What follows belongs to an exercise in optimizing a design on an open flow for small area and a short achievable clock period; a production flow would make more cautious choices.
Not every run is shown, and edits may drop behaviour that the tests do not exercise.
Function was not checked in any run shown here: the RTL went through the layout flow alone.

[flow/design.v]
module goertzel_filter
  (input  [13:0] input_signal,
   input  clk,
   input  rst,
   output [39:0] magnitude);
  reg [17:0] q1, q2;
  reg [34:0] mag;
  assign magnitude = {5'b00000, mag};
  wire n1 = ~input_signal[11];
  wire n2 = ~input_signal[12];
  wire n3 = ~input_signal[13];
  wire n4 = ~input_signal[9];
  wire n5 = ~input_signal[10];
  wire s6, c7;
  gz_fa us6 (.a(input_signal[4]), .b(input_signal[1]), .c(n1), .s(s6), .co(c7));
  wire s8 = ~(input_signal[5] ^ input_signal[2]);
  wire c9 = input_signal[5] | input_signal[2];
  wire s10, c11;
  gz_fa us10 (.a(input_signal[0]), .b(n2), .c(n5), .s(s10), .co(c11));
  wire s12, c13;
  gz_fa us12 (.a(s8), .b(c7), .c(s10), .s(s12), .co(c13));
  wire s14, c15;
  gz_fa us14 (.a(input_signal[6]), .b(input_signal[3]), .c(input_signal[1]), .s(s14), .co(c15));
  wire s16, c17;
  gz_fa us16 (.a(n3), .b(n1), .c(c9), .s(s16), .co(c17));
  wire s18, c19;
  gz_fa us18 (.a(s14), .b(c11), .c(s16), .s(s18), .co(c19));
  wire s20 = ~(input_signal[7] ^ input_signal[4]);
  wire c21 = input_signal[7] | input_signal[4];
  wire s22, c23;
  gz_fa us22 (.a(input_signal[2]), .b(n2), .c(s20), .s(s22), .co(c23));
  wire s24, c25;
  gz_fa us24 (.a(c15), .b(c17), .c(s22), .s(s24), .co(c25));
  wire s26 = ~(input_signal[8] ^ input_signal[5]);
  wire c27 = input_signal[8] | input_signal[5];
  wire s28, c29;
  gz_fa us28 (.a(input_signal[3]), .b(n3), .c(c21), .s(s28), .co(c29));
  wire s30, c31;
  gz_fa us30 (.a(s26), .b(c23), .c(s28), .s(s30), .co(c31));
  wire s32, c33;
  gz_fa us32 (.a(input_signal[9]), .b(input_signal[6]), .c(input_signal[4]), .s(s32), .co(c33));
  wire s34, c35;
  gz_fa us34 (.a(c27), .b(s32), .c(c29), .s(s34), .co(c35));
  wire s36 = ~(input_signal[10] ^ input_signal[7]);
  wire c37 = input_signal[10] | input_signal[7];
  wire s38, c39;
  gz_fa us38 (.a(input_signal[5]), .b(s36), .c(c33), .s(s38), .co(c39));
  wire s40 = ~(input_signal[11] ^ input_signal[8]);
  wire c41 = input_signal[11] | input_signal[8];
  wire s42, c43;
  gz_fa us42 (.a(input_signal[6]), .b(c37), .c(s40), .s(s42), .co(c43));
  wire [19:0] dlo = {s42, s38, c31, c25, c19, c13, s12, n4, 1'b0, 1'b0, 1'b0, 1'b0, 1'b0, 1'b0, 1'b0, 1'b0, 1'b0, 1'b0, 1'b0} + {c39, c35, s34, s30, s24, s18, 1'b0, s6, 1'b0, 1'b0, 1'b0, 1'b0, 1'b0, 1'b0, 1'b0, 1'b0, 1'b0, 1'b0, 1'b0};
  wire n44 = ~q1[17];
  wire n45 = ~q1[4];
  wire n46 = ~q1[5];
  wire n47 = ~q1[6];
  wire n48 = ~q1[7];
  wire n49 = ~q1[8];
  wire n50 = ~q1[9];
  wire n51 = ~q1[10];
  wire n52 = ~q1[11];
  wire n53 = ~q1[12];
  wire n54 = ~q1[13];
  wire n55 = ~q1[14];
  wire n56 = ~q1[15];
  wire n57 = ~q1[16];
  wire n58 = ~q1[2];
  wire n59 = ~q1[3];
  wire n60 = ~q1[0];
  wire n61 = ~q1[1];
  wire s62, c63;
  gz_fa us62 (.a(q1[11]), .b(q1[9]), .c(q1[6]), .s(s62), .co(c63));
  wire s64, c65;
  gz_fa us64 (.a(n45), .b(n58), .c(s62), .s(s64), .co(c65));
  wire s66, c67;
  gz_fa us66 (.a(q1[12]), .b(q1[10]), .c(q1[7]), .s(s66), .co(c67));
  wire s68, c69;
  gz_fa us68 (.a(n46), .b(n59), .c(c63), .s(s68), .co(c69));
  wire s70, c71;
  gz_fa us70 (.a(s66), .b(s68), .c(c65), .s(s70), .co(c71));
  wire s72, c73;
  gz_fa us72 (.a(q1[13]), .b(q1[11]), .c(q1[8]), .s(s72), .co(c73));
  wire s74, c75;
  gz_fa us74 (.a(q1[17]), .b(n47), .c(n45), .s(s74), .co(c75));
  wire s76, c77;
  gz_fa us76 (.a(c67), .b(s72), .c(s74), .s(s76), .co(c77));
  wire s78, c79;
  gz_fa us78 (.a(c69), .b(s76), .c(c71), .s(s78), .co(c79));
  wire s80, c81;
  gz_fa us80 (.a(q1[14]), .b(q1[12]), .c(q1[9]), .s(s80), .co(c81));
  wire s82, c83;
  gz_fa us82 (.a(n48), .b(n46), .c(n60), .s(s82), .co(c83));
  wire s84, c85;
  gz_fa us84 (.a(c73), .b(c75), .c(s80), .s(s84), .co(c85));
  wire s86, c87;
  gz_fa us86 (.a(s82), .b(c77), .c(s84), .s(s86), .co(c87));
  wire s88, c89;
  gz_fa us88 (.a(q1[15]), .b(q1[13]), .c(q1[10]), .s(s88), .co(c89));
  wire s90, c91;
  gz_fa us90 (.a(n49), .b(n47), .c(n61), .s(s90), .co(c91));
  wire s92, c93;
  gz_fa us92 (.a(n44), .b(c81), .c(c83), .s(s92), .co(c93));
  wire s94, c95;
  gz_fa us94 (.a(s88), .b(s90), .c(c85), .s(s94), .co(c95));
  wire s96, c97;
  gz_fa us96 (.a(s92), .b(c87), .c(s94), .s(s96), .co(c97));
  wire s98, c99;
  gz_fa us98 (.a(q1[16]), .b(q1[14]), .c(q1[11]), .s(s98), .co(c99));
  wire s100, c101;
  gz_fa us100 (.a(n50), .b(n48), .c(n58), .s(s100), .co(c101));
  wire s102, c103;
  gz_fa us102 (.a(c89), .b(c91), .c(s98), .s(s102), .co(c103));
  wire s104, c105;
  gz_fa us104 (.a(s100), .b(c93), .c(s102), .s(s104), .co(c105));
  wire s106, c107;
  gz_fa us106 (.a(c95), .b(s104), .c(c97), .s(s106), .co(c107));
  wire s108 = ~(q1[15] ^ q1[12]);
  wire c109 = q1[15] | q1[12];
  wire s110, c111;
  gz_fa us110 (.a(q1[0]), .b(n44), .c(n51), .s(s110), .co(c111));
  wire s112, c113;
  gz_fa us112 (.a(n49), .b(n59), .c(s108), .s(s112), .co(c113));
  wire s114, c115;
  gz_fa us114 (.a(c99), .b(c101), .c(s110), .s(s114), .co(c115));
  wire s116, c117;
  gz_fa us116 (.a(s112), .b(c103), .c(s114), .s(s116), .co(c117));
  wire s118, c119;
  gz_fa us118 (.a(c105), .b(s116), .c(c107), .s(s118), .co(c119));
  wire s120 = ~(q1[16] ^ q1[13]);
  wire c121 = q1[16] | q1[13];
  wire s122, c123;
  gz_fa us122 (.a(q1[1]), .b(n52), .c(n50), .s(s122), .co(c123));
  wire s124, c125;
  gz_fa us124 (.a(n45), .b(c109), .c(s120), .s(s124), .co(c125));
  wire s126, c127;
  gz_fa us126 (.a(c111), .b(s122), .c(c113), .s(s126), .co(c127));
  wire s128, c129;
  gz_fa us128 (.a(s124), .b(c115), .c(s126), .s(s128), .co(c129));
  wire s130, c131;
  gz_fa us130 (.a(c117), .b(s128), .c(c119), .s(s130), .co(c131));
  wire s132, c133;
  gz_fa us132 (.a(q1[14]), .b(q1[2]), .c(n44), .s(s132), .co(c133));
  wire s134, c135;
  gz_fa us134 (.a(n53), .b(n51), .c(n46), .s(s134), .co(c135));
  wire s136, c137;
  gz_fa us136 (.a(c121), .b(c123), .c(s132), .s(s136), .co(c137));
  wire s138, c139;
  gz_fa us138 (.a(s134), .b(c125), .c(s136), .s(s138), .co(c139));
  wire s140, c141;
  gz_fa us140 (.a(c127), .b(s138), .c(c129), .s(s140), .co(c141));
  wire s142 = ~(q1[15] ^ q1[3]);
  wire c143 = q1[15] | q1[3];
  wire s144, c145;
  gz_fa us144 (.a(n54), .b(n52), .c(n47), .s(s144), .co(c145));
  wire s146, c147;
  gz_fa us146 (.a(s142), .b(c133), .c(c135), .s(s146), .co(c147));
  wire s148, c149;
  gz_fa us148 (.a(s144), .b(c137), .c(s146), .s(s148), .co(c149));
  wire s150, c151;
  gz_fa us150 (.a(s148), .b(c139), .c(c141), .s(s150), .co(c151));
  wire s152 = ~(q1[16] ^ q1[4]);
  wire c153 = q1[16] | q1[4];
  wire s154, c155;
  gz_fa us154 (.a(n55), .b(n53), .c(n48), .s(s154), .co(c155));
  wire s156, c157;
  gz_fa us156 (.a(c143), .b(s152), .c(c145), .s(s156), .co(c157));
  wire s158, c159;
  gz_fa us158 (.a(s154), .b(c147), .c(s156), .s(s158), .co(c159));
  wire s160, c161;
  gz_fa us160 (.a(c149), .b(s158), .c(c151), .s(s160), .co(c161));
  wire s162, c163;
  gz_fa us162 (.a(q1[5]), .b(q1[0]), .c(n44), .s(s162), .co(c163));
  wire s164, c165;
  gz_fa us164 (.a(n56), .b(n54), .c(n49), .s(s164), .co(c165));
  wire s166, c167;
  gz_fa us166 (.a(c153), .b(c155), .c(s162), .s(s166), .co(c167));
  wire s168, c169;
  gz_fa us168 (.a(s164), .b(c157), .c(s166), .s(s168), .co(c169));
  wire s170, c171;
  gz_fa us170 (.a(c159), .b(s168), .c(c161), .s(s170), .co(c171));
  wire s172 = ~(q1[6] ^ q1[1]);
  wire c173 = q1[6] | q1[1];
  wire s174, c175;
  gz_fa us174 (.a(n57), .b(n55), .c(n50), .s(s174), .co(c175));
  wire s176, c177;
  gz_fa us176 (.a(s172), .b(c163), .c(c165), .s(s176), .co(c177));
  wire s178, c179;
  gz_fa us178 (.a(s174), .b(c167), .c(s176), .s(s178), .co(c179));
  wire s180, c181;
  gz_fa us180 (.a(s178), .b(c169), .c(c171), .s(s180), .co(c181));
  wire s182 = ~(q1[17] ^ q1[7]);
  wire c183 = q1[17] | q1[7];
  wire s184, c185;
  gz_fa us184 (.a(q1[2]), .b(n56), .c(n51), .s(s184), .co(c185));
  wire s186, c187;
  gz_fa us186 (.a(n60), .b(c173), .c(s182), .s(s186), .co(c187));
  wire s188, c189;
  gz_fa us188 (.a(c175), .b(s184), .c(s186), .s(s188), .co(c189));
  wire s190, c191;
  gz_fa us190 (.a(c177), .b(s188), .c(c179), .s(s190), .co(c191));
  wire s192 = ~(q1[8] ^ q1[3]);
  wire c193 = q1[8] | q1[3];
  wire s194, c195;
  gz_fa us194 (.a(n57), .b(n52), .c(n61), .s(s194), .co(c195));
  wire s196, c197;
  gz_fa us196 (.a(c183), .b(s192), .c(c185), .s(s196), .co(c197));
  wire s198, c199;
  gz_fa us198 (.a(s194), .b(c187), .c(s196), .s(s198), .co(c199));
  wire s200, c201;
  gz_fa us200 (.a(c189), .b(s198), .c(c191), .s(s200), .co(c201));
  wire s202, c203;
  gz_fa us202 (.a(q1[17]), .b(q1[9]), .c(q1[4]), .s(s202), .co(c203));
  wire s204, c205;
  gz_fa us204 (.a(n53), .b(n58), .c(c193), .s(s204), .co(c205));
  wire s206, c207;
  gz_fa us206 (.a(c195), .b(s202), .c(s204), .s(s206), .co(c207));
  wire s208, c209;
  gz_fa us208 (.a(c197), .b(s206), .c(c199), .s(s208), .co(c209));
  wire [27:0] p1lo = {s208, s200, s190, s180, s170, s160, s150, s140, s130, s118, s106, s96, s86, s78, s70, s64, 1'b0, 1'b0, 1'b0, 1'b0, 1'b0, 1'b0, 1'b0, 1'b0, 1'b0, 1'b0, 1'b0} + {c201, 1'b0, c181, 1'b0, 1'b0, 1'b0, 1'b0, c131, 1'b0, 1'b0, 1'b0, 1'b0, c79, 1'b0, 1'b0, 1'b0, 1'b0, 1'b0, 1'b0, 1'b0, 1'b0, 1'b0, 1'b0, 1'b0, 1'b0, 1'b0, 1'b0};
  wire n210 = ~q2[0];
  wire n211 = ~q2[1];
  wire n212 = ~q2[2];
  wire n213 = ~q2[3];
  wire n214 = ~q2[4];
  wire n215 = ~q2[5];
  wire n216 = ~q2[6];
  wire n217 = ~q2[7];
  wire n218 = ~q2[8];
  wire n219 = ~q2[9];
  wire n220 = ~q2[10];
  wire n221 = ~q2[11];
  wire n222 = ~q2[12];
  wire n223 = ~q2[13];
  wire n224 = ~q2[14];
  wire n225 = ~q2[15];
  wire n226 = ~q2[16];
  wire s227, c228;
  gz_fa us227 (.a(q1[10]), .b(q1[5]), .c(q1[17]), .s(s227), .co(c228));
  wire s229, c230;
  gz_fa us229 (.a(n54), .b(n59), .c(n210), .s(s229), .co(c230));
  wire s231, c232;
  gz_fa us231 (.a(c203), .b(s227), .c(s229), .s(s231), .co(c232));
  wire s233, c234;
  gz_fa us233 (.a(c205), .b(s231), .c(c207), .s(s233), .co(c234));
  wire s235, c236;
  gz_fa us235 (.a(s233), .b(c209), .c(p1lo[27]), .s(s235), .co(c236));
  wire s237, c238;
  gz_fa us237 (.a(q1[11]), .b(q1[6]), .c(q1[0]), .s(s237), .co(c238));
  wire s239, c240;
  gz_fa us239 (.a(n55), .b(n45), .c(n211), .s(s239), .co(c240));
  wire s241, c242;
  gz_fa us241 (.a(c228), .b(c230), .c(s237), .s(s241), .co(c242));
  wire s243, c244;
  gz_fa us243 (.a(s239), .b(c232), .c(s241), .s(s243), .co(c244));
  wire s245, c246;
  gz_fa us245 (.a(s243), .b(c234), .c(c236), .s(s245), .co(c246));
  wire s247, c248;
  gz_fa us247 (.a(q1[12]), .b(q1[7]), .c(q1[1]), .s(s247), .co(c248));
  wire s249, c250;
  gz_fa us249 (.a(n56), .b(n46), .c(n212), .s(s249), .co(c250));
  wire s251, c252;
  gz_fa us251 (.a(c238), .b(c240), .c(s247), .s(s251), .co(c252));
  wire s253, c254;
  gz_fa us253 (.a(s249), .b(c242), .c(s251), .s(s253), .co(c254));
  wire s255, c256;
  gz_fa us255 (.a(c244), .b(s253), .c(c246), .s(s255), .co(c256));
  wire s257, c258;
  gz_fa us257 (.a(q1[13]), .b(q1[8]), .c(q1[2]), .s(s257), .co(c258));
  wire s259, c260;
  gz_fa us259 (.a(n57), .b(n47), .c(n213), .s(s259), .co(c260));
  wire s261, c262;
  gz_fa us261 (.a(c248), .b(c250), .c(s257), .s(s261), .co(c262));
  wire s263, c264;
  gz_fa us263 (.a(s259), .b(c252), .c(s261), .s(s263), .co(c264));
  wire s265, c266;
  gz_fa us265 (.a(c254), .b(s263), .c(c256), .s(s265), .co(c266));
  wire s267 = ~(q1[17] ^ q1[14]);
  wire c268 = q1[17] | q1[14];
  wire s269, c270;
  gz_fa us269 (.a(q1[9]), .b(q1[3]), .c(n48), .s(s269), .co(c270));
  wire s271, c272;
  gz_fa us271 (.a(n214), .b(s267), .c(c258), .s(s271), .co(c272));
  wire s273, c274;
  gz_fa us273 (.a(c260), .b(s269), .c(s271), .s(s273), .co(c274));
  wire s275, c276;
  gz_fa us275 (.a(c262), .b(c264), .c(s273), .s(s275), .co(c276));
  wire s277 = ~(q1[15] ^ q1[10]);
  wire c278 = q1[15] | q1[10];
  wire s279, c280;
  gz_fa us279 (.a(q1[4]), .b(n49), .c(n215), .s(s279), .co(c280));
  wire s281, c282;
  gz_fa us281 (.a(c268), .b(s277), .c(c270), .s(s281), .co(c282));
  wire s283, c284;
  gz_fa us283 (.a(s279), .b(c272), .c(s281), .s(s283), .co(c284));
  wire s285, c286;
  gz_fa us285 (.a(c274), .b(s283), .c(c276), .s(s285), .co(c286));
  wire s287 = ~(q1[16] ^ q1[11]);
  wire c288 = q1[16] | q1[11];
  wire s289, c290;
  gz_fa us289 (.a(q1[5]), .b(n50), .c(n216), .s(s289), .co(c290));
  wire s291, c292;
  gz_fa us291 (.a(c278), .b(s287), .c(c280), .s(s291), .co(c292));
  wire s293, c294;
  gz_fa us293 (.a(s289), .b(c282), .c(s291), .s(s293), .co(c294));
  wire s295, c296;
  gz_fa us295 (.a(c284), .b(s293), .c(c286), .s(s295), .co(c296));
  wire s297, c298;
  gz_fa us297 (.a(q1[12]), .b(q1[6]), .c(n44), .s(s297), .co(c298));
  wire s299, c300;
  gz_fa us299 (.a(n51), .b(n217), .c(c288), .s(s299), .co(c300));
  wire s301, c302;
  gz_fa us301 (.a(c290), .b(s297), .c(s299), .s(s301), .co(c302));
  wire s303, c304;
  gz_fa us303 (.a(c292), .b(s301), .c(c294), .s(s303), .co(c304));
  wire s305 = ~(q1[13] ^ q1[7]);
  wire c306 = q1[13] | q1[7];
  wire s307, c308;
  gz_fa us307 (.a(n52), .b(n218), .c(s305), .s(s307), .co(c308));
  wire s309, c310;
  gz_fa us309 (.a(c298), .b(c300), .c(s307), .s(s309), .co(c310));
  wire s311, c312;
  gz_fa us311 (.a(c302), .b(s309), .c(c304), .s(s311), .co(c312));
  wire s313 = ~(q1[14] ^ q1[8]);
  wire c314 = q1[14] | q1[8];
  wire s315, c316;
  gz_fa us315 (.a(n53), .b(n219), .c(c306), .s(s315), .co(c316));
  wire s317, c318;
  gz_fa us317 (.a(s313), .b(c308), .c(s315), .s(s317), .co(c318));
  wire s319, c320;
  gz_fa us319 (.a(c310), .b(s317), .c(c312), .s(s319), .co(c320));
  wire s321 = ~(q1[15] ^ q1[9]);
  wire c322 = q1[15] | q1[9];
  wire s323, c324;
  gz_fa us323 (.a(n54), .b(n220), .c(c314), .s(s323), .co(c324));
  wire s325, c326;
  gz_fa us325 (.a(s321), .b(c316), .c(s323), .s(s325), .co(c326));
  wire s327, c328;
  gz_fa us327 (.a(c318), .b(s325), .c(c320), .s(s327), .co(c328));
  wire s329 = ~(q1[16] ^ q1[10]);
  wire c330 = q1[16] | q1[10];
  wire s331, c332;
  gz_fa us331 (.a(n55), .b(n221), .c(c322), .s(s331), .co(c332));
  wire s333, c334;
  gz_fa us333 (.a(s329), .b(c324), .c(s331), .s(s333), .co(c334));
  wire s335, c336;
  gz_fa us335 (.a(c326), .b(s333), .c(c328), .s(s335), .co(c336));
  wire s337, c338;
  gz_fa us337 (.a(q1[11]), .b(n44), .c(n56), .s(s337), .co(c338));
  wire s339, c340;
  gz_fa us339 (.a(n222), .b(c330), .c(s337), .s(s339), .co(c340));
  wire s341, c342;
  gz_fa us341 (.a(c332), .b(s339), .c(c334), .s(s341), .co(c342));
  wire s343 = ~(q1[12] ^ n57);
  wire c344 = q1[12] | n57;
  wire s345, c346;
  gz_fa us345 (.a(n223), .b(s343), .c(c338), .s(s345), .co(c346));
  wire s347, c348;
  gz_fa us347 (.a(c340), .b(s345), .c(c342), .s(s347), .co(c348));
  wire s349, c350;
  gz_fa us349 (.a(q1[17]), .b(q1[13]), .c(n224), .s(s349), .co(c350));
  wire s351, c352;
  gz_fa us351 (.a(c344), .b(s349), .c(c346), .s(s351), .co(c352));
  wire s353 = ~(q1[14] ^ n225);
  wire c354 = q1[14] | n225;
  wire s355, c356;
  gz_fa us355 (.a(s353), .b(c350), .c(c352), .s(s355), .co(c356));
  wire s357 = ~(q1[15] ^ n226);
  wire c358 = q1[15] | n226;
  wire s359, c360;
  gz_fa us359 (.a(c354), .b(s357), .c(c356), .s(s359), .co(c360));
  wire s361, c362;
  gz_fa us361 (.a(q1[16]), .b(q2[17]), .c(c358), .s(s361), .co(c362));
  wire s363, c364;
  gz_fa us363 (.a(q1[9]), .b(q1[5]), .c(q1[17]), .s(s363), .co(c364));
  wire s365, c366;
  gz_fa us365 (.a(n53), .b(n59), .c(n61), .s(s365), .co(c366));
  wire s367 = ~(q1[10] ^ q1[6]);
  wire c368 = q1[10] | q1[6];
  wire s369, c370;
  gz_fa us369 (.a(q1[0]), .b(n54), .c(n45), .s(s369), .co(c370));
  wire s371, c372;
  gz_fa us371 (.a(n58), .b(s367), .c(c364), .s(s371), .co(c372));
  wire s373, c374;
  gz_fa us373 (.a(c366), .b(s369), .c(s371), .s(s373), .co(c374));
  wire s375, c376;
  gz_fa us375 (.a(q1[11]), .b(q1[7]), .c(q1[1]), .s(s375), .co(c376));
  wire s377, c378;
  gz_fa us377 (.a(n55), .b(n46), .c(n59), .s(s377), .co(c378));
  wire s379, c380;
  gz_fa us379 (.a(c368), .b(c370), .c(s375), .s(s379), .co(c380));
  wire s381, c382;
  gz_fa us381 (.a(s377), .b(c372), .c(s379), .s(s381), .co(c382));
  wire s383, c384;
  gz_fa us383 (.a(q1[12]), .b(q1[8]), .c(q1[2]), .s(s383), .co(c384));
  wire s385, c386;
  gz_fa us385 (.a(n56), .b(n47), .c(n45), .s(s385), .co(c386));
  wire s387, c388;
  gz_fa us387 (.a(c376), .b(c378), .c(s383), .s(s387), .co(c388));
  wire s389, c390;
  gz_fa us389 (.a(s385), .b(c380), .c(s387), .s(s389), .co(c390));
  wire s391, c392;
  gz_fa us391 (.a(q1[13]), .b(q1[9]), .c(q1[3]), .s(s391), .co(c392));
  wire s393, c394;
  gz_fa us393 (.a(q1[0]), .b(n57), .c(n48), .s(s393), .co(c394));
  wire s395, c396;
  gz_fa us395 (.a(n46), .b(c384), .c(c386), .s(s395), .co(c396));
  wire s397, c398;
  gz_fa us397 (.a(s391), .b(s393), .c(c388), .s(s397), .co(c398));
  wire s399, c400;
  gz_fa us399 (.a(s395), .b(c390), .c(s397), .s(s399), .co(c400));
  wire s401 = ~(q1[17] ^ q1[14]);
  wire c402 = q1[17] | q1[14];
  wire s403, c404;
  gz_fa us403 (.a(q1[10]), .b(q1[4]), .c(q1[1]), .s(s403), .co(c404));
  wire s405, c406;
  gz_fa us405 (.a(n49), .b(n47), .c(s401), .s(s405), .co(c406));
  wire s407, c408;
  gz_fa us407 (.a(c392), .b(c394), .c(s403), .s(s407), .co(c408));
  wire s409, c410;
  gz_fa us409 (.a(s405), .b(c396), .c(s407), .s(s409), .co(c410));
  wire s411, c412;
  gz_fa us411 (.a(c398), .b(s409), .c(c400), .s(s411), .co(c412));
  wire s413 = ~(q1[15] ^ q1[11]);
  wire c414 = q1[15] | q1[11];
  wire s415, c416;
  gz_fa us415 (.a(q1[5]), .b(q1[2]), .c(n50), .s(s415), .co(c416));
  wire s417, c418;
  gz_fa us417 (.a(n48), .b(c402), .c(s413), .s(s417), .co(c418));
  wire s419, c420;
  gz_fa us419 (.a(c404), .b(s415), .c(c406), .s(s419), .co(c420));
  wire s421, c422;
  gz_fa us421 (.a(s417), .b(c408), .c(s419), .s(s421), .co(c422));
  wire s423, c424;
  gz_fa us423 (.a(c410), .b(s421), .c(c412), .s(s423), .co(c424));
  wire s425, c426;
  gz_fa us425 (.a(q1[16]), .b(q1[12]), .c(q1[6]), .s(s425), .co(c426));
  wire s427, c428;
  gz_fa us427 (.a(q1[3]), .b(n51), .c(n49), .s(s427), .co(c428));
  wire s429, c430;
  gz_fa us429 (.a(n60), .b(c414), .c(c416), .s(s429), .co(c430));
  wire s431, c432;
  gz_fa us431 (.a(s425), .b(s427), .c(c418), .s(s431), .co(c432));
  wire s433, c434;
  gz_fa us433 (.a(s429), .b(c420), .c(s431), .s(s433), .co(c434));
  wire s435, c436;
  gz_fa us435 (.a(c422), .b(s433), .c(c424), .s(s435), .co(c436));
  wire s437 = ~(q1[13] ^ q1[7]);
  wire c438 = q1[13] | q1[7];
  wire s439, c440;
  gz_fa us439 (.a(q1[4]), .b(n44), .c(n52), .s(s439), .co(c440));
  wire s441, c442;
  gz_fa us441 (.a(n50), .b(n61), .c(s437), .s(s441), .co(c442));
  wire s443, c444;
  gz_fa us443 (.a(c426), .b(c428), .c(s439), .s(s443), .co(c444));
  wire s445, c446;
  gz_fa us445 (.a(s441), .b(c430), .c(s443), .s(s445), .co(c446));
  wire s447, c448;
  gz_fa us447 (.a(c432), .b(s445), .c(c434), .s(s447), .co(c448));
  wire s449 = ~(q1[14] ^ q1[8]);
  wire c450 = q1[14] | q1[8];
  wire s451, c452;
  gz_fa us451 (.a(q1[5]), .b(q1[0]), .c(n53), .s(s451), .co(c452));
  wire s453, c454;
  gz_fa us453 (.a(n51), .b(n58), .c(c438), .s(s453), .co(c454));
  wire s455, c456;
  gz_fa us455 (.a(s449), .b(c440), .c(s451), .s(s455), .co(c456));
  wire s457, c458;
  gz_fa us457 (.a(c442), .b(s453), .c(c444), .s(s457), .co(c458));
  wire s459, c460;
  gz_fa us459 (.a(s455), .b(s457), .c(c446), .s(s459), .co(c460));
  wire s461 = ~(q1[15] ^ q1[9]);
  wire c462 = q1[15] | q1[9];
  wire s463, c464;
  gz_fa us463 (.a(q1[6]), .b(q1[1]), .c(n54), .s(s463), .co(c464));
  wire s465, c466;
  gz_fa us465 (.a(n52), .b(n59), .c(c450), .s(s465), .co(c466));
  wire s467, c468;
  gz_fa us467 (.a(s461), .b(c452), .c(s463), .s(s467), .co(c468));
  wire s469, c470;
  gz_fa us469 (.a(c454), .b(s465), .c(c456), .s(s469), .co(c470));
  wire s471, c472;
  gz_fa us471 (.a(s467), .b(c458), .c(s469), .s(s471), .co(c472));
  wire s473 = ~(q1[16] ^ q1[10]);
  wire c474 = q1[16] | q1[10];
  wire s475, c476;
  gz_fa us475 (.a(q1[7]), .b(q1[2]), .c(n55), .s(s475), .co(c476));
  wire s477, c478;
  gz_fa us477 (.a(n53), .b(n45), .c(c462), .s(s477), .co(c478));
  wire s479, c480;
  gz_fa us479 (.a(s473), .b(c464), .c(s475), .s(s479), .co(c480));
  wire s481, c482;
  gz_fa us481 (.a(c466), .b(s477), .c(c468), .s(s481), .co(c482));
  wire s483, c484;
  gz_fa us483 (.a(s479), .b(c470), .c(s481), .s(s483), .co(c484));
  wire s485, c486;
  gz_fa us485 (.a(q1[11]), .b(q1[8]), .c(q1[3]), .s(s485), .co(c486));
  wire s487, c488;
  gz_fa us487 (.a(n44), .b(n56), .c(n54), .s(s487), .co(c488));
  wire s489, c490;
  gz_fa us489 (.a(n46), .b(c474), .c(c476), .s(s489), .co(c490));
  wire s491, c492;
  gz_fa us491 (.a(s485), .b(s487), .c(c478), .s(s491), .co(c492));
  wire s493, c494;
  gz_fa us493 (.a(c480), .b(s489), .c(s491), .s(s493), .co(c494));
  wire s495, c496;
  gz_fa us495 (.a(c482), .b(s493), .c(c484), .s(s495), .co(c496));
  wire [27:0] p2lo = {s495, c472, c460, s459, s447, s435, s423, s411, s399, c382, c374, s373, s363, 1'b1, 1'b1, 1'b1, 1'b1, 1'b1, 1'b1, 1'b1, 1'b1, 1'b1, 1'b1, 1'b1, 1'b1, 1'b1, 1'b1} + {1'b0, s483, s471, c448, c436, 1'b0, 1'b0, 1'b0, 1'b0, s389, s381, 1'b0, s365, 1'b0, 1'b0, 1'b0, 1'b0, 1'b0, 1'b0, 1'b0, 1'b0, 1'b0, 1'b0, 1'b0, 1'b0, 1'b0, 1'b0};
  wire s497, c498;
  gz_fa us497 (.a(q1[7]), .b(q1[5]), .c(q1[3]), .s(s497), .co(c498));
  wire s499, c500;
  gz_fa us499 (.a(n55), .b(n61), .c(s497), .s(s499), .co(c500));
  wire s501, c502;
  gz_fa us501 (.a(q1[8]), .b(q1[6]), .c(q1[4]), .s(s501), .co(c502));
  wire s503, c504;
  gz_fa us503 (.a(q1[0]), .b(n56), .c(n58), .s(s503), .co(c504));
  wire s505, c506;
  gz_fa us505 (.a(c498), .b(s501), .c(s503), .s(s505), .co(c506));
  wire s507, c508;
  gz_fa us507 (.a(q1[9]), .b(q1[7]), .c(q1[5]), .s(s507), .co(c508));
  wire s509, c510;
  gz_fa us509 (.a(q1[1]), .b(n57), .c(n59), .s(s509), .co(c510));
  wire s511, c512;
  gz_fa us511 (.a(n44), .b(c502), .c(c504), .s(s511), .co(c512));
  wire s513, c514;
  gz_fa us513 (.a(s507), .b(s509), .c(c506), .s(s513), .co(c514));
  wire s515 = ~(q1[17] ^ q1[10]);
  wire c516 = q1[17] | q1[10];
  wire s517, c518;
  gz_fa us517 (.a(q1[8]), .b(q1[6]), .c(q1[2]), .s(s517), .co(c518));
  wire s519, c520;
  gz_fa us519 (.a(n45), .b(s515), .c(c508), .s(s519), .co(c520));
  wire s521, c522;
  gz_fa us521 (.a(c510), .b(s517), .c(s519), .s(s521), .co(c522));
  wire s523, c524;
  gz_fa us523 (.a(c512), .b(c514), .c(s521), .s(s523), .co(c524));
  wire s525, c526;
  gz_fa us525 (.a(q1[11]), .b(q1[9]), .c(q1[7]), .s(s525), .co(c526));
  wire s527, c528;
  gz_fa us527 (.a(q1[3]), .b(n46), .c(n60), .s(s527), .co(c528));
  wire s529, c530;
  gz_fa us529 (.a(c516), .b(c518), .c(s525), .s(s529), .co(c530));
  wire s531, c532;
  gz_fa us531 (.a(s527), .b(c520), .c(s529), .s(s531), .co(c532));
  wire s533, c534;
  gz_fa us533 (.a(c522), .b(s531), .c(c524), .s(s533), .co(c534));
  wire s535, c536;
  gz_fa us535 (.a(q1[12]), .b(q1[10]), .c(q1[8]), .s(s535), .co(c536));
  wire s537, c538;
  gz_fa us537 (.a(q1[4]), .b(n47), .c(n61), .s(s537), .co(c538));
  wire s539, c540;
  gz_fa us539 (.a(c526), .b(c528), .c(s535), .s(s539), .co(c540));
  wire s541, c542;
  gz_fa us541 (.a(s537), .b(c530), .c(s539), .s(s541), .co(c542));
  wire s543, c544;
  gz_fa us543 (.a(c532), .b(s541), .c(c534), .s(s543), .co(c544));
  wire s545, c546;
  gz_fa us545 (.a(q1[13]), .b(q1[11]), .c(q1[9]), .s(s545), .co(c546));
  wire s547, c548;
  gz_fa us547 (.a(q1[5]), .b(n48), .c(n58), .s(s547), .co(c548));
  wire s549, c550;
  gz_fa us549 (.a(c536), .b(c538), .c(s545), .s(s549), .co(c550));
  wire s551, c552;
  gz_fa us551 (.a(s547), .b(c540), .c(s549), .s(s551), .co(c552));
  wire s553, c554;
  gz_fa us553 (.a(c542), .b(s551), .c(c544), .s(s553), .co(c554));
  wire s555, c556;
  gz_fa us555 (.a(q1[14]), .b(q1[12]), .c(q1[10]), .s(s555), .co(c556));
  wire s557, c558;
  gz_fa us557 (.a(q1[6]), .b(n49), .c(n59), .s(s557), .co(c558));
  wire s559, c560;
  gz_fa us559 (.a(c546), .b(c548), .c(s555), .s(s559), .co(c560));
  wire s561, c562;
  gz_fa us561 (.a(s557), .b(c550), .c(s559), .s(s561), .co(c562));
  wire s563, c564;
  gz_fa us563 (.a(c552), .b(s561), .c(c554), .s(s563), .co(c564));
  wire s565, c566;
  gz_fa us565 (.a(q1[15]), .b(q1[13]), .c(q1[11]), .s(s565), .co(c566));
  wire s567, c568;
  gz_fa us567 (.a(q1[7]), .b(q1[0]), .c(n50), .s(s567), .co(c568));
  wire s569, c570;
  gz_fa us569 (.a(n45), .b(c556), .c(c558), .s(s569), .co(c570));
  wire s571, c572;
  gz_fa us571 (.a(s565), .b(s567), .c(c560), .s(s571), .co(c572));
  wire s573, c574;
  gz_fa us573 (.a(s569), .b(c562), .c(s571), .s(s573), .co(c574));
  wire s575, c576;
  gz_fa us575 (.a(q1[16]), .b(q1[14]), .c(q1[12]), .s(s575), .co(c576));
  wire s577, c578;
  gz_fa us577 (.a(q1[8]), .b(q1[1]), .c(n51), .s(s577), .co(c578));
  wire s579, c580;
  gz_fa us579 (.a(n46), .b(c566), .c(c568), .s(s579), .co(c580));
  wire s581, c582;
  gz_fa us581 (.a(s575), .b(s577), .c(c570), .s(s581), .co(c582));
  wire s583, c584;
  gz_fa us583 (.a(s579), .b(c572), .c(s581), .s(s583), .co(c584));
  wire s585 = ~(q1[15] ^ q1[13]);
  wire c586 = q1[15] | q1[13];
  wire s587, c588;
  gz_fa us587 (.a(q1[9]), .b(q1[2]), .c(q1[0]), .s(s587), .co(c588));
  wire s589, c590;
  gz_fa us589 (.a(n44), .b(n52), .c(n47), .s(s589), .co(c590));
  wire s591, c592;
  gz_fa us591 (.a(s585), .b(c576), .c(c578), .s(s591), .co(c592));
  wire s593, c594;
  gz_fa us593 (.a(s587), .b(s589), .c(c580), .s(s593), .co(c594));
  wire s595, c596;
  gz_fa us595 (.a(s591), .b(c582), .c(s593), .s(s595), .co(c596));
  wire s597 = ~(q1[16] ^ q1[14]);
  wire c598 = q1[16] | q1[14];
  wire s599, c600;
  gz_fa us599 (.a(q1[10]), .b(q1[3]), .c(q1[1]), .s(s599), .co(c600));
  wire s601, c602;
  gz_fa us601 (.a(n53), .b(n48), .c(c586), .s(s601), .co(c602));
  wire s603, c604;
  gz_fa us603 (.a(s597), .b(c588), .c(c590), .s(s603), .co(c604));
  wire s605, c606;
  gz_fa us605 (.a(s599), .b(s601), .c(c592), .s(s605), .co(c606));
  wire s607, c608;
  gz_fa us607 (.a(s603), .b(c594), .c(s605), .s(s607), .co(c608));
  wire [27:0] p3lo = {c596, c584, c574, s573, s563, s553, s543, s533, s523, s511, c500, s499, 1'b0, 1'b0, 1'b0, 1'b0, 1'b0, 1'b0, 1'b0, 1'b0, 1'b0, 1'b0, 1'b0, 1'b0, 1'b0, 1'b0, 1'b0} + {s607, s595, s583, c564, 1'b0, 1'b0, 1'b0, 1'b0, 1'b0, s513, s505, 1'b0, 1'b0, 1'b0, 1'b0, 1'b0, 1'b0, 1'b0, 1'b0, 1'b0, 1'b0, 1'b0, 1'b0, 1'b0, 1'b0, 1'b0, 1'b0};
  wire s609, c610;
  gz_fa us609 (.a(q1[15]), .b(q1[11]), .c(q1[4]), .s(s609), .co(c610));
  wire s611, c612;
  gz_fa us611 (.a(q1[2]), .b(q1[17]), .c(n44), .s(s611), .co(c612));
  wire s613, c614;
  gz_fa us613 (.a(n54), .b(n49), .c(c598), .s(s613), .co(c614));
  wire s615, c616;
  gz_fa us615 (.a(c600), .b(s609), .c(s611), .s(s615), .co(c616));
  wire s617, c618;
  gz_fa us617 (.a(c602), .b(s613), .c(c604), .s(s617), .co(c618));
  wire s619, c620;
  gz_fa us619 (.a(s615), .b(c606), .c(s617), .s(s619), .co(c620));
  wire s621, c622;
  gz_fa us621 (.a(c608), .b(s619), .c(p3lo[27]), .s(s621), .co(c622));
  wire s623 = ~(q1[16] ^ q1[12]);
  wire c624 = q1[16] | q1[12];
  wire s625, c626;
  gz_fa us625 (.a(q1[5]), .b(q1[3]), .c(n55), .s(s625), .co(c626));
  wire s627, c628;
  gz_fa us627 (.a(n50), .b(s623), .c(c610), .s(s627), .co(c628));
  wire s629, c630;
  gz_fa us629 (.a(c612), .b(s625), .c(c614), .s(s629), .co(c630));
  wire s631, c632;
  gz_fa us631 (.a(s627), .b(c616), .c(s629), .s(s631), .co(c632));
  wire s633, c634;
  gz_fa us633 (.a(c618), .b(s631), .c(c620), .s(s633), .co(c634));
  wire s635, c636;
  gz_fa us635 (.a(q1[13]), .b(q1[6]), .c(q1[4]), .s(s635), .co(c636));
  wire s637, c638;
  gz_fa us637 (.a(n44), .b(n56), .c(n51), .s(s637), .co(c638));
  wire s639, c640;
  gz_fa us639 (.a(c624), .b(c626), .c(s635), .s(s639), .co(c640));
  wire s641, c642;
  gz_fa us641 (.a(s637), .b(c628), .c(s639), .s(s641), .co(c642));
  wire s643, c644;
  gz_fa us643 (.a(c630), .b(s641), .c(c632), .s(s643), .co(c644));
  wire s645 = ~(q1[14] ^ q1[7]);
  wire c646 = q1[14] | q1[7];
  wire s647, c648;
  gz_fa us647 (.a(q1[5]), .b(n57), .c(n52), .s(s647), .co(c648));
  wire s649, c650;
  gz_fa us649 (.a(s645), .b(c636), .c(c638), .s(s649), .co(c650));
  wire s651, c652;
  gz_fa us651 (.a(s647), .b(c640), .c(s649), .s(s651), .co(c652));
  wire s653, c654;
  gz_fa us653 (.a(c642), .b(s651), .c(c644), .s(s653), .co(c654));
  wire s655, c656;
  gz_fa us655 (.a(q1[17]), .b(q1[15]), .c(q1[8]), .s(s655), .co(c656));
  wire s657, c658;
  gz_fa us657 (.a(q1[6]), .b(n53), .c(c646), .s(s657), .co(c658));
  wire s659, c660;
  gz_fa us659 (.a(c648), .b(s655), .c(s657), .s(s659), .co(c660));
  wire s661, c662;
  gz_fa us661 (.a(c650), .b(s659), .c(c652), .s(s661), .co(c662));
  wire s663 = ~(q1[16] ^ q1[9]);
  wire c664 = q1[16] | q1[9];
  wire s665, c666;
  gz_fa us665 (.a(q1[7]), .b(n54), .c(s663), .s(s665), .co(c666));
  wire s667, c668;
  gz_fa us667 (.a(c656), .b(c658), .c(s665), .s(s667), .co(c668));
  wire s669, c670;
  gz_fa us669 (.a(c660), .b(s667), .c(c662), .s(s669), .co(c670));
  wire s671, c672;
  gz_fa us671 (.a(q1[10]), .b(q1[8]), .c(n44), .s(s671), .co(c672));
  wire s673, c674;
  gz_fa us673 (.a(n55), .b(c664), .c(s671), .s(s673), .co(c674));
  wire s675, c676;
  gz_fa us675 (.a(c666), .b(s673), .c(c668), .s(s675), .co(c676));
  wire s677 = ~(q1[11] ^ q1[9]);
  wire c678 = q1[11] | q1[9];
  wire s679, c680;
  gz_fa us679 (.a(n56), .b(s677), .c(c672), .s(s679), .co(c680));
  wire s681, c682;
  gz_fa us681 (.a(c674), .b(s679), .c(c676), .s(s681), .co(c682));
  wire s683 = ~(q1[12] ^ q1[10]);
  wire c684 = q1[12] | q1[10];
  wire s685, c686;
  gz_fa us685 (.a(n57), .b(c678), .c(s683), .s(s685), .co(c686));
  wire s687, c688;
  gz_fa us687 (.a(s685), .b(c680), .c(c682), .s(s687), .co(c688));
  wire s689, c690;
  gz_fa us689 (.a(q1[17]), .b(q1[13]), .c(q1[11]), .s(s689), .co(c690));
  wire s691, c692;
  gz_fa us691 (.a(c684), .b(s689), .c(c686), .s(s691), .co(c692));
  wire s693 = ~(q1[14] ^ q1[12]);
  wire c694 = q1[14] | q1[12];
  wire s695, c696;
  gz_fa us695 (.a(s693), .b(c690), .c(c692), .s(s695), .co(c696));
  wire s697 = ~(q1[15] ^ q1[13]);
  wire c698 = q1[15] | q1[13];
  wire s699, c700;
  gz_fa us699 (.a(c694), .b(s697), .c(c696), .s(s699), .co(c700));
  wire s701 = ~(q1[16] ^ q1[14]);
  wire c702 = q1[16] | q1[14];
  wire s703, c704;
  gz_fa us703 (.a(c698), .b(s701), .c(c700), .s(s703), .co(c704));
  wire s705, c706;
  gz_fa us705 (.a(q1[15]), .b(n44), .c(c702), .s(s705), .co(c706));
  wire s707 = ~(q1[16] ^ c706);
  wire c708 = q1[16] | c706;
  wire [16:0] im = {1'b1, n44, s707, s705, s703, s699, s695, s691, s687, s681, s675, s669, s661, s653, s643, s633, s621} + {1'b0, c708, 1'b0, c704, 1'b0, 1'b0, 1'b0, c688, 1'b0, 1'b0, c670, 1'b0, c654, 1'b0, c634, c622, 1'b0};
  wire s709 = ~(s235 ^ input_signal[12]);
  wire c710 = s235 | input_signal[12];
  wire s711, c712;
  gz_fa us711 (.a(input_signal[9]), .b(input_signal[7]), .c(c41), .s(s711), .co(c712));
  wire s713, c714;
  gz_fa us713 (.a(s709), .b(c43), .c(s711), .s(s713), .co(c714));
  wire s715 = ~(s245 ^ input_signal[13]);
  wire c716 = s245 | input_signal[13];
  wire s717, c718;
  gz_fa us717 (.a(input_signal[10]), .b(input_signal[8]), .c(c710), .s(s717), .co(c718));
  wire s719, c720;
  gz_fa us719 (.a(s715), .b(c712), .c(s717), .s(s719), .co(c720));
  wire s721 = ~(s255 ^ input_signal[11]);
  wire c722 = s255 | input_signal[11];
  wire s723, c724;
  gz_fa us723 (.a(input_signal[9]), .b(c716), .c(s721), .s(s723), .co(c724));
  wire s725, c726;
  gz_fa us725 (.a(c718), .b(s723), .c(c720), .s(s725), .co(c726));
  wire s727 = ~(s265 ^ input_signal[12]);
  wire c728 = s265 | input_signal[12];
  wire s729, c730;
  gz_fa us729 (.a(input_signal[10]), .b(c722), .c(s727), .s(s729), .co(c730));
  wire s731, c732;
  gz_fa us731 (.a(c724), .b(s729), .c(c726), .s(s731), .co(c732));
  wire s733 = ~(s275 ^ c266);
  wire c734 = s275 | c266;
  wire s735, c736;
  gz_fa us735 (.a(s733), .b(input_signal[13]), .c(input_signal[11]), .s(s735), .co(c736));
  wire s737, c738;
  gz_fa us737 (.a(c728), .b(s735), .c(c730), .s(s737), .co(c738));
  wire s739 = ~(s285 ^ c734);
  wire c740 = s285 | c734;
  wire s741, c742;
  gz_fa us741 (.a(s739), .b(input_signal[12]), .c(c736), .s(s741), .co(c742));
  wire s743 = ~(s295 ^ c740);
  wire c744 = s295 | c740;
  wire s745, c746;
  gz_fa us745 (.a(s743), .b(input_signal[13]), .c(c742), .s(s745), .co(c746));
  wire s747 = ~(s303 ^ c296);
  wire c748 = s303 | c296;
  wire s749, c750;
  gz_fa us749 (.a(s747), .b(c744), .c(c746), .s(s749), .co(c750));
  wire s751 = ~(s311 ^ c748);
  wire c752 = s311 | c748;
  wire s753 = ~(s319 ^ c752);
  wire c754 = s319 | c752;
  wire s755 = ~(s327 ^ c754);
  wire c756 = s327 | c754;
  wire s757 = ~(s335 ^ c756);
  wire c758 = s335 | c756;
  wire s759 = ~(s341 ^ c336);
  wire c760 = s341 | c336;
  wire s761 = ~(s347 ^ c760);
  wire c762 = s347 | c760;
  wire s763 = ~(s351 ^ c348);
  wire c764 = s351 | c348;
  wire s765 = ~(s355 ^ c764);
  wire c766 = s355 | c764;
  wire s767 = ~(s359 ^ c766);
  wire c768 = s359 | c766;
  wire s769 = ~(s361 ^ c360);
  wire c770 = s361 | c360;
  wire [17:0] q0 = {s769, s767, s765, s763, s761, s759, s757, s755, s753, s751, s749, s745, s741, s737, s731, s725, c714, s713} + {c768, 1'b0, 1'b0, c762, 1'b0, c758, 1'b0, 1'b0, 1'b0, c750, 1'b0, 1'b0, c738, c732, 1'b0, 1'b0, s719, dlo[19]};
  wire s771 = ~(q1[12] ^ q1[9]);
  wire c772 = q1[12] | q1[9];
  wire s773, c774;
  gz_fa us773 (.a(q1[4]), .b(n57), .c(n55), .s(s773), .co(c774));
  wire s775, c776;
  gz_fa us775 (.a(n47), .b(n60), .c(n44), .s(s775), .co(c776));
  wire s777, c778;
  gz_fa us777 (.a(s771), .b(c486), .c(c488), .s(s777), .co(c778));
  wire s779, c780;
  gz_fa us779 (.a(s773), .b(s775), .c(c490), .s(s779), .co(c780));
  wire s781, c782;
  gz_fa us781 (.a(s777), .b(c492), .c(s779), .s(s781), .co(c782));
  wire s783, c784;
  gz_fa us783 (.a(c494), .b(s781), .c(c496), .s(s783), .co(c784));
  wire s785, c786;
  gz_fa us785 (.a(s783), .b(p2lo[27]), .c(s235), .s(s785), .co(c786));
  wire s787, c788;
  gz_fa us787 (.a(s785), .b(input_signal[12]), .c(input_signal[9]), .s(s787), .co(c788));
  wire s789, c790;
  gz_fa us789 (.a(input_signal[7]), .b(c41), .c(s787), .s(s789), .co(c790));
  wire s791, c792;
  gz_fa us791 (.a(c43), .b(s789), .c(dlo[19]), .s(s791), .co(c792));
  wire s793, c794;
  gz_fa us793 (.a(q1[17]), .b(q1[13]), .c(q1[10]), .s(s793), .co(c794));
  wire s795, c796;
  gz_fa us795 (.a(q1[5]), .b(n56), .c(n48), .s(s795), .co(c796));
  wire s797, c798;
  gz_fa us797 (.a(n61), .b(c772), .c(c774), .s(s797), .co(c798));
  wire s799, c800;
  gz_fa us799 (.a(c776), .b(s793), .c(s795), .s(s799), .co(c800));
  wire s801, c802;
  gz_fa us801 (.a(c778), .b(s797), .c(s799), .s(s801), .co(c802));
  wire s803, c804;
  gz_fa us803 (.a(c780), .b(s801), .c(c782), .s(s803), .co(c804));
  wire s805, c806;
  gz_fa us805 (.a(s803), .b(c784), .c(s245), .s(s805), .co(c806));
  wire s807, c808;
  gz_fa us807 (.a(c786), .b(s805), .c(input_signal[13]), .s(s807), .co(c808));
  wire s809, c810;
  gz_fa us809 (.a(input_signal[10]), .b(input_signal[8]), .c(c788), .s(s809), .co(c810));
  wire s811, c812;
  gz_fa us811 (.a(s807), .b(c790), .c(s809), .s(s811), .co(c812));
  wire s813 = ~(q1[14] ^ q1[11]);
  wire c814 = q1[14] | q1[11];
  wire s815, c816;
  gz_fa us815 (.a(q1[6]), .b(n57), .c(n49), .s(s815), .co(c816));
  wire s817, c818;
  gz_fa us817 (.a(n58), .b(s813), .c(c794), .s(s817), .co(c818));
  wire s819, c820;
  gz_fa us819 (.a(c796), .b(s815), .c(s817), .s(s819), .co(c820));
  wire s821, c822;
  gz_fa us821 (.a(c798), .b(c800), .c(s819), .s(s821), .co(c822));
  wire s823, c824;
  gz_fa us823 (.a(c802), .b(s821), .c(c804), .s(s823), .co(c824));
  wire s825, c826;
  gz_fa us825 (.a(s823), .b(s255), .c(c806), .s(s825), .co(c826));
  wire s827, c828;
  gz_fa us827 (.a(s825), .b(input_signal[11]), .c(input_signal[9]), .s(s827), .co(c828));
  wire s829, c830;
  gz_fa us829 (.a(c808), .b(s827), .c(c810), .s(s829), .co(c830));
  wire s831, c832;
  gz_fa us831 (.a(q1[17]), .b(q1[15]), .c(q1[12]), .s(s831), .co(c832));
  wire s833, c834;
  gz_fa us833 (.a(q1[7]), .b(n50), .c(n59), .s(s833), .co(c834));
  wire s835, c836;
  gz_fa us835 (.a(c814), .b(c816), .c(s831), .s(s835), .co(c836));
  wire s837, c838;
  gz_fa us837 (.a(s833), .b(c818), .c(s835), .s(s837), .co(c838));
  wire s839, c840;
  gz_fa us839 (.a(c820), .b(s837), .c(c822), .s(s839), .co(c840));
  wire s841, c842;
  gz_fa us841 (.a(s839), .b(c824), .c(s265), .s(s841), .co(c842));
  wire s843, c844;
  gz_fa us843 (.a(c826), .b(s841), .c(input_signal[12]), .s(s843), .co(c844));
  wire s845, c846;
  gz_fa us845 (.a(input_signal[10]), .b(c828), .c(s843), .s(s845), .co(c846));
  wire s847 = ~(q1[16] ^ q1[13]);
  wire c848 = q1[16] | q1[13];
  wire s849, c850;
  gz_fa us849 (.a(q1[8]), .b(n51), .c(n45), .s(s849), .co(c850));
  wire s851, c852;
  gz_fa us851 (.a(s847), .b(c832), .c(c834), .s(s851), .co(c852));
  wire s853, c854;
  gz_fa us853 (.a(s849), .b(c836), .c(s851), .s(s853), .co(c854));
  wire s855, c856;
  gz_fa us855 (.a(c838), .b(s853), .c(s275), .s(s855), .co(c856));
  wire s857, c858;
  gz_fa us857 (.a(c840), .b(s855), .c(c266), .s(s857), .co(c858));
  wire s859, c860;
  gz_fa us859 (.a(c842), .b(s857), .c(input_signal[13]), .s(s859), .co(c860));
  wire s861, c862;
  gz_fa us861 (.a(input_signal[11]), .b(c844), .c(s859), .s(s861), .co(c862));
  wire s863, c864;
  gz_fa us863 (.a(q1[14]), .b(q1[9]), .c(n44), .s(s863), .co(c864));
  wire s865, c866;
  gz_fa us865 (.a(n52), .b(n46), .c(c848), .s(s865), .co(c866));
  wire s867, c868;
  gz_fa us867 (.a(c850), .b(s863), .c(s865), .s(s867), .co(c868));
  wire s869, c870;
  gz_fa us869 (.a(c852), .b(s867), .c(c854), .s(s869), .co(c870));
  wire s871, c872;
  gz_fa us871 (.a(s869), .b(s285), .c(c856), .s(s871), .co(c872));
  wire s873, c874;
  gz_fa us873 (.a(s871), .b(c858), .c(input_signal[12]), .s(s873), .co(c874));
  wire s875, c876;
  gz_fa us875 (.a(c860), .b(s873), .c(c862), .s(s875), .co(c876));
  wire s877 = ~(q1[15] ^ q1[10]);
  wire c878 = q1[15] | q1[10];
  wire s879, c880;
  gz_fa us879 (.a(n53), .b(n47), .c(s877), .s(s879), .co(c880));
  wire s881, c882;
  gz_fa us881 (.a(c864), .b(c866), .c(s879), .s(s881), .co(c882));
  wire s883, c884;
  gz_fa us883 (.a(c868), .b(s881), .c(c870), .s(s883), .co(c884));
  wire s885, c886;
  gz_fa us885 (.a(s883), .b(s295), .c(c872), .s(s885), .co(c886));
  wire s887, c888;
  gz_fa us887 (.a(s885), .b(input_signal[13]), .c(c874), .s(s887), .co(c888));
  wire s889 = ~(q1[16] ^ q1[11]);
  wire c890 = q1[16] | q1[11];
  wire s891, c892;
  gz_fa us891 (.a(n54), .b(n48), .c(c878), .s(s891), .co(c892));
  wire s893, c894;
  gz_fa us893 (.a(s889), .b(c880), .c(s891), .s(s893), .co(c894));
  wire s895, c896;
  gz_fa us895 (.a(c882), .b(s893), .c(s303), .s(s895), .co(c896));
  wire s897, c898;
  gz_fa us897 (.a(c884), .b(s895), .c(c296), .s(s897), .co(c898));
  wire s899, c900;
  gz_fa us899 (.a(c886), .b(s897), .c(c888), .s(s899), .co(c900));
  wire s901, c902;
  gz_fa us901 (.a(q1[12]), .b(n44), .c(n55), .s(s901), .co(c902));
  wire s903, c904;
  gz_fa us903 (.a(n49), .b(c890), .c(s901), .s(s903), .co(c904));
  wire s905, c906;
  gz_fa us905 (.a(c892), .b(s903), .c(c894), .s(s905), .co(c906));
  wire s907, c908;
  gz_fa us907 (.a(s905), .b(s311), .c(c896), .s(s907), .co(c908));
  wire s909, c910;
  gz_fa us909 (.a(s907), .b(c898), .c(c900), .s(s909), .co(c910));
  wire s911 = ~(q1[13] ^ n56);
  wire c912 = q1[13] | n56;
  wire s913, c914;
  gz_fa us913 (.a(n50), .b(s911), .c(c902), .s(s913), .co(c914));
  wire s915, c916;
  gz_fa us915 (.a(c904), .b(s913), .c(c906), .s(s915), .co(c916));
  wire s917, c918;
  gz_fa us917 (.a(s915), .b(s319), .c(c908), .s(s917), .co(c918));
  wire s919 = ~(q1[14] ^ n57);
  wire c920 = q1[14] | n57;
  wire s921, c922;
  gz_fa us921 (.a(n51), .b(c912), .c(s919), .s(s921), .co(c922));
  wire s923, c924;
  gz_fa us923 (.a(s921), .b(c914), .c(c916), .s(s923), .co(c924));
  wire s925, c926;
  gz_fa us925 (.a(s923), .b(s327), .c(c918), .s(s925), .co(c926));
  wire s927, c928;
  gz_fa us927 (.a(q1[17]), .b(q1[15]), .c(n52), .s(s927), .co(c928));
  wire s929, c930;
  gz_fa us929 (.a(c920), .b(s927), .c(c922), .s(s929), .co(c930));
  wire s931, c932;
  gz_fa us931 (.a(s929), .b(c924), .c(s335), .s(s931), .co(c932));
  wire s933 = ~(q1[16] ^ n53);
  wire c934 = q1[16] | n53;
  wire s935, c936;
  gz_fa us935 (.a(s933), .b(c928), .c(c930), .s(s935), .co(c936));
  wire s937, c938;
  gz_fa us937 (.a(s935), .b(s341), .c(c336), .s(s937), .co(c938));
  wire s939, c940;
  gz_fa us939 (.a(n44), .b(n54), .c(c934), .s(s939), .co(c940));
  wire s941, c942;
  gz_fa us941 (.a(s939), .b(c936), .c(s347), .s(s941), .co(c942));
  wire s943 = ~(n55 ^ c940);
  wire c944 = n55 | c940;
  wire s945, c946;
  gz_fa us945 (.a(s943), .b(s351), .c(c348), .s(s945), .co(c946));
  wire s947 = ~(n56 ^ c944);
  wire c948 = n56 | c944;
  wire s949, c950;
  gz_fa us949 (.a(s947), .b(s355), .c(c946), .s(s949), .co(c950));
  wire s951 = ~(n57 ^ c948);
  wire c952 = n57 | c948;
  wire s953, c954;
  gz_fa us953 (.a(s951), .b(s359), .c(c950), .s(s953), .co(c954));
  wire s955, c956;
  gz_fa us955 (.a(q1[17]), .b(s361), .c(c952), .s(s955), .co(c956));
  wire s957, c958;
  gz_fa us957 (.a(s955), .b(c360), .c(c954), .s(s957), .co(c958));
  wire [17:0] re = {s957, s953, s949, c942, s941, c932, c926, s925, s917, s909, s899, s887, s875, c846, s845, c812, s811, s791} + {1'b0, 1'b0, 1'b0, s945, c938, s937, s931, 1'b0, c910, 1'b0, 1'b0, c876, 1'b0, s861, c830, s829, c792, 1'b0};
  wire pp959 = im[0] & im[1];
  wire pp960 = im[0] & im[2];
  wire pp961 = im[0] & im[3];
  wire pp962 = im[0] & im[4];
  wire pp963 = im[0] & im[5];
  wire pp964 = im[0] & im[6];
  wire pp965 = im[0] & im[7];
  wire pp966 = im[0] & im[8];
  wire pp967 = im[0] & im[9];
  wire pp968 = im[0] & im[10];
  wire pp969 = im[0] & im[11];
  wire pp970 = im[0] & im[12];
  wire pp971 = im[0] & im[13];
  wire pp972 = im[0] & im[14];
  wire pp973 = im[0] & im[15];
  wire pp974 = im[1] & im[2];
  wire pp975 = im[1] & im[3];
  wire pp976 = im[1] & im[4];
  wire pp977 = im[1] & im[5];
  wire pp978 = im[1] & im[6];
  wire pp979 = im[1] & im[7];
  wire pp980 = im[1] & im[8];
  wire pp981 = im[1] & im[9];
  wire pp982 = im[1] & im[10];
  wire pp983 = im[1] & im[11];
  wire pp984 = im[1] & im[12];
  wire pp985 = im[1] & im[13];
  wire pp986 = im[1] & im[14];
  wire pp987 = im[1] & im[15];
  wire pp988 = im[2] & im[3];
  wire pp989 = im[2] & im[4];
  wire pp990 = im[2] & im[5];
  wire pp991 = im[2] & im[6];
  wire pp992 = im[2] & im[7];
  wire pp993 = im[2] & im[8];
  wire pp994 = im[2] & im[9];
  wire pp995 = im[2] & im[10];
  wire pp996 = im[2] & im[11];
  wire pp997 = im[2] & im[12];
  wire pp998 = im[2] & im[13];
  wire pp999 = im[2] & im[14];
  wire pp1000 = im[2] & im[15];
  wire pp1001 = im[3] & im[4];
  wire pp1002 = im[3] & im[5];
  wire pp1003 = im[3] & im[6];
  wire pp1004 = im[3] & im[7];
  wire pp1005 = im[3] & im[8];
  wire pp1006 = im[3] & im[9];
  wire pp1007 = im[3] & im[10];
  wire pp1008 = im[3] & im[11];
  wire pp1009 = im[3] & im[12];
  wire pp1010 = im[3] & im[13];
  wire pp1011 = im[3] & im[14];
  wire pp1012 = im[3] & im[15];
  wire pp1013 = im[4] & im[5];
  wire pp1014 = im[4] & im[6];
  wire pp1015 = im[4] & im[7];
  wire pp1016 = im[4] & im[8];
  wire pp1017 = im[4] & im[9];
  wire pp1018 = im[4] & im[10];
  wire pp1019 = im[4] & im[11];
  wire pp1020 = im[4] & im[12];
  wire pp1021 = im[4] & im[13];
  wire pp1022 = im[4] & im[14];
  wire pp1023 = im[4] & im[15];
  wire pp1024 = im[5] & im[6];
  wire pp1025 = im[5] & im[7];
  wire pp1026 = im[5] & im[8];
  wire pp1027 = im[5] & im[9];
  wire pp1028 = im[5] & im[10];
  wire pp1029 = im[5] & im[11];
  wire pp1030 = im[5] & im[12];
  wire pp1031 = im[5] & im[13];
  wire pp1032 = im[5] & im[14];
  wire pp1033 = im[5] & im[15];
  wire pp1034 = im[6] & im[7];
  wire pp1035 = im[6] & im[8];
  wire pp1036 = im[6] & im[9];
  wire pp1037 = im[6] & im[10];
  wire pp1038 = im[6] & im[11];
  wire pp1039 = im[6] & im[12];
  wire pp1040 = im[6] & im[13];
  wire pp1041 = im[6] & im[14];
  wire pp1042 = im[6] & im[15];
  wire pp1043 = im[7] & im[8];
  wire pp1044 = im[7] & im[9];
  wire pp1045 = im[7] & im[10];
  wire pp1046 = im[7] & im[11];
  wire pp1047 = im[7] & im[12];
  wire pp1048 = im[7] & im[13];
  wire pp1049 = im[7] & im[14];
  wire pp1050 = im[7] & im[15];
  wire pp1051 = im[8] & im[9];
  wire pp1052 = im[8] & im[10];
  wire pp1053 = im[8] & im[11];
  wire pp1054 = im[8] & im[12];
  wire pp1055 = im[8] & im[13];
  wire pp1056 = im[8] & im[14];
  wire pp1057 = im[8] & im[15];
  wire pp1058 = im[9] & im[10];
  wire pp1059 = im[9] & im[11];
  wire pp1060 = im[9] & im[12];
  wire pp1061 = im[9] & im[13];
  wire pp1062 = im[9] & im[14];
  wire pp1063 = im[9] & im[15];
  wire pp1064 = im[10] & im[11];
  wire pp1065 = im[10] & im[12];
  wire pp1066 = im[10] & im[13];
  wire pp1067 = im[10] & im[14];
  wire pp1068 = im[10] & im[15];
  wire pp1069 = im[11] & im[12];
  wire pp1070 = im[11] & im[13];
  wire pp1071 = im[11] & im[14];
  wire pp1072 = im[11] & im[15];
  wire pp1073 = im[12] & im[13];
  wire pp1074 = im[12] & im[14];
  wire pp1075 = im[12] & im[15];
  wire pp1076 = im[13] & im[14];
  wire pp1077 = im[13] & im[15];
  wire pp1078 = im[14] & im[15];
  wire pp1079 = ~(im[16] & im[0]);
  wire pp1080 = ~(im[16] & im[1]);
  wire pp1081 = ~(im[16] & im[2]);
  wire pp1082 = ~(im[16] & im[3]);
  wire pp1083 = ~(im[16] & im[4]);
  wire pp1084 = ~(im[16] & im[5]);
  wire pp1085 = ~(im[16] & im[6]);
  wire pp1086 = ~(im[16] & im[7]);
  wire pp1087 = ~(im[16] & im[8]);
  wire pp1088 = ~(im[16] & im[9]);
  wire pp1089 = ~(im[16] & im[10]);
  wire pp1090 = ~(im[16] & im[11]);
  wire pp1091 = ~(im[16] & im[12]);
  wire pp1092 = ~(im[16] & im[13]);
  wire pp1093 = ~(im[16] & im[14]);
  wire pp1094 = ~(im[16] & im[15]);
  wire pp1095 = re[0] & re[1];
  wire pp1096 = re[0] & re[2];
  wire pp1097 = re[0] & re[3];
  wire pp1098 = re[0] & re[4];
  wire pp1099 = re[0] & re[5];
  wire pp1100 = re[0] & re[6];
  wire pp1101 = re[0] & re[7];
  wire pp1102 = re[0] & re[8];
  wire pp1103 = re[0] & re[9];
  wire pp1104 = re[0] & re[10];
  wire pp1105 = re[0] & re[11];
  wire pp1106 = re[0] & re[12];
  wire pp1107 = re[0] & re[13];
  wire pp1108 = re[0] & re[14];
  wire pp1109 = re[0] & re[15];
  wire pp1110 = re[0] & re[16];
  wire pp1111 = re[1] & re[2];
  wire pp1112 = re[1] & re[3];
  wire pp1113 = re[1] & re[4];
  wire pp1114 = re[1] & re[5];
  wire pp1115 = re[1] & re[6];
  wire pp1116 = re[1] & re[7];
  wire pp1117 = re[1] & re[8];
  wire pp1118 = re[1] & re[9];
  wire pp1119 = re[1] & re[10];
  wire pp1120 = re[1] & re[11];
  wire pp1121 = re[1] & re[12];
  wire pp1122 = re[1] & re[13];
  wire pp1123 = re[1] & re[14];
  wire pp1124 = re[1] & re[15];
  wire pp1125 = re[1] & re[16];
  wire pp1126 = re[2] & re[3];
  wire pp1127 = re[2] & re[4];
  wire pp1128 = re[2] & re[5];
  wire pp1129 = re[2] & re[6];
  wire pp1130 = re[2] & re[7];
  wire pp1131 = re[2] & re[8];
  wire pp1132 = re[2] & re[9];
  wire pp1133 = re[2] & re[10];
  wire pp1134 = re[2] & re[11];
  wire pp1135 = re[2] & re[12];
  wire pp1136 = re[2] & re[13];
  wire pp1137 = re[2] & re[14];
  wire pp1138 = re[2] & re[15];
  wire pp1139 = re[2] & re[16];
  wire pp1140 = re[3] & re[4];
  wire pp1141 = re[3] & re[5];
  wire pp1142 = re[3] & re[6];
  wire pp1143 = re[3] & re[7];
  wire pp1144 = re[3] & re[8];
  wire pp1145 = re[3] & re[9];
  wire pp1146 = re[3] & re[10];
  wire pp1147 = re[3] & re[11];
  wire pp1148 = re[3] & re[12];
  wire pp1149 = re[3] & re[13];
  wire pp1150 = re[3] & re[14];
  wire pp1151 = re[3] & re[15];
  wire pp1152 = re[3] & re[16];
  wire pp1153 = re[4] & re[5];
  wire pp1154 = re[4] & re[6];
  wire pp1155 = re[4] & re[7];
  wire pp1156 = re[4] & re[8];
  wire pp1157 = re[4] & re[9];
  wire pp1158 = re[4] & re[10];
  wire pp1159 = re[4] & re[11];
  wire pp1160 = re[4] & re[12];
  wire pp1161 = re[4] & re[13];
  wire pp1162 = re[4] & re[14];
  wire pp1163 = re[4] & re[15];
  wire pp1164 = re[4] & re[16];
  wire pp1165 = re[5] & re[6];
  wire pp1166 = re[5] & re[7];
  wire pp1167 = re[5] & re[8];
  wire pp1168 = re[5] & re[9];
  wire pp1169 = re[5] & re[10];
  wire pp1170 = re[5] & re[11];
  wire pp1171 = re[5] & re[12];
  wire pp1172 = re[5] & re[13];
  wire pp1173 = re[5] & re[14];
  wire pp1174 = re[5] & re[15];
  wire pp1175 = re[5] & re[16];
  wire pp1176 = re[6] & re[7];
  wire pp1177 = re[6] & re[8];
  wire pp1178 = re[6] & re[9];
  wire pp1179 = re[6] & re[10];
  wire pp1180 = re[6] & re[11];
  wire pp1181 = re[6] & re[12];
  wire pp1182 = re[6] & re[13];
  wire pp1183 = re[6] & re[14];
  wire pp1184 = re[6] & re[15];
  wire pp1185 = re[6] & re[16];
  wire pp1186 = re[7] & re[8];
  wire pp1187 = re[7] & re[9];
  wire pp1188 = re[7] & re[10];
  wire pp1189 = re[7] & re[11];
  wire pp1190 = re[7] & re[12];
  wire pp1191 = re[7] & re[13];
  wire pp1192 = re[7] & re[14];
  wire pp1193 = re[7] & re[15];
  wire pp1194 = re[7] & re[16];
  wire pp1195 = re[8] & re[9];
  wire pp1196 = re[8] & re[10];
  wire pp1197 = re[8] & re[11];
  wire pp1198 = re[8] & re[12];
  wire pp1199 = re[8] & re[13];
  wire pp1200 = re[8] & re[14];
  wire pp1201 = re[8] & re[15];
  wire pp1202 = re[8] & re[16];
  wire pp1203 = re[9] & re[10];
  wire pp1204 = re[9] & re[11];
  wire pp1205 = re[9] & re[12];
  wire pp1206 = re[9] & re[13];
  wire pp1207 = re[9] & re[14];
  wire pp1208 = re[9] & re[15];
  wire pp1209 = re[9] & re[16];
  wire pp1210 = re[10] & re[11];
  wire pp1211 = re[10] & re[12];
  wire pp1212 = re[10] & re[13];
  wire pp1213 = re[10] & re[14];
  wire pp1214 = re[10] & re[15];
  wire pp1215 = re[10] & re[16];
  wire pp1216 = re[11] & re[12];
  wire pp1217 = re[11] & re[13];
  wire pp1218 = re[11] & re[14];
  wire pp1219 = re[11] & re[15];
  wire pp1220 = re[11] & re[16];
  wire pp1221 = re[12] & re[13];
  wire pp1222 = re[12] & re[14];
  wire pp1223 = re[12] & re[15];
  wire pp1224 = re[12] & re[16];
  wire pp1225 = re[13] & re[14];
  wire pp1226 = re[13] & re[15];
  wire pp1227 = re[13] & re[16];
  wire pp1228 = re[14] & re[15];
  wire pp1229 = re[14] & re[16];
  wire pp1230 = re[15] & re[16];
  wire pp1231 = ~(re[17] & re[0]);
  wire pp1232 = ~(re[17] & re[1]);
  wire pp1233 = ~(re[17] & re[2]);
  wire pp1234 = ~(re[17] & re[3]);
  wire pp1235 = ~(re[17] & re[4]);
  wire pp1236 = ~(re[17] & re[5]);
  wire pp1237 = ~(re[17] & re[6]);
  wire pp1238 = ~(re[17] & re[7]);
  wire pp1239 = ~(re[17] & re[8]);
  wire pp1240 = ~(re[17] & re[9]);
  wire pp1241 = ~(re[17] & re[10]);
  wire pp1242 = ~(re[17] & re[11]);
  wire pp1243 = ~(re[17] & re[12]);
  wire pp1244 = ~(re[17] & re[13]);
  wire pp1245 = ~(re[17] & re[14]);
  wire pp1246 = ~(re[17] & re[15]);
  wire pp1247 = ~(re[17] & re[16]);
  wire s1248, c1249;
  gz_fa us1248 (.a(im[1]), .b(pp959), .c(re[1]), .s(s1248), .co(c1249));
  wire s1250, c1251;
  gz_fa us1250 (.a(pp960), .b(pp1096), .c(c1249), .s(s1250), .co(c1251));
  wire s1252, c1253;
  gz_fa us1252 (.a(im[2]), .b(pp961), .c(pp974), .s(s1252), .co(c1253));
  wire s1254, c1255;
  gz_fa us1254 (.a(s1252), .b(re[2]), .c(pp1097), .s(s1254), .co(c1255));
  wire s1256, c1257;
  gz_fa us1256 (.a(pp1111), .b(s1254), .c(c1251), .s(s1256), .co(c1257));
  wire s1258, c1259;
  gz_fa us1258 (.a(pp962), .b(pp975), .c(c1253), .s(s1258), .co(c1259));
  wire s1260, c1261;
  gz_fa us1260 (.a(s1258), .b(pp1098), .c(pp1112), .s(s1260), .co(c1261));
  wire s1262, c1263;
  gz_fa us1262 (.a(c1255), .b(s1260), .c(c1257), .s(s1262), .co(c1263));
  wire s1264, c1265;
  gz_fa us1264 (.a(im[3]), .b(pp963), .c(pp976), .s(s1264), .co(c1265));
  wire s1266, c1267;
  gz_fa us1266 (.a(pp988), .b(s1264), .c(c1259), .s(s1266), .co(c1267));
  wire s1268, c1269;
  gz_fa us1268 (.a(s1266), .b(re[3]), .c(pp1099), .s(s1268), .co(c1269));
  wire s1270, c1271;
  gz_fa us1270 (.a(pp1113), .b(pp1126), .c(c1261), .s(s1270), .co(c1271));
  wire s1272, c1273;
  gz_fa us1272 (.a(s1268), .b(s1270), .c(c1263), .s(s1272), .co(c1273));
  wire s1274, c1275;
  gz_fa us1274 (.a(pp964), .b(pp977), .c(pp989), .s(s1274), .co(c1275));
  wire s1276, c1277;
  gz_fa us1276 (.a(c1265), .b(s1274), .c(c1267), .s(s1276), .co(c1277));
  wire s1278, c1279;
  gz_fa us1278 (.a(s1276), .b(pp1100), .c(pp1114), .s(s1278), .co(c1279));
  wire s1280, c1281;
  gz_fa us1280 (.a(pp1127), .b(c1269), .c(s1278), .s(s1280), .co(c1281));
  wire s1282, c1283;
  gz_fa us1282 (.a(c1271), .b(s1280), .c(c1273), .s(s1282), .co(c1283));
  wire s1284, c1285;
  gz_fa us1284 (.a(im[4]), .b(pp965), .c(pp978), .s(s1284), .co(c1285));
  wire s1286, c1287;
  gz_fa us1286 (.a(pp990), .b(pp1001), .c(c1275), .s(s1286), .co(c1287));
  wire s1288, c1289;
  gz_fa us1288 (.a(s1284), .b(s1286), .c(c1277), .s(s1288), .co(c1289));
  wire s1290, c1291;
  gz_fa us1290 (.a(s1288), .b(re[4]), .c(pp1101), .s(s1290), .co(c1291));
  wire s1292, c1293;
  gz_fa us1292 (.a(pp1115), .b(pp1128), .c(pp1140), .s(s1292), .co(c1293));
  wire s1294, c1295;
  gz_fa us1294 (.a(c1279), .b(s1290), .c(s1292), .s(s1294), .co(c1295));
  wire s1296, c1297;
  gz_fa us1296 (.a(c1281), .b(s1294), .c(c1283), .s(s1296), .co(c1297));
  wire s1298, c1299;
  gz_fa us1298 (.a(pp966), .b(pp979), .c(pp991), .s(s1298), .co(c1299));
  wire s1300, c1301;
  gz_fa us1300 (.a(pp1002), .b(c1285), .c(s1298), .s(s1300), .co(c1301));
  wire s1302, c1303;
  gz_fa us1302 (.a(c1287), .b(s1300), .c(c1289), .s(s1302), .co(c1303));
  wire s1304, c1305;
  gz_fa us1304 (.a(s1302), .b(pp1102), .c(pp1116), .s(s1304), .co(c1305));
  wire s1306, c1307;
  gz_fa us1306 (.a(pp1129), .b(pp1141), .c(c1291), .s(s1306), .co(c1307));
  wire s1308, c1309;
  gz_fa us1308 (.a(c1293), .b(s1304), .c(c1295), .s(s1308), .co(c1309));
  wire s1310, c1311;
  gz_fa us1310 (.a(s1306), .b(s1308), .c(c1297), .s(s1310), .co(c1311));
  wire s1312, c1313;
  gz_fa us1312 (.a(im[5]), .b(pp967), .c(pp980), .s(s1312), .co(c1313));
  wire s1314, c1315;
  gz_fa us1314 (.a(pp992), .b(pp1003), .c(pp1013), .s(s1314), .co(c1315));
  wire s1316, c1317;
  gz_fa us1316 (.a(c1299), .b(s1312), .c(s1314), .s(s1316), .co(c1317));
  wire s1318, c1319;
  gz_fa us1318 (.a(c1301), .b(s1316), .c(c1303), .s(s1318), .co(c1319));
  wire s1320, c1321;
  gz_fa us1320 (.a(s1318), .b(re[5]), .c(pp1103), .s(s1320), .co(c1321));
  wire s1322, c1323;
  gz_fa us1322 (.a(pp1117), .b(pp1130), .c(pp1142), .s(s1322), .co(c1323));
  wire s1324, c1325;
  gz_fa us1324 (.a(pp1153), .b(c1305), .c(s1320), .s(s1324), .co(c1325));
  wire s1326, c1327;
  gz_fa us1326 (.a(s1322), .b(c1307), .c(s1324), .s(s1326), .co(c1327));
  wire s1328, c1329;
  gz_fa us1328 (.a(c1309), .b(s1326), .c(c1311), .s(s1328), .co(c1329));
  wire s1330, c1331;
  gz_fa us1330 (.a(pp968), .b(pp981), .c(pp993), .s(s1330), .co(c1331));
  wire s1332, c1333;
  gz_fa us1332 (.a(pp1004), .b(pp1014), .c(c1313), .s(s1332), .co(c1333));
  wire s1334, c1335;
  gz_fa us1334 (.a(c1315), .b(s1330), .c(c1317), .s(s1334), .co(c1335));
  wire s1336, c1337;
  gz_fa us1336 (.a(s1332), .b(s1334), .c(c1319), .s(s1336), .co(c1337));
  wire s1338, c1339;
  gz_fa us1338 (.a(s1336), .b(pp1104), .c(pp1118), .s(s1338), .co(c1339));
  wire s1340, c1341;
  gz_fa us1340 (.a(pp1131), .b(pp1143), .c(pp1154), .s(s1340), .co(c1341));
  wire s1342, c1343;
  gz_fa us1342 (.a(c1321), .b(c1323), .c(s1338), .s(s1342), .co(c1343));
  wire s1344, c1345;
  gz_fa us1344 (.a(s1340), .b(c1325), .c(s1342), .s(s1344), .co(c1345));
  wire s1346, c1347;
  gz_fa us1346 (.a(c1327), .b(s1344), .c(c1329), .s(s1346), .co(c1347));
  wire s1348, c1349;
  gz_fa us1348 (.a(im[6]), .b(pp969), .c(pp982), .s(s1348), .co(c1349));
  wire s1350, c1351;
  gz_fa us1350 (.a(pp994), .b(pp1005), .c(pp1015), .s(s1350), .co(c1351));
  wire s1352, c1353;
  gz_fa us1352 (.a(pp1024), .b(c1331), .c(s1348), .s(s1352), .co(c1353));
  wire s1354, c1355;
  gz_fa us1354 (.a(s1350), .b(c1333), .c(s1352), .s(s1354), .co(c1355));
  wire s1356, c1357;
  gz_fa us1356 (.a(c1335), .b(s1354), .c(c1337), .s(s1356), .co(c1357));
  wire s1358, c1359;
  gz_fa us1358 (.a(s1356), .b(re[6]), .c(pp1105), .s(s1358), .co(c1359));
  wire s1360, c1361;
  gz_fa us1360 (.a(pp1119), .b(pp1132), .c(pp1144), .s(s1360), .co(c1361));
  wire s1362, c1363;
  gz_fa us1362 (.a(pp1155), .b(pp1165), .c(c1339), .s(s1362), .co(c1363));
  wire s1364, c1365;
  gz_fa us1364 (.a(c1341), .b(s1358), .c(s1360), .s(s1364), .co(c1365));
  wire s1366, c1367;
  gz_fa us1366 (.a(c1343), .b(s1362), .c(s1364), .s(s1366), .co(c1367));
  wire s1368, c1369;
  gz_fa us1368 (.a(c1345), .b(s1366), .c(c1347), .s(s1368), .co(c1369));
  wire s1370, c1371;
  gz_fa us1370 (.a(pp970), .b(pp983), .c(pp995), .s(s1370), .co(c1371));
  wire s1372, c1373;
  gz_fa us1372 (.a(pp1006), .b(pp1016), .c(pp1025), .s(s1372), .co(c1373));
  wire s1374, c1375;
  gz_fa us1374 (.a(c1349), .b(c1351), .c(s1370), .s(s1374), .co(c1375));
  wire s1376, c1377;
  gz_fa us1376 (.a(s1372), .b(c1353), .c(s1374), .s(s1376), .co(c1377));
  wire s1378, c1379;
  gz_fa us1378 (.a(c1355), .b(s1376), .c(c1357), .s(s1378), .co(c1379));
  wire s1380, c1381;
  gz_fa us1380 (.a(s1378), .b(pp1106), .c(pp1120), .s(s1380), .co(c1381));
  wire s1382, c1383;
  gz_fa us1382 (.a(pp1133), .b(pp1145), .c(pp1156), .s(s1382), .co(c1383));
  wire s1384, c1385;
  gz_fa us1384 (.a(pp1166), .b(c1359), .c(c1361), .s(s1384), .co(c1385));
  wire s1386, c1387;
  gz_fa us1386 (.a(s1380), .b(s1382), .c(c1363), .s(s1386), .co(c1387));
  wire s1388, c1389;
  gz_fa us1388 (.a(c1365), .b(s1384), .c(s1386), .s(s1388), .co(c1389));
  wire s1390, c1391;
  gz_fa us1390 (.a(c1367), .b(s1388), .c(c1369), .s(s1390), .co(c1391));
  wire s1392, c1393;
  gz_fa us1392 (.a(im[7]), .b(pp971), .c(pp984), .s(s1392), .co(c1393));
  wire s1394, c1395;
  gz_fa us1394 (.a(pp996), .b(pp1007), .c(pp1017), .s(s1394), .co(c1395));
  wire s1396, c1397;
  gz_fa us1396 (.a(pp1026), .b(pp1034), .c(c1371), .s(s1396), .co(c1397));
  wire s1398, c1399;
  gz_fa us1398 (.a(c1373), .b(s1392), .c(s1394), .s(s1398), .co(c1399));
  wire s1400, c1401;
  gz_fa us1400 (.a(c1375), .b(s1396), .c(s1398), .s(s1400), .co(c1401));
  wire s1402, c1403;
  gz_fa us1402 (.a(c1377), .b(s1400), .c(c1379), .s(s1402), .co(c1403));
  wire s1404, c1405;
  gz_fa us1404 (.a(s1402), .b(re[7]), .c(pp1107), .s(s1404), .co(c1405));
  wire s1406, c1407;
  gz_fa us1406 (.a(pp1121), .b(pp1134), .c(pp1146), .s(s1406), .co(c1407));
  wire s1408, c1409;
  gz_fa us1408 (.a(pp1157), .b(pp1167), .c(pp1176), .s(s1408), .co(c1409));
  wire s1410, c1411;
  gz_fa us1410 (.a(c1381), .b(c1383), .c(s1404), .s(s1410), .co(c1411));
  wire s1412, c1413;
  gz_fa us1412 (.a(s1406), .b(s1408), .c(c1385), .s(s1412), .co(c1413));
  wire s1414, c1415;
  gz_fa us1414 (.a(s1410), .b(c1387), .c(s1412), .s(s1414), .co(c1415));
  wire s1416, c1417;
  gz_fa us1416 (.a(c1389), .b(s1414), .c(c1391), .s(s1416), .co(c1417));
  wire s1418, c1419;
  gz_fa us1418 (.a(pp972), .b(pp985), .c(pp997), .s(s1418), .co(c1419));
  wire s1420, c1421;
  gz_fa us1420 (.a(pp1008), .b(pp1018), .c(pp1027), .s(s1420), .co(c1421));
  wire s1422, c1423;
  gz_fa us1422 (.a(pp1035), .b(c1393), .c(c1395), .s(s1422), .co(c1423));
  wire s1424, c1425;
  gz_fa us1424 (.a(s1418), .b(s1420), .c(c1397), .s(s1424), .co(c1425));
  wire s1426, c1427;
  gz_fa us1426 (.a(c1399), .b(s1422), .c(s1424), .s(s1426), .co(c1427));
  wire s1428, c1429;
  gz_fa us1428 (.a(c1401), .b(s1426), .c(c1403), .s(s1428), .co(c1429));
  wire s1430, c1431;
  gz_fa us1430 (.a(s1428), .b(pp1108), .c(pp1122), .s(s1430), .co(c1431));
  wire s1432, c1433;
  gz_fa us1432 (.a(pp1135), .b(pp1147), .c(pp1158), .s(s1432), .co(c1433));
  wire s1434, c1435;
  gz_fa us1434 (.a(pp1168), .b(pp1177), .c(c1405), .s(s1434), .co(c1435));
  wire s1436, c1437;
  gz_fa us1436 (.a(c1407), .b(c1409), .c(s1430), .s(s1436), .co(c1437));
  wire s1438, c1439;
  gz_fa us1438 (.a(s1432), .b(c1411), .c(s1434), .s(s1438), .co(c1439));
  wire s1440, c1441;
  gz_fa us1440 (.a(s1436), .b(c1413), .c(s1438), .s(s1440), .co(c1441));
  wire s1442, c1443;
  gz_fa us1442 (.a(c1415), .b(s1440), .c(c1417), .s(s1442), .co(c1443));
  wire s1444, c1445;
  gz_fa us1444 (.a(im[8]), .b(pp973), .c(pp986), .s(s1444), .co(c1445));
  wire s1446, c1447;
  gz_fa us1446 (.a(pp998), .b(pp1009), .c(pp1019), .s(s1446), .co(c1447));
  wire s1448, c1449;
  gz_fa us1448 (.a(pp1028), .b(pp1036), .c(pp1043), .s(s1448), .co(c1449));
  wire s1450, c1451;
  gz_fa us1450 (.a(c1419), .b(c1421), .c(s1444), .s(s1450), .co(c1451));
  wire s1452, c1453;
  gz_fa us1452 (.a(s1446), .b(s1448), .c(c1423), .s(s1452), .co(c1453));
  wire s1454, c1455;
  gz_fa us1454 (.a(s1450), .b(c1425), .c(s1452), .s(s1454), .co(c1455));
  wire s1456, c1457;
  gz_fa us1456 (.a(c1427), .b(s1454), .c(c1429), .s(s1456), .co(c1457));
  wire s1458, c1459;
  gz_fa us1458 (.a(s1456), .b(re[8]), .c(pp1109), .s(s1458), .co(c1459));
  wire s1460, c1461;
  gz_fa us1460 (.a(pp1123), .b(pp1136), .c(pp1148), .s(s1460), .co(c1461));
  wire s1462, c1463;
  gz_fa us1462 (.a(pp1159), .b(pp1169), .c(pp1178), .s(s1462), .co(c1463));
  wire s1464, c1465;
  gz_fa us1464 (.a(pp1186), .b(c1431), .c(c1433), .s(s1464), .co(c1465));
  wire s1466, c1467;
  gz_fa us1466 (.a(s1458), .b(s1460), .c(s1462), .s(s1466), .co(c1467));
  wire s1468, c1469;
  gz_fa us1468 (.a(c1435), .b(c1437), .c(s1464), .s(s1468), .co(c1469));
  wire s1470, c1471;
  gz_fa us1470 (.a(s1466), .b(c1439), .c(s1468), .s(s1470), .co(c1471));
  wire s1472, c1473;
  gz_fa us1472 (.a(c1441), .b(s1470), .c(c1443), .s(s1472), .co(c1473));
  wire s1474 = ~(pp987 ^ pp999);
  wire c1475 = pp987 | pp999;
  wire s1476, c1477;
  gz_fa us1476 (.a(pp1010), .b(pp1020), .c(pp1029), .s(s1476), .co(c1477));
  wire s1478, c1479;
  gz_fa us1478 (.a(pp1037), .b(pp1044), .c(pp1079), .s(s1478), .co(c1479));
  wire s1480, c1481;
  gz_fa us1480 (.a(s1474), .b(c1445), .c(c1447), .s(s1480), .co(c1481));
  wire s1482, c1483;
  gz_fa us1482 (.a(c1449), .b(s1476), .c(s1478), .s(s1482), .co(c1483));
  wire s1484, c1485;
  gz_fa us1484 (.a(c1451), .b(s1480), .c(s1482), .s(s1484), .co(c1485));
  wire s1486, c1487;
  gz_fa us1486 (.a(c1453), .b(s1484), .c(c1455), .s(s1486), .co(c1487));
  wire s1488, c1489;
  gz_fa us1488 (.a(s1486), .b(c1457), .c(pp1110), .s(s1488), .co(c1489));
  wire s1490, c1491;
  gz_fa us1490 (.a(pp1124), .b(pp1137), .c(pp1149), .s(s1490), .co(c1491));
  wire s1492, c1493;
  gz_fa us1492 (.a(pp1160), .b(pp1170), .c(pp1179), .s(s1492), .co(c1493));
  wire s1494, c1495;
  gz_fa us1494 (.a(pp1187), .b(c1459), .c(c1461), .s(s1494), .co(c1495));
  wire s1496, c1497;
  gz_fa us1496 (.a(c1463), .b(s1488), .c(s1490), .s(s1496), .co(c1497));
  wire s1498, c1499;
  gz_fa us1498 (.a(s1492), .b(c1465), .c(c1467), .s(s1498), .co(c1499));
  wire s1500, c1501;
  gz_fa us1500 (.a(s1494), .b(s1496), .c(c1469), .s(s1500), .co(c1501));
  wire s1502, c1503;
  gz_fa us1502 (.a(s1498), .b(c1471), .c(s1500), .s(s1502), .co(c1503));
  wire s1504 = ~(im[9] ^ pp1000);
  wire c1505 = im[9] | pp1000;
  wire s1506, c1507;
  gz_fa us1506 (.a(pp1011), .b(pp1021), .c(pp1030), .s(s1506), .co(c1507));
  wire s1508, c1509;
  gz_fa us1508 (.a(pp1038), .b(pp1045), .c(pp1051), .s(s1508), .co(c1509));
  wire s1510, c1511;
  gz_fa us1510 (.a(pp1080), .b(c1475), .c(s1504), .s(s1510), .co(c1511));
  wire s1512, c1513;
  gz_fa us1512 (.a(c1477), .b(c1479), .c(s1506), .s(s1512), .co(c1513));
  wire s1514, c1515;
  gz_fa us1514 (.a(s1508), .b(s1510), .c(c1481), .s(s1514), .co(c1515));
  wire s1516, c1517;
  gz_fa us1516 (.a(c1483), .b(s1512), .c(s1514), .s(s1516), .co(c1517));
  wire s1518, c1519;
  gz_fa us1518 (.a(c1485), .b(s1516), .c(c1487), .s(s1518), .co(c1519));
  wire s1520, c1521;
  gz_fa us1520 (.a(s1518), .b(re[9]), .c(pp1125), .s(s1520), .co(c1521));
  wire s1522, c1523;
  gz_fa us1522 (.a(pp1138), .b(pp1150), .c(pp1161), .s(s1522), .co(c1523));
  wire s1524, c1525;
  gz_fa us1524 (.a(pp1171), .b(pp1180), .c(pp1188), .s(s1524), .co(c1525));
  wire s1526, c1527;
  gz_fa us1526 (.a(pp1195), .b(pp1231), .c(c1489), .s(s1526), .co(c1527));
  wire s1528, c1529;
  gz_fa us1528 (.a(c1491), .b(c1493), .c(s1520), .s(s1528), .co(c1529));
  wire s1530, c1531;
  gz_fa us1530 (.a(s1522), .b(s1524), .c(c1495), .s(s1530), .co(c1531));
  wire s1532, c1533;
  gz_fa us1532 (.a(c1497), .b(s1526), .c(s1528), .s(s1532), .co(c1533));
  wire s1534, c1535;
  gz_fa us1534 (.a(c1499), .b(s1530), .c(s1532), .s(s1534), .co(c1535));
  wire s1536, c1537;
  gz_fa us1536 (.a(c1501), .b(s1534), .c(c1503), .s(s1536), .co(c1537));
  wire s1538, c1539;
  gz_fa us1538 (.a(pp1012), .b(pp1022), .c(pp1031), .s(s1538), .co(c1539));
  wire s1540, c1541;
  gz_fa us1540 (.a(pp1039), .b(pp1046), .c(pp1052), .s(s1540), .co(c1541));
  wire s1542, c1543;
  gz_fa us1542 (.a(pp1081), .b(c1505), .c(c1507), .s(s1542), .co(c1543));
  wire s1544, c1545;
  gz_fa us1544 (.a(c1509), .b(s1538), .c(s1540), .s(s1544), .co(c1545));
  wire s1546, c1547;
  gz_fa us1546 (.a(c1511), .b(c1513), .c(s1542), .s(s1546), .co(c1547));
  wire s1548, c1549;
  gz_fa us1548 (.a(s1544), .b(c1515), .c(s1546), .s(s1548), .co(c1549));
  wire s1550, c1551;
  gz_fa us1550 (.a(c1517), .b(s1548), .c(c1519), .s(s1550), .co(c1551));
  wire s1552, c1553;
  gz_fa us1552 (.a(s1550), .b(pp1139), .c(pp1151), .s(s1552), .co(c1553));
  wire s1554, c1555;
  gz_fa us1554 (.a(pp1162), .b(pp1172), .c(pp1181), .s(s1554), .co(c1555));
  wire s1556, c1557;
  gz_fa us1556 (.a(pp1189), .b(pp1196), .c(pp1232), .s(s1556), .co(c1557));
  wire s1558, c1559;
  gz_fa us1558 (.a(c1521), .b(c1523), .c(c1525), .s(s1558), .co(c1559));
  wire s1560, c1561;
  gz_fa us1560 (.a(s1552), .b(s1554), .c(s1556), .s(s1560), .co(c1561));
  wire s1562, c1563;
  gz_fa us1562 (.a(c1527), .b(c1529), .c(s1558), .s(s1562), .co(c1563));
  wire s1564, c1565;
  gz_fa us1564 (.a(s1560), .b(c1531), .c(c1533), .s(s1564), .co(c1565));
  wire s1566, c1567;
  gz_fa us1566 (.a(s1562), .b(c1535), .c(s1564), .s(s1566), .co(c1567));
  wire s1568, c1569;
  gz_fa us1568 (.a(im[10]), .b(pp1023), .c(pp1032), .s(s1568), .co(c1569));
  wire s1570, c1571;
  gz_fa us1570 (.a(pp1040), .b(pp1047), .c(pp1053), .s(s1570), .co(c1571));
  wire s1572, c1573;
  gz_fa us1572 (.a(pp1058), .b(pp1082), .c(c1539), .s(s1572), .co(c1573));
  wire s1574, c1575;
  gz_fa us1574 (.a(c1541), .b(s1568), .c(s1570), .s(s1574), .co(c1575));
  wire s1576, c1577;
  gz_fa us1576 (.a(c1543), .b(c1545), .c(s1572), .s(s1576), .co(c1577));
  wire s1578, c1579;
  gz_fa us1578 (.a(s1574), .b(c1547), .c(s1576), .s(s1578), .co(c1579));
  wire s1580, c1581;
  gz_fa us1580 (.a(c1549), .b(s1578), .c(c1551), .s(s1580), .co(c1581));
  wire s1582, c1583;
  gz_fa us1582 (.a(s1580), .b(re[10]), .c(pp1152), .s(s1582), .co(c1583));
  wire s1584, c1585;
  gz_fa us1584 (.a(pp1163), .b(pp1173), .c(pp1182), .s(s1584), .co(c1585));
  wire s1586, c1587;
  gz_fa us1586 (.a(pp1190), .b(pp1197), .c(pp1203), .s(s1586), .co(c1587));
  wire s1588, c1589;
  gz_fa us1588 (.a(pp1233), .b(c1553), .c(c1555), .s(s1588), .co(c1589));
  wire s1590, c1591;
  gz_fa us1590 (.a(c1557), .b(s1582), .c(s1584), .s(s1590), .co(c1591));
  wire s1592, c1593;
  gz_fa us1592 (.a(s1586), .b(c1559), .c(c1561), .s(s1592), .co(c1593));
  wire s1594, c1595;
  gz_fa us1594 (.a(s1588), .b(s1590), .c(c1563), .s(s1594), .co(c1595));
  wire s1596, c1597;
  gz_fa us1596 (.a(s1592), .b(c1565), .c(s1594), .s(s1596), .co(c1597));
  wire s1598, c1599;
  gz_fa us1598 (.a(pp1033), .b(pp1041), .c(pp1048), .s(s1598), .co(c1599));
  wire s1600, c1601;
  gz_fa us1600 (.a(pp1054), .b(pp1059), .c(pp1083), .s(s1600), .co(c1601));
  wire s1602, c1603;
  gz_fa us1602 (.a(c1569), .b(c1571), .c(s1598), .s(s1602), .co(c1603));
  wire s1604, c1605;
  gz_fa us1604 (.a(s1600), .b(c1573), .c(c1575), .s(s1604), .co(c1605));
  wire s1606, c1607;
  gz_fa us1606 (.a(s1602), .b(c1577), .c(s1604), .s(s1606), .co(c1607));
  wire s1608, c1609;
  gz_fa us1608 (.a(c1579), .b(s1606), .c(c1581), .s(s1608), .co(c1609));
  wire s1610, c1611;
  gz_fa us1610 (.a(s1608), .b(pp1164), .c(pp1174), .s(s1610), .co(c1611));
  wire s1612, c1613;
  gz_fa us1612 (.a(pp1183), .b(pp1191), .c(pp1198), .s(s1612), .co(c1613));
  wire s1614, c1615;
  gz_fa us1614 (.a(pp1204), .b(pp1234), .c(c1583), .s(s1614), .co(c1615));
  wire s1616, c1617;
  gz_fa us1616 (.a(c1585), .b(c1587), .c(s1610), .s(s1616), .co(c1617));
  wire s1618, c1619;
  gz_fa us1618 (.a(s1612), .b(c1589), .c(c1591), .s(s1618), .co(c1619));
  wire s1620, c1621;
  gz_fa us1620 (.a(s1614), .b(s1616), .c(c1593), .s(s1620), .co(c1621));
  wire s1622, c1623;
  gz_fa us1622 (.a(s1618), .b(c1595), .c(s1620), .s(s1622), .co(c1623));
  wire s1624, c1625;
  gz_fa us1624 (.a(im[11]), .b(pp1042), .c(pp1049), .s(s1624), .co(c1625));
  wire s1626, c1627;
  gz_fa us1626 (.a(pp1055), .b(pp1060), .c(pp1064), .s(s1626), .co(c1627));
  wire s1628, c1629;
  gz_fa us1628 (.a(pp1084), .b(c1599), .c(c1601), .s(s1628), .co(c1629));
  wire s1630, c1631;
  gz_fa us1630 (.a(s1624), .b(s1626), .c(c1603), .s(s1630), .co(c1631));
  wire s1632, c1633;
  gz_fa us1632 (.a(s1628), .b(c1605), .c(s1630), .s(s1632), .co(c1633));
  wire s1634, c1635;
  gz_fa us1634 (.a(c1607), .b(s1632), .c(c1609), .s(s1634), .co(c1635));
  wire s1636, c1637;
  gz_fa us1636 (.a(s1634), .b(re[11]), .c(pp1175), .s(s1636), .co(c1637));
  wire s1638, c1639;
  gz_fa us1638 (.a(pp1184), .b(pp1192), .c(pp1199), .s(s1638), .co(c1639));
  wire s1640, c1641;
  gz_fa us1640 (.a(pp1205), .b(pp1210), .c(pp1235), .s(s1640), .co(c1641));
  wire s1642, c1643;
  gz_fa us1642 (.a(c1611), .b(c1613), .c(s1636), .s(s1642), .co(c1643));
  wire s1644, c1645;
  gz_fa us1644 (.a(s1638), .b(s1640), .c(c1615), .s(s1644), .co(c1645));
  wire s1646, c1647;
  gz_fa us1646 (.a(c1617), .b(s1642), .c(c1619), .s(s1646), .co(c1647));
  wire s1648, c1649;
  gz_fa us1648 (.a(s1644), .b(c1621), .c(s1646), .s(s1648), .co(c1649));
  wire s1650, c1651;
  gz_fa us1650 (.a(pp1050), .b(pp1056), .c(pp1061), .s(s1650), .co(c1651));
  wire s1652, c1653;
  gz_fa us1652 (.a(pp1065), .b(pp1085), .c(c1625), .s(s1652), .co(c1653));
  wire s1654, c1655;
  gz_fa us1654 (.a(c1627), .b(s1650), .c(c1629), .s(s1654), .co(c1655));
  wire s1656, c1657;
  gz_fa us1656 (.a(s1652), .b(c1631), .c(s1654), .s(s1656), .co(c1657));
  wire s1658, c1659;
  gz_fa us1658 (.a(c1633), .b(s1656), .c(c1635), .s(s1658), .co(c1659));
  wire s1660, c1661;
  gz_fa us1660 (.a(s1658), .b(pp1185), .c(pp1193), .s(s1660), .co(c1661));
  wire s1662, c1663;
  gz_fa us1662 (.a(pp1200), .b(pp1206), .c(pp1211), .s(s1662), .co(c1663));
  wire s1664, c1665;
  gz_fa us1664 (.a(pp1236), .b(c1637), .c(c1639), .s(s1664), .co(c1665));
  wire s1666, c1667;
  gz_fa us1666 (.a(c1641), .b(s1660), .c(s1662), .s(s1666), .co(c1667));
  wire s1668, c1669;
  gz_fa us1668 (.a(c1643), .b(s1664), .c(s1666), .s(s1668), .co(c1669));
  wire s1670, c1671;
  gz_fa us1670 (.a(c1645), .b(s1668), .c(c1647), .s(s1670), .co(c1671));
  wire s1672, c1673;
  gz_fa us1672 (.a(im[12]), .b(pp1057), .c(pp1062), .s(s1672), .co(c1673));
  wire s1674, c1675;
  gz_fa us1674 (.a(pp1066), .b(pp1069), .c(pp1086), .s(s1674), .co(c1675));
  wire s1676, c1677;
  gz_fa us1676 (.a(c1651), .b(s1672), .c(s1674), .s(s1676), .co(c1677));
  wire s1678, c1679;
  gz_fa us1678 (.a(c1653), .b(s1676), .c(c1655), .s(s1678), .co(c1679));
  wire s1680, c1681;
  gz_fa us1680 (.a(c1657), .b(s1678), .c(c1659), .s(s1680), .co(c1681));
  wire s1682, c1683;
  gz_fa us1682 (.a(s1680), .b(re[12]), .c(pp1194), .s(s1682), .co(c1683));
  wire s1684, c1685;
  gz_fa us1684 (.a(pp1201), .b(pp1207), .c(pp1212), .s(s1684), .co(c1685));
  wire s1686, c1687;
  gz_fa us1686 (.a(pp1216), .b(pp1237), .c(c1661), .s(s1686), .co(c1687));
  wire s1688, c1689;
  gz_fa us1688 (.a(c1663), .b(s1682), .c(s1684), .s(s1688), .co(c1689));
  wire s1690, c1691;
  gz_fa us1690 (.a(c1665), .b(c1667), .c(s1686), .s(s1690), .co(c1691));
  wire s1692, c1693;
  gz_fa us1692 (.a(s1688), .b(c1669), .c(s1690), .s(s1692), .co(c1693));
  wire s1694, c1695;
  gz_fa us1694 (.a(pp1063), .b(pp1067), .c(pp1070), .s(s1694), .co(c1695));
  wire s1696, c1697;
  gz_fa us1696 (.a(pp1087), .b(c1673), .c(c1675), .s(s1696), .co(c1697));
  wire s1698, c1699;
  gz_fa us1698 (.a(s1694), .b(c1677), .c(s1696), .s(s1698), .co(c1699));
  wire s1700, c1701;
  gz_fa us1700 (.a(s1698), .b(c1679), .c(c1681), .s(s1700), .co(c1701));
  wire s1702, c1703;
  gz_fa us1702 (.a(s1700), .b(pp1202), .c(pp1208), .s(s1702), .co(c1703));
  wire s1704, c1705;
  gz_fa us1704 (.a(pp1213), .b(pp1217), .c(pp1238), .s(s1704), .co(c1705));
  wire s1706, c1707;
  gz_fa us1706 (.a(c1683), .b(c1685), .c(s1702), .s(s1706), .co(c1707));
  wire s1708, c1709;
  gz_fa us1708 (.a(s1704), .b(c1687), .c(c1689), .s(s1708), .co(c1709));
  wire s1710, c1711;
  gz_fa us1710 (.a(s1706), .b(c1691), .c(s1708), .s(s1710), .co(c1711));
  wire s1712, c1713;
  gz_fa us1712 (.a(im[13]), .b(pp1068), .c(pp1071), .s(s1712), .co(c1713));
  wire s1714, c1715;
  gz_fa us1714 (.a(pp1073), .b(pp1088), .c(c1695), .s(s1714), .co(c1715));
  wire s1716, c1717;
  gz_fa us1716 (.a(s1712), .b(c1697), .c(s1714), .s(s1716), .co(c1717));
  wire s1718, c1719;
  gz_fa us1718 (.a(c1699), .b(s1716), .c(c1701), .s(s1718), .co(c1719));
  wire s1720, c1721;
  gz_fa us1720 (.a(s1718), .b(re[13]), .c(pp1209), .s(s1720), .co(c1721));
  wire s1722, c1723;
  gz_fa us1722 (.a(pp1214), .b(pp1218), .c(pp1221), .s(s1722), .co(c1723));
  wire s1724, c1725;
  gz_fa us1724 (.a(pp1239), .b(c1703), .c(c1705), .s(s1724), .co(c1725));
  wire s1726, c1727;
  gz_fa us1726 (.a(s1720), .b(s1722), .c(c1707), .s(s1726), .co(c1727));
  wire s1728, c1729;
  gz_fa us1728 (.a(s1724), .b(c1709), .c(s1726), .s(s1728), .co(c1729));
  wire s1730, c1731;
  gz_fa us1730 (.a(pp1072), .b(pp1074), .c(pp1089), .s(s1730), .co(c1731));
  wire s1732, c1733;
  gz_fa us1732 (.a(c1713), .b(s1730), .c(c1715), .s(s1732), .co(c1733));
  wire s1734, c1735;
  gz_fa us1734 (.a(c1717), .b(s1732), .c(c1719), .s(s1734), .co(c1735));
  wire s1736, c1737;
  gz_fa us1736 (.a(s1734), .b(pp1215), .c(pp1219), .s(s1736), .co(c1737));
  wire s1738, c1739;
  gz_fa us1738 (.a(pp1222), .b(pp1240), .c(c1721), .s(s1738), .co(c1739));
  wire s1740, c1741;
  gz_fa us1740 (.a(c1723), .b(s1736), .c(c1725), .s(s1740), .co(c1741));
  wire s1742, c1743;
  gz_fa us1742 (.a(s1738), .b(c1727), .c(s1740), .s(s1742), .co(c1743));
  wire s1744, c1745;
  gz_fa us1744 (.a(im[14]), .b(pp1075), .c(pp1076), .s(s1744), .co(c1745));
  wire s1746, c1747;
  gz_fa us1746 (.a(pp1090), .b(c1731), .c(s1744), .s(s1746), .co(c1747));
  wire s1748, c1749;
  gz_fa us1748 (.a(s1746), .b(c1733), .c(c1735), .s(s1748), .co(c1749));
  wire s1750, c1751;
  gz_fa us1750 (.a(re[14]), .b(pp1220), .c(pp1223), .s(s1750), .co(c1751));
  wire s1752, c1753;
  gz_fa us1752 (.a(pp1225), .b(pp1241), .c(s1748), .s(s1752), .co(c1753));
  wire s1754, c1755;
  gz_fa us1754 (.a(c1737), .b(s1750), .c(s1752), .s(s1754), .co(c1755));
  wire s1756, c1757;
  gz_fa us1756 (.a(c1739), .b(s1754), .c(c1741), .s(s1756), .co(c1757));
  wire s1758, c1759;
  gz_fa us1758 (.a(pp1077), .b(pp1091), .c(c1745), .s(s1758), .co(c1759));
  wire s1760, c1761;
  gz_fa us1760 (.a(c1747), .b(s1758), .c(pp1224), .s(s1760), .co(c1761));
  wire s1762, c1763;
  gz_fa us1762 (.a(pp1226), .b(pp1242), .c(c1749), .s(s1762), .co(c1763));
  wire s1764, c1765;
  gz_fa us1764 (.a(c1751), .b(s1760), .c(c1753), .s(s1764), .co(c1765));
  wire s1766, c1767;
  gz_fa us1766 (.a(s1762), .b(c1755), .c(s1764), .s(s1766), .co(c1767));
  wire s1768, c1769;
  gz_fa us1768 (.a(im[15]), .b(pp1078), .c(pp1092), .s(s1768), .co(c1769));
  wire s1770, c1771;
  gz_fa us1770 (.a(s1768), .b(c1759), .c(re[15]), .s(s1770), .co(c1771));
  wire s1772, c1773;
  gz_fa us1772 (.a(pp1227), .b(pp1228), .c(pp1243), .s(s1772), .co(c1773));
  wire s1774, c1775;
  gz_fa us1774 (.a(s1770), .b(c1761), .c(s1772), .s(s1774), .co(c1775));
  wire s1776, c1777;
  gz_fa us1776 (.a(c1763), .b(s1774), .c(c1765), .s(s1776), .co(c1777));
  wire s1778, c1779;
  gz_fa us1778 (.a(pp1093), .b(c1769), .c(pp1229), .s(s1778), .co(c1779));
  wire s1780, c1781;
  gz_fa us1780 (.a(pp1244), .b(c1771), .c(c1773), .s(s1780), .co(c1781));
  wire s1782, c1783;
  gz_fa us1782 (.a(s1778), .b(c1775), .c(s1780), .s(s1782), .co(c1783));
  wire s1784, c1785;
  gz_fa us1784 (.a(im[16]), .b(pp1094), .c(re[16]), .s(s1784), .co(c1785));
  wire s1786, c1787;
  gz_fa us1786 (.a(pp1230), .b(pp1245), .c(s1784), .s(s1786), .co(c1787));
  wire s1788, c1789;
  gz_fa us1788 (.a(c1779), .b(s1786), .c(c1781), .s(s1788), .co(c1789));
  wire s1790 = ~(pp1246 ^ c1785);
  wire c1791 = pp1246 | c1785;
  wire s1792, c1793;
  gz_fa us1792 (.a(s1790), .b(c1787), .c(c1789), .s(s1792), .co(c1793));
  wire s1794 = ~(re[17] ^ pp1247);
  wire c1795 = re[17] | pp1247;
  wire s1796, c1797;
  gz_fa us1796 (.a(s1794), .b(c1791), .c(c1793), .s(s1796), .co(c1797));
  wire [34:0] mag_n = {s1796, s1792, c1783, s1782, c1767, s1766, c1743, c1729, c1711, c1693, s1692, c1649, c1623, c1597, c1567, s1566, s1536, s1502, s1472, s1442, s1416, s1390, s1368, s1346, s1328, s1310, s1296, s1282, s1272, s1262, s1256, s1250, pp1095, 1'b0, im[0]} + {1'b0, 1'b0, s1788, c1777, s1776, c1757, s1756, s1742, s1728, s1710, c1671, s1670, s1648, s1622, s1596, c1537, 1'b0, c1473, 1'b0, 1'b0, 1'b0, 1'b0, 1'b0, 1'b0, 1'b0, 1'b0, 1'b0, 1'b0, 1'b0, 1'b0, 1'b0, 1'b0, s1248, 1'b0, re[0]};
  always @(posedge clk or posedge rst)
    if (rst) begin
      q1 <= 18'd0;
      q2 <= 18'd0;
    end else begin
      q1 <= q0;
      q2 <= q1;
    end
  always @(posedge clk)
    if (!rst) mag <= mag_n;
endmodule
module gz_fa(input a, input b, input c, output s, output co);
  assign s = a ^ b ^ c;
  assign co = (a & b) | (a & c) | (b & c);
endmodule
module gz_ha(input a, input b, output s, output co);
  assign s = a ^ b;
  assign co = a & b;
endmodule
[flow/run.sh]
#!/bin/bash
# synth_recipe.tcl (not shown) runs the flow's synth.tcl, then flattens the netlist and writes it again
# the make line also repeats each setting of config.mk as NAME=value (left out here)
make -C /OpenROAD-flow-scripts/flow DESIGN_CONFIG=/design/flow/config.mk WORK_HOME=/design/flow/orfs CLKGATE_MAP_FILE= SYNTH_SCRIPT=/design/flow/synth_recipe.tcl finish
[flow/config.mk]
export PLATFORM = sky130hd
export DESIGN_NAME = goertzel_filter
export DESIGN_NICKNAME = goertzel_filter
export VERILOG_FILES = /design/flow/design.v
export SDC_FILE = /design/flow/constraint.sdc
export NUM_CORES = 4
export LEC_CHECK = 0
export CAP_MARGIN = 20
export CORE_MARGIN = 2
export CORE_UTILIZATION = 40
export SLEW_MARGIN = 20
export SYNTH_HIERARCHICAL = 1
export SYNTH_MINIMUM_KEEP_SIZE = 0
[flow/constraint.sdc]
create_clock -name core_clock -period 45.0 [get_ports {clk}]
set_input_delay 9.0000 -clock core_clock [delete_from_list [all_inputs] [get_ports {clk}]]
set_output_delay 9.0000 -clock core_clock [all_outputs]
set_load 0.01 [all_outputs]
Fig. 1: run 1, M1 wires
Scale bar: 50 um. Supply wires on this layer in grey.
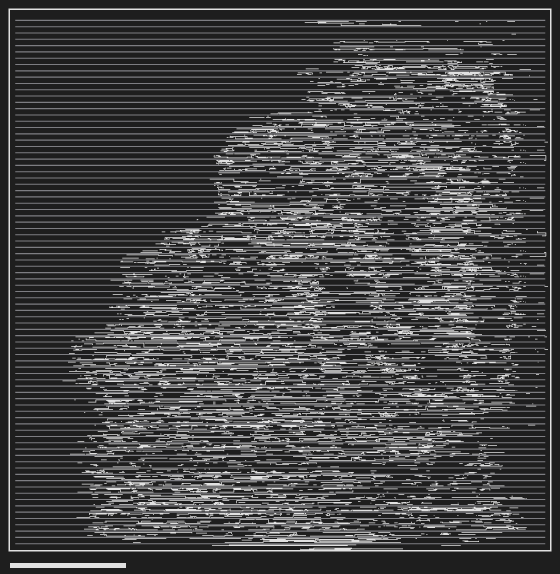
- wire length on this layer: 22.1 mm
- nets with wire on the layer: 2362
- longest straight run: 58.4 um

Fig. 2: run 1, metal 2
Scale bar: 50 um.
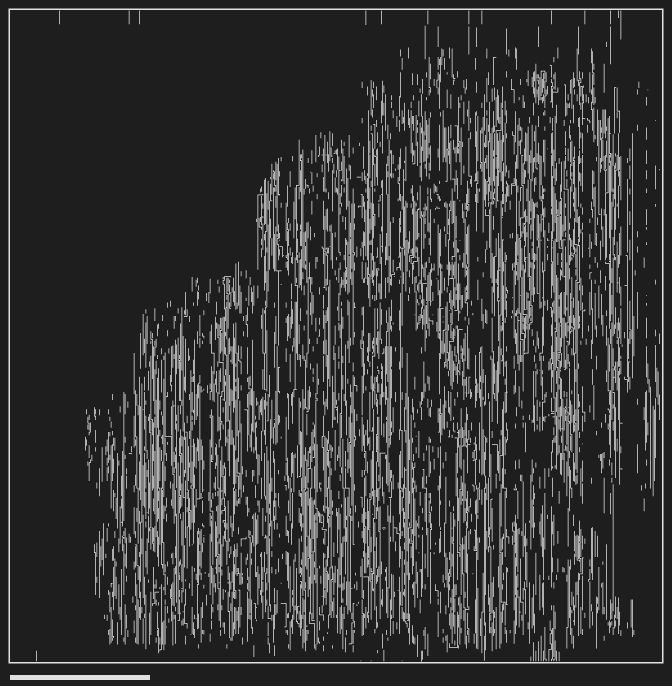
- nets with wire on the layer: 2260
- share of all routed wire: 50%
- wire length on this layer: 25.1 mm
- longest straight run: 87.4 um

Fig. 3: run 1, M3 wires
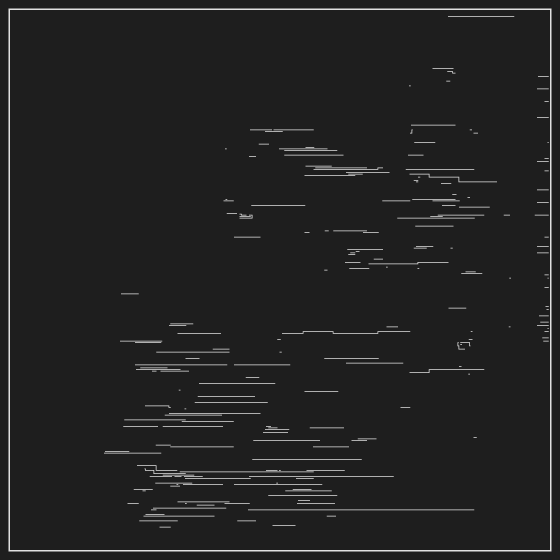
- share of all routed wire: 4.6%
- nets with wire on the layer: 130
- longest straight run: 97.3 um

run 1: critical path: cells and delay by family:
family	cells	cell delay (ns)
AO/OA/AOI/OAI	6	1.37
XOR/XNOR	1	0.08
adder cells (fa/ha/maj)	21	8.61
AND/OR/NAND/NOR	3	0.55
buffers and inverters	4	1.16
run 1: cells in the mapped netlist (all sizes together), types with 9 or more instances:
cell type / n / share of area (%)
clkbuf: 26 / 0.47
o21ai: 16 / 0.38
a21oi: 29 / 0.71
nand2: 63 / 1.1
xnor2: 42 / 1.9
xor2: 34 / 1.5
edfxtp: 35 / 5.0
dfrtp: 36 / 4.3
inv: 214 / 3.8
buf: 17 / 0.60
a21o: 12 / 0.43
nor2b: 9 / 0.27
ha: 124 / 7.4
o21bai: 9 / 0.32
fa: 663 / 63
nand3: 18 / 0.43
nor2: 277 / 5.0
nand2b: 11 / 0.33
run 1: placed cells by master, fill, tap and decap left out, types with 4 or more instances in the layout:
| master | count |
|---|---|
| nand2_1 | 63 |
| xor2_2 | 5 |
| xnor2_1 | 38 |
| o21ai_1 | 5 |
| o21bai_1 | 9 |
| dfrtp_1 | 36 |
| xor2_1 | 29 |
| fa_1 | 663 |
| ha_1 | 124 |
| a21o_1 | 12 |
| conb_1 | 5 |
| edfxtp_1 | 35 |
| clkbuf_16 | 9 |
| a31oi_1 | 7 |
| a41o_1 | 5 |
| nand4_1 | 8 |
| nand2b_1 | 11 |
| and3_1 | 5 |
| nor2_1 | 276 |
| nor3_1 | 7 |
| xnor2_2 | 4 |
| o21ai_0 | 11 |
| clkdlybuf4s50_1 | 50 |
| nand3_1 | 18 |
| a21oi_1 | 28 |
| nor2b_1 | 9 |
| inv_1 | 212 |
| buf_4 | 55 |
run 1: registers in the layout (all words and copies together), names as in the netlist:
register	cells
mag	35
q2	18
q1	18
run 1: final timing paths:
| check | slack (ns) | depth (start not counted) | end |
|---|---|---|---|
| hold / removal | 0.64 | 1 | q2[16]$_DFF_PP0_ |
| min in group asynchronous | 9.27 | 3 | q1[0]$_DFF_PP0_ |
| hold reg to reg | 0.64 | 1 | q2[16]$_DFF_PP0_ |
| setup / recovery | 24.33 | 35 | mag[34]$_DFFE_PN_ |
| max in group asynchronous | 35.12 | 3 | q2[11]$_DFF_PP0_ |
| setup reg to reg | 27.23 | 54 | mag[32]$_DFFE_PN_ |
run 1: stage by stage:
step	util, %	setup WS [ns]	cell area, um2
2_1_floorplan	-	25.27	21000
3_3_place_gp	43.7	24.01	22600
3_5_place_dp	43.7	23.88	22600
4_1_cts	44.3	24.25	22900
5_1_grt	44.3	23.59	22900
6_report	44.3	24.33	22900
run 1: per-layer routing:
layer,vias to the layer above,global-route usage (%)
li1,5399,-
met1,6929,27.6
met2,349,34.4
met3,60,2.90
met4,0,5.53
met5,-,0
run 1: kinds of logic (layout without fill, tap and decap cells):
group,after synthesis,in the layout,synth area share [%]
compound gates,106,106,3.65
xor+xnor,76,76,3.35
fa+ha+maj,787,787,70.7
buf+inv,257,335,4.89
flops,71,71,9.31
other cells,1,6,0.0179
simple gates,407,407,8.08
run 1: modules after synthesis, one instance, submodules excluded:
| module | cells | times used | cell area (um2) |
|---|---|---|---|
| goertzel_filter | 1045 | 1 | 7760 |
| gz_fa | 1 | 660 | 20.0 |
run 1: area by class of cell:
type,instances,area [um2]
Clock inverter,6,91.3
Fill cell,4699,28700
Inverter,214,803
Clock buffer,10,239
Antenna cell,1,2.50
Multi-Input combinational cell,1381,18000
Tap cell,680,851
Timing Repair Buffer,105,913
Sequential cell,71,1950
==> results.py, run 1 <==
metrics = {
    "yosys": {
        "synthCells": 1705,
        "syn_avg_cell_area_um2": 12.3,
        "ys_types": 59,
        "async_flop_share_pct": 50.7,
        "synth_seq_cells": 71,
        "yosysWarnings": 7,
        "synthFlopType": "dfrtp_1",
        "synth_seq_area_share_pct": 9.31,
        "synth_edf_count": 35,
        "syn_area_mm2": 0.0210,
    },
    "route": {
        "met1_length_mm": 22.1,
        "first_pass_iters": 7,
        "wl_mm": 50.6,
        "via_per_inst": 5.16,
        "drc": 0,
        "routedWlPerCell_um": 20.5,
        "wl_met3_mm": 2.32,
        "vias": 12700,
        "drtIter0Drc": 755,
        "dr.max_layer_used": "met4",
        "ant_nets": 0,
        "dr_wl_met2_mm": 25.1,
    },
    "sta": {
        "maxSlewViolCount": 0,
        "hold_viol_final": 0,
        "maxSlewHeadroom_pct": 26.6,
        "setup_viol": 0,
        "tightest_slew_ns": 1.10,
        "timing.fmax_mhz": 48.4,
        "skew_ns": 0.0164,
        "rsz0062_at_grt": "false",
        "post-route-min-period_ns": 20.67,
        "hold_slack_ns": 0.644,
        "fin_setup_tns_ns": 0,
        "min_period_over_period_pct": 45.9,
    },
    "clock_network": {
        "htree_levels": 3,
        "clock-sinks": 71,
        "numCtsBuffers": 9,
        "cts_hold_repair.buffers": 0,
        "cts_setup_buffers": 0,
        "cts_tree": "built",
        "path_clk_slew_ns": 0.07,
        "clk_latency_ns": 0.38,
        "clk_root_buffer_cell": "clkbuf_16",
        "clk_path_buf_depth": 2,
        "ctsResizeCount": 0,
    },
    "cells_and_area": {
        "final_cells": 2468,
        "area_growth_syn_to_layout_pct": 9.15,
        "nets": 2585,
        "layout-drive-gt1-share_pct": 5.20,
    },
    "setup_path": {
        "r2r-start": "q1[2]$_DFF_PP0_",
        "slowest_delay_ns": 0.88,
        "cp_slowest_cell": "fa_1",
        "path_common_cell": "fa_1",
        "critical_path_class": "input pin to register",
        "cp.arrival_ns": 20.78,
        "endpoint_kind": "register",
        "startpoint_type": "input pin",
        "startpoint": "input_signal[13]",
        "crit_fanout": 17,
        "required_ns": 45.11,
    },
    "min_path": {
        "worst_hold_path_type": "register to register",
        "holdCritStartpoint": "q1[16]$_DFF_PP0_",
    },
    "placement": {
        "dpl.hpwl_mm": 40.8,
        "portBuffers": 50,
        "placedCellCount": 2451,
        "gp_congestion": 0.874,
    },
    "die": {
        "fp.dieH_um": 233,
        "fp.dieW_um": 233,
        "rows": 83,
        "core-area_mm2": 0.0516,
        "pin_count": 56,
        "start_util_pct": 40.6,
        "die_area_mm2": 0.0543,
    },
    "global_route": {
        "antenna_found_initial": 0,
        "grt_pass1_wl_mm": 83.5,
        "grt_pass1_vias": 15000,
        "gr-usage-all-layers_pct": 20.4,
        "grt_remaining_overflow": 0,
        "grt_max_degree": 72,
    },
    "run": {
        "maxCapViolations": 0,
    },
    "outcome": {
        "outcome": "timing/DRC/antenna clean",
    },
}
Fig. 4: run 1, the metal 4 layer
Scale bar: 50 um. Supply wires on this layer in grey.
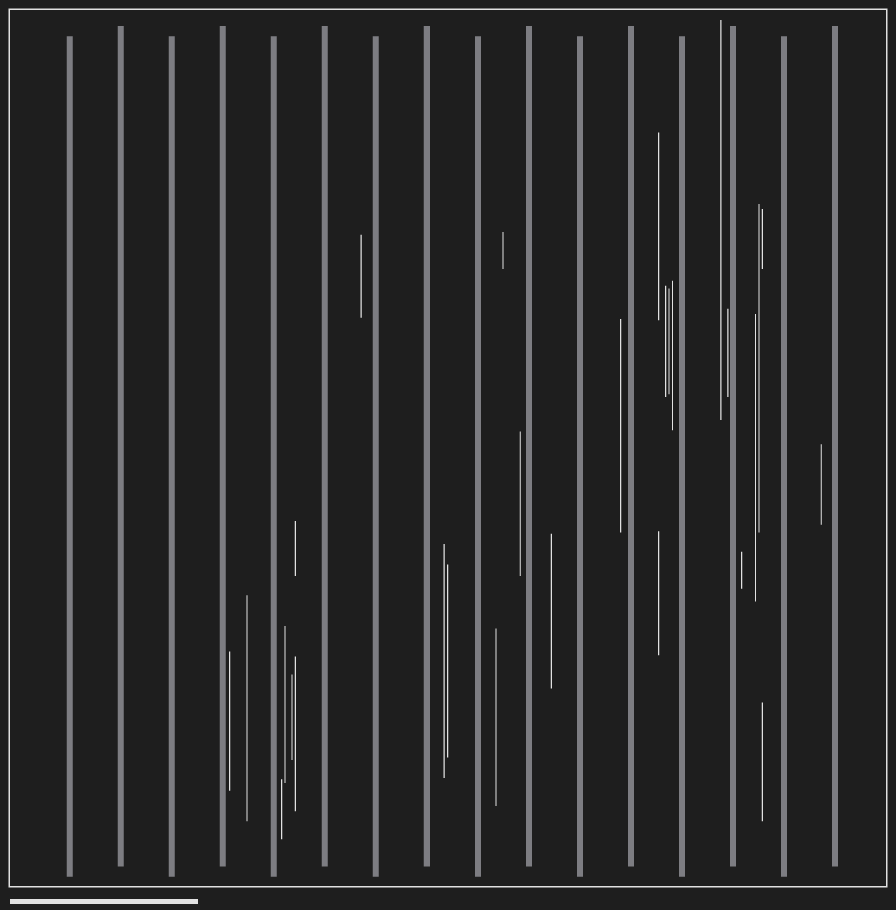

--- run 2: outline of the changes from run 1 ---
flow/design.v: 1832 -> 1908 lines; modules unchanged: 2
  goertzel_filter: edited, 1824 -> 1900 lines
Fig. 5: run 2, the metal 4 layer
Scale bar: 50 um. Supply wires on this layer in grey.
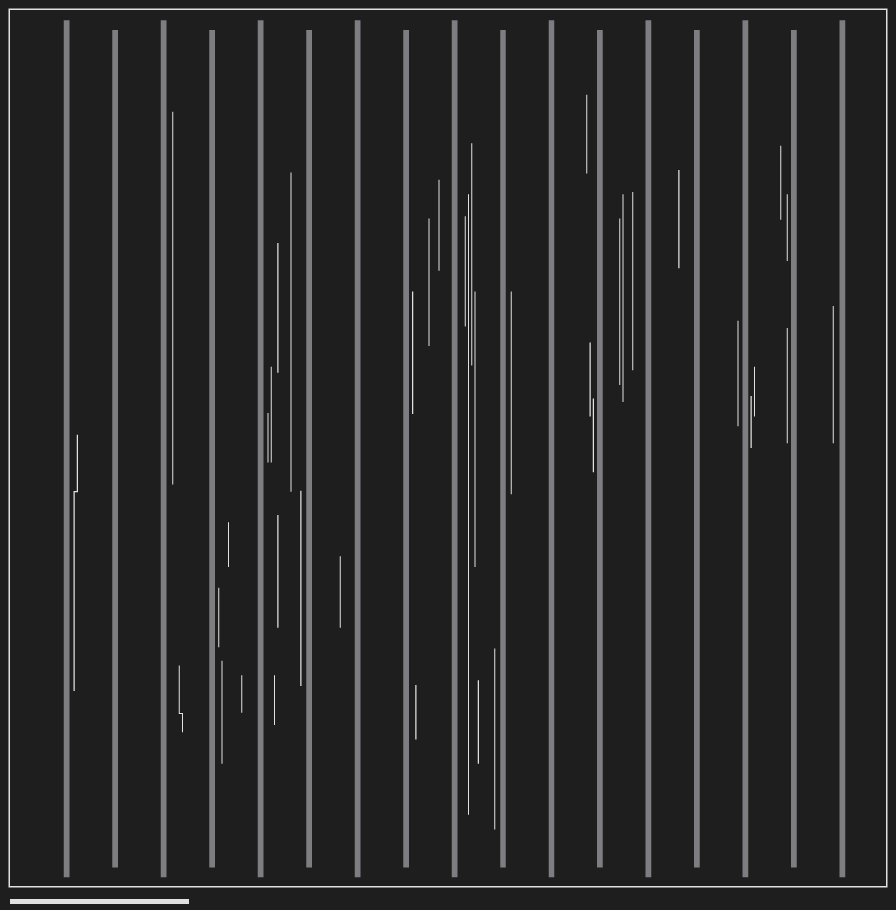
- longest straight run: 173 um
- share of all routed wire: 2.6%

Fig. 6: run 2, M1 wires
Scale bar: 50 um. Supply wires on this layer in grey.
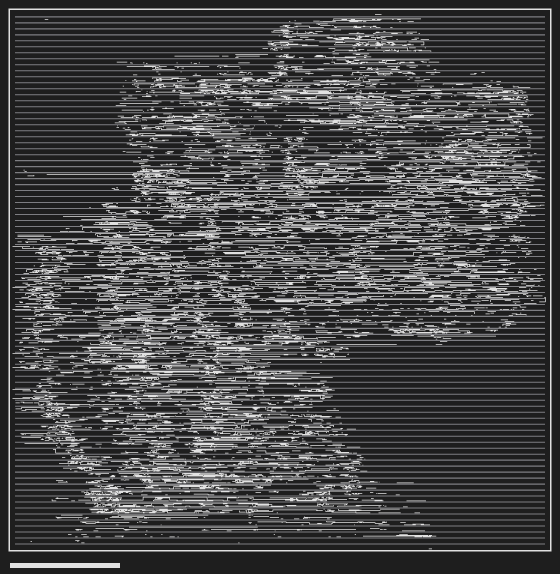
- share of all routed wire: 42%
- main direction: horizontal
- nets with wire on the layer: 2764
- longest straight run: 65.8 um

==> results.py, run 2 <==
metrics = {
    "clock_network": {
        "numCtsBuffers": 9,
        "clk_path_buf_depth": 2,
        "cts_tree": "built",
        "clk_latency_ns": 0.38,
        "cts_setup_buffers": 0,
        "htree_levels": 3,
        "path_clk_slew_ns": 0.07,
        "clk_root_buffer_cell": "clkbuf_16",
        "ctsResizeCount": 0,
        "clock-sinks": 71,
        "cts_hold_repair.buffers": 0,
    },
    "sta": {
        "skew_ns": 0.0149,
        "fin_setup_tns_ns": 0,
        "tightest_slew_ns": 1.09,
        "rsz0062_at_grt": "false",
        "hold_viol_final": 0,
        "min_period_over_period_pct": 42.8,
        "fin_ws_ns": 25.74,
        "maxSlewViolCount": 0,
        "setup_viol": 0,
        "post-route-min-period_ns": 19.26,
        "timing.fmax_mhz": 51.9,
        "maxSlewHeadroom_pct": 26.8,
    },
    "setup_path": {
        "crit_fanout": 19,
        "r2r-start": "q1[7]$_DFF_PP0_",
        "path_common_cell": "fa_1",
        "required_ns": 45.13,
        "cp_top_family": "adder cells",
        "cp.arrival_ns": 19.39,
        "r2r_cells": 37,
        "r2r_slack_ns": 30.52,
        "critPathBufInv": 1,
        "cp_slowest_cell": "clkdlybuf4s50_1",
        "timing.rr.end": "mag[29]$_DFFE_PN_",
        "critical_path_class": "input pin to register",
        "endpoint_kind": "register",
        "slowest_delay_ns": 0.72,
        "startpoint_type": "input pin",
    },
    "cells_and_area": {
        "top_register": "mag",
        "most-common-layout-cells": "637 x fa_1, 301 x nor2_1, 254 x ha_1, 213 x inv_1, 67 x a21oi_1",
        "antenna_cells": 0,
        "final_common_cell": "fa_1",
        "largestRegisters": "mag x35, q1 x18, q2 x18",
        "largest_reg_flops": 35,
        "utilization_pct": 43.9,
        "area_growth_syn_to_layout_pct": 8.62,
        "nets": 3005,
        "layout-drive-gt1-share_pct": 4.18,
    },
    "min_path": {
        "min_path_cells": 1,
        "worstHoldEndpoint": "q2[0]$_DFF_PP0_",
        "holdCritStartpoint": "q1[0]$_DFF_PP0_",
        "worst_hold_path_type": "register to register",
    },
    "yosys": {
        "syn_avg_cell_area_um2": 11.5,
        "ys_types": 65,
        "synthTopCellsByCount": "637 x fa_1, 301 x nor2_1, 254 x ha_1, 214 x inv_1, 67 x a21oi_1",
        "syn_area_mm2": 0.0233,
        "synth.area.top_cells": "fa_1 55%, ha_1 14%, nor2_1 4.9%, edfxtp_1 4.5%, dfrtp_1 3.9%",
        "yosysWarnings": 7,
        "synth_top_area_share_pct": 54.8,
        "async_flop_share_pct": 50.7,
        "synthCells": 2025,
        "synth_edf_count": 35,
        "yosysTopAreaCell": "fa_1",
        "synth_seq_cells": 71,
        "synthFlopType": "dfrtp_1",
        "synth_most_common_cell": "fa_1",
        "synth_seq_area_share_pct": 8.39,
    },
    "route": {
        "first_pass_iters": 5,
        "ant_nets": 0,
        "routedWlPerCell_um": 20.9,
        "drtIter0Drc": 1168,
        "wl_mm": 60.0,
        "via_per_inst": 5.44,
        "vias": 15600,
        "drc": 0,
    },
    "global_route": {
        "grt_pass1_vias": 17900,
        "antenna_found_initial": 0,
        "grt_max_degree": 72,
        "grt_remaining_overflow": 0,
        "gr-usage-all-layers_pct": 21.6,
        "grt_pass1_wl_mm": 99.5,
    },
    "die": {
        "start_util_pct": 40.4,
        "rows": 88,
        "pin_count": 56,
        "core-area_mm2": 0.0576,
        "die_area_mm2": 0.0601,
        "fp.dieH_um": 245,
        "fp.dieW_um": 245,
    },
    "placement": {
        "portBuffers": 50,
        "dpl.hpwl_mm": 48.2,
        "gp_congestion": 0.909,
        "dp_slack_ns": 25.36,
    },
    "run": {
        "maxCapViolations": 0,
    },
    "outcome": {
        "outcome": "timing/DRC/antenna clean",
    },
}
[run 2: cell count changes after synthesis, sizes merged, moves of 18 or more]
| cell | change |
|---|---|
| o21ai | +38 |
| fa | -26 |
| nor2 | +24 |
| a21o | +26 |
| o21a | +18 |
| a21oi | +38 |
| ha | +130 |
[run 2: how the worst max path moves through the flow]
stage	end	cells after the start	startpoint	slack, ns
floorplan	mag[33]$_DFFE_PN_	34	input_signal[12]	27.06
global placement	mag[29]$_DFFE_PN_	32	input_signal[12]	25.49
detailed placement	mag[29]$_DFFE_PN_	32	input_signal[12]	25.36
CTS	mag[29]$_DFFE_PN_	32	input_signal[12]	25.75
global route	mag[29]$_DFFE_PN_	32	input_signal[12]	25.22
finish	mag[29]$_DFFE_PN_	27	input_signal[12]	25.74
[run 2: per-module statistics from Yosys (local to each module, per instance)]
module           flops+latches  cells
gz_fa                        0      1
gz_ha                        0      1
goertzel_filter             71   1310
[run 2: layout make-up]
class	count	area [um2]
Multi-Input combinational cell	1692	20300
Inverter	216	812
Clock inverter	7	70.1
Fill cell	5326	32300
Sequential cell	71	1950
Timing Repair Buffer	108	948
Tap cell	765	957
Clock buffer	9	225
[run 2: per-stage QoR]
step | cell area, um2 | cells | hold WS (ns)
after detailed placement | 25000 | 2851 | 0.658
after floorplan | 23300 | 2029 | 0.632
after global routing | 25300 | 2868 | 0.675
after CTS | 25300 | 2867 | 0.668
final | 25300 | 2868 | 0.665
after global placement | 25000 | 2851 | 0.648
[run 2: cell families after synthesis]
family / Yosys count / synth area share (%)
DFF: 71 / 8.39
muxes: 2 / 0.0914
buffers and inverters: 266 / 4.42
other: 1 / 0.0161
xor gates and xnor gates: 71 / 2.67
adders and majority gates: 891 / 68.5
AOI/OAI and AO/OA: 272 / 7.81
and+or+nand+nor: 451 / 8.16
[run 2: routing by layer]
metal	track usage [%]	wire, um	up-vias
met3	4.57	3840	90
met2	35.3	29400	484
met1	29.2	25200	8314
li1	-	-	6714
met5	0	0	-
met4	6.24	1540	0

## what the ideal ports hide
Ports are ideal in the flow. The routed layouts listed here were re-timed in OpenROAD. Step 1, drivers: a clkbuf_16 drives clk and a buf_2 each remaining input, both assumed. Step 2, shift: input delay + t, output delay - t, t = (earliest + latest rising clock arrival at the registers) / 2. This alone moves slack from input paths to output paths. a / b / c = no drivers / after step 1 / after step 2; a / b = the first two.
| run | t (ns) | setup WS [ns] | worst setup path after step 2 |
|---|---|---|---|
| run 1 | 0.419 | 24.328 / 24.341 / 23.922 | input to register |
| run 2 | 0.427 | 25.742 / 25.771 / 25.344 | input to register |
After both steps every run listed still meets setup and hold. For run 1, which loses most, drivers alone change the setup slack by +0.013 ns; drivers and shift together by -0.406 ns.
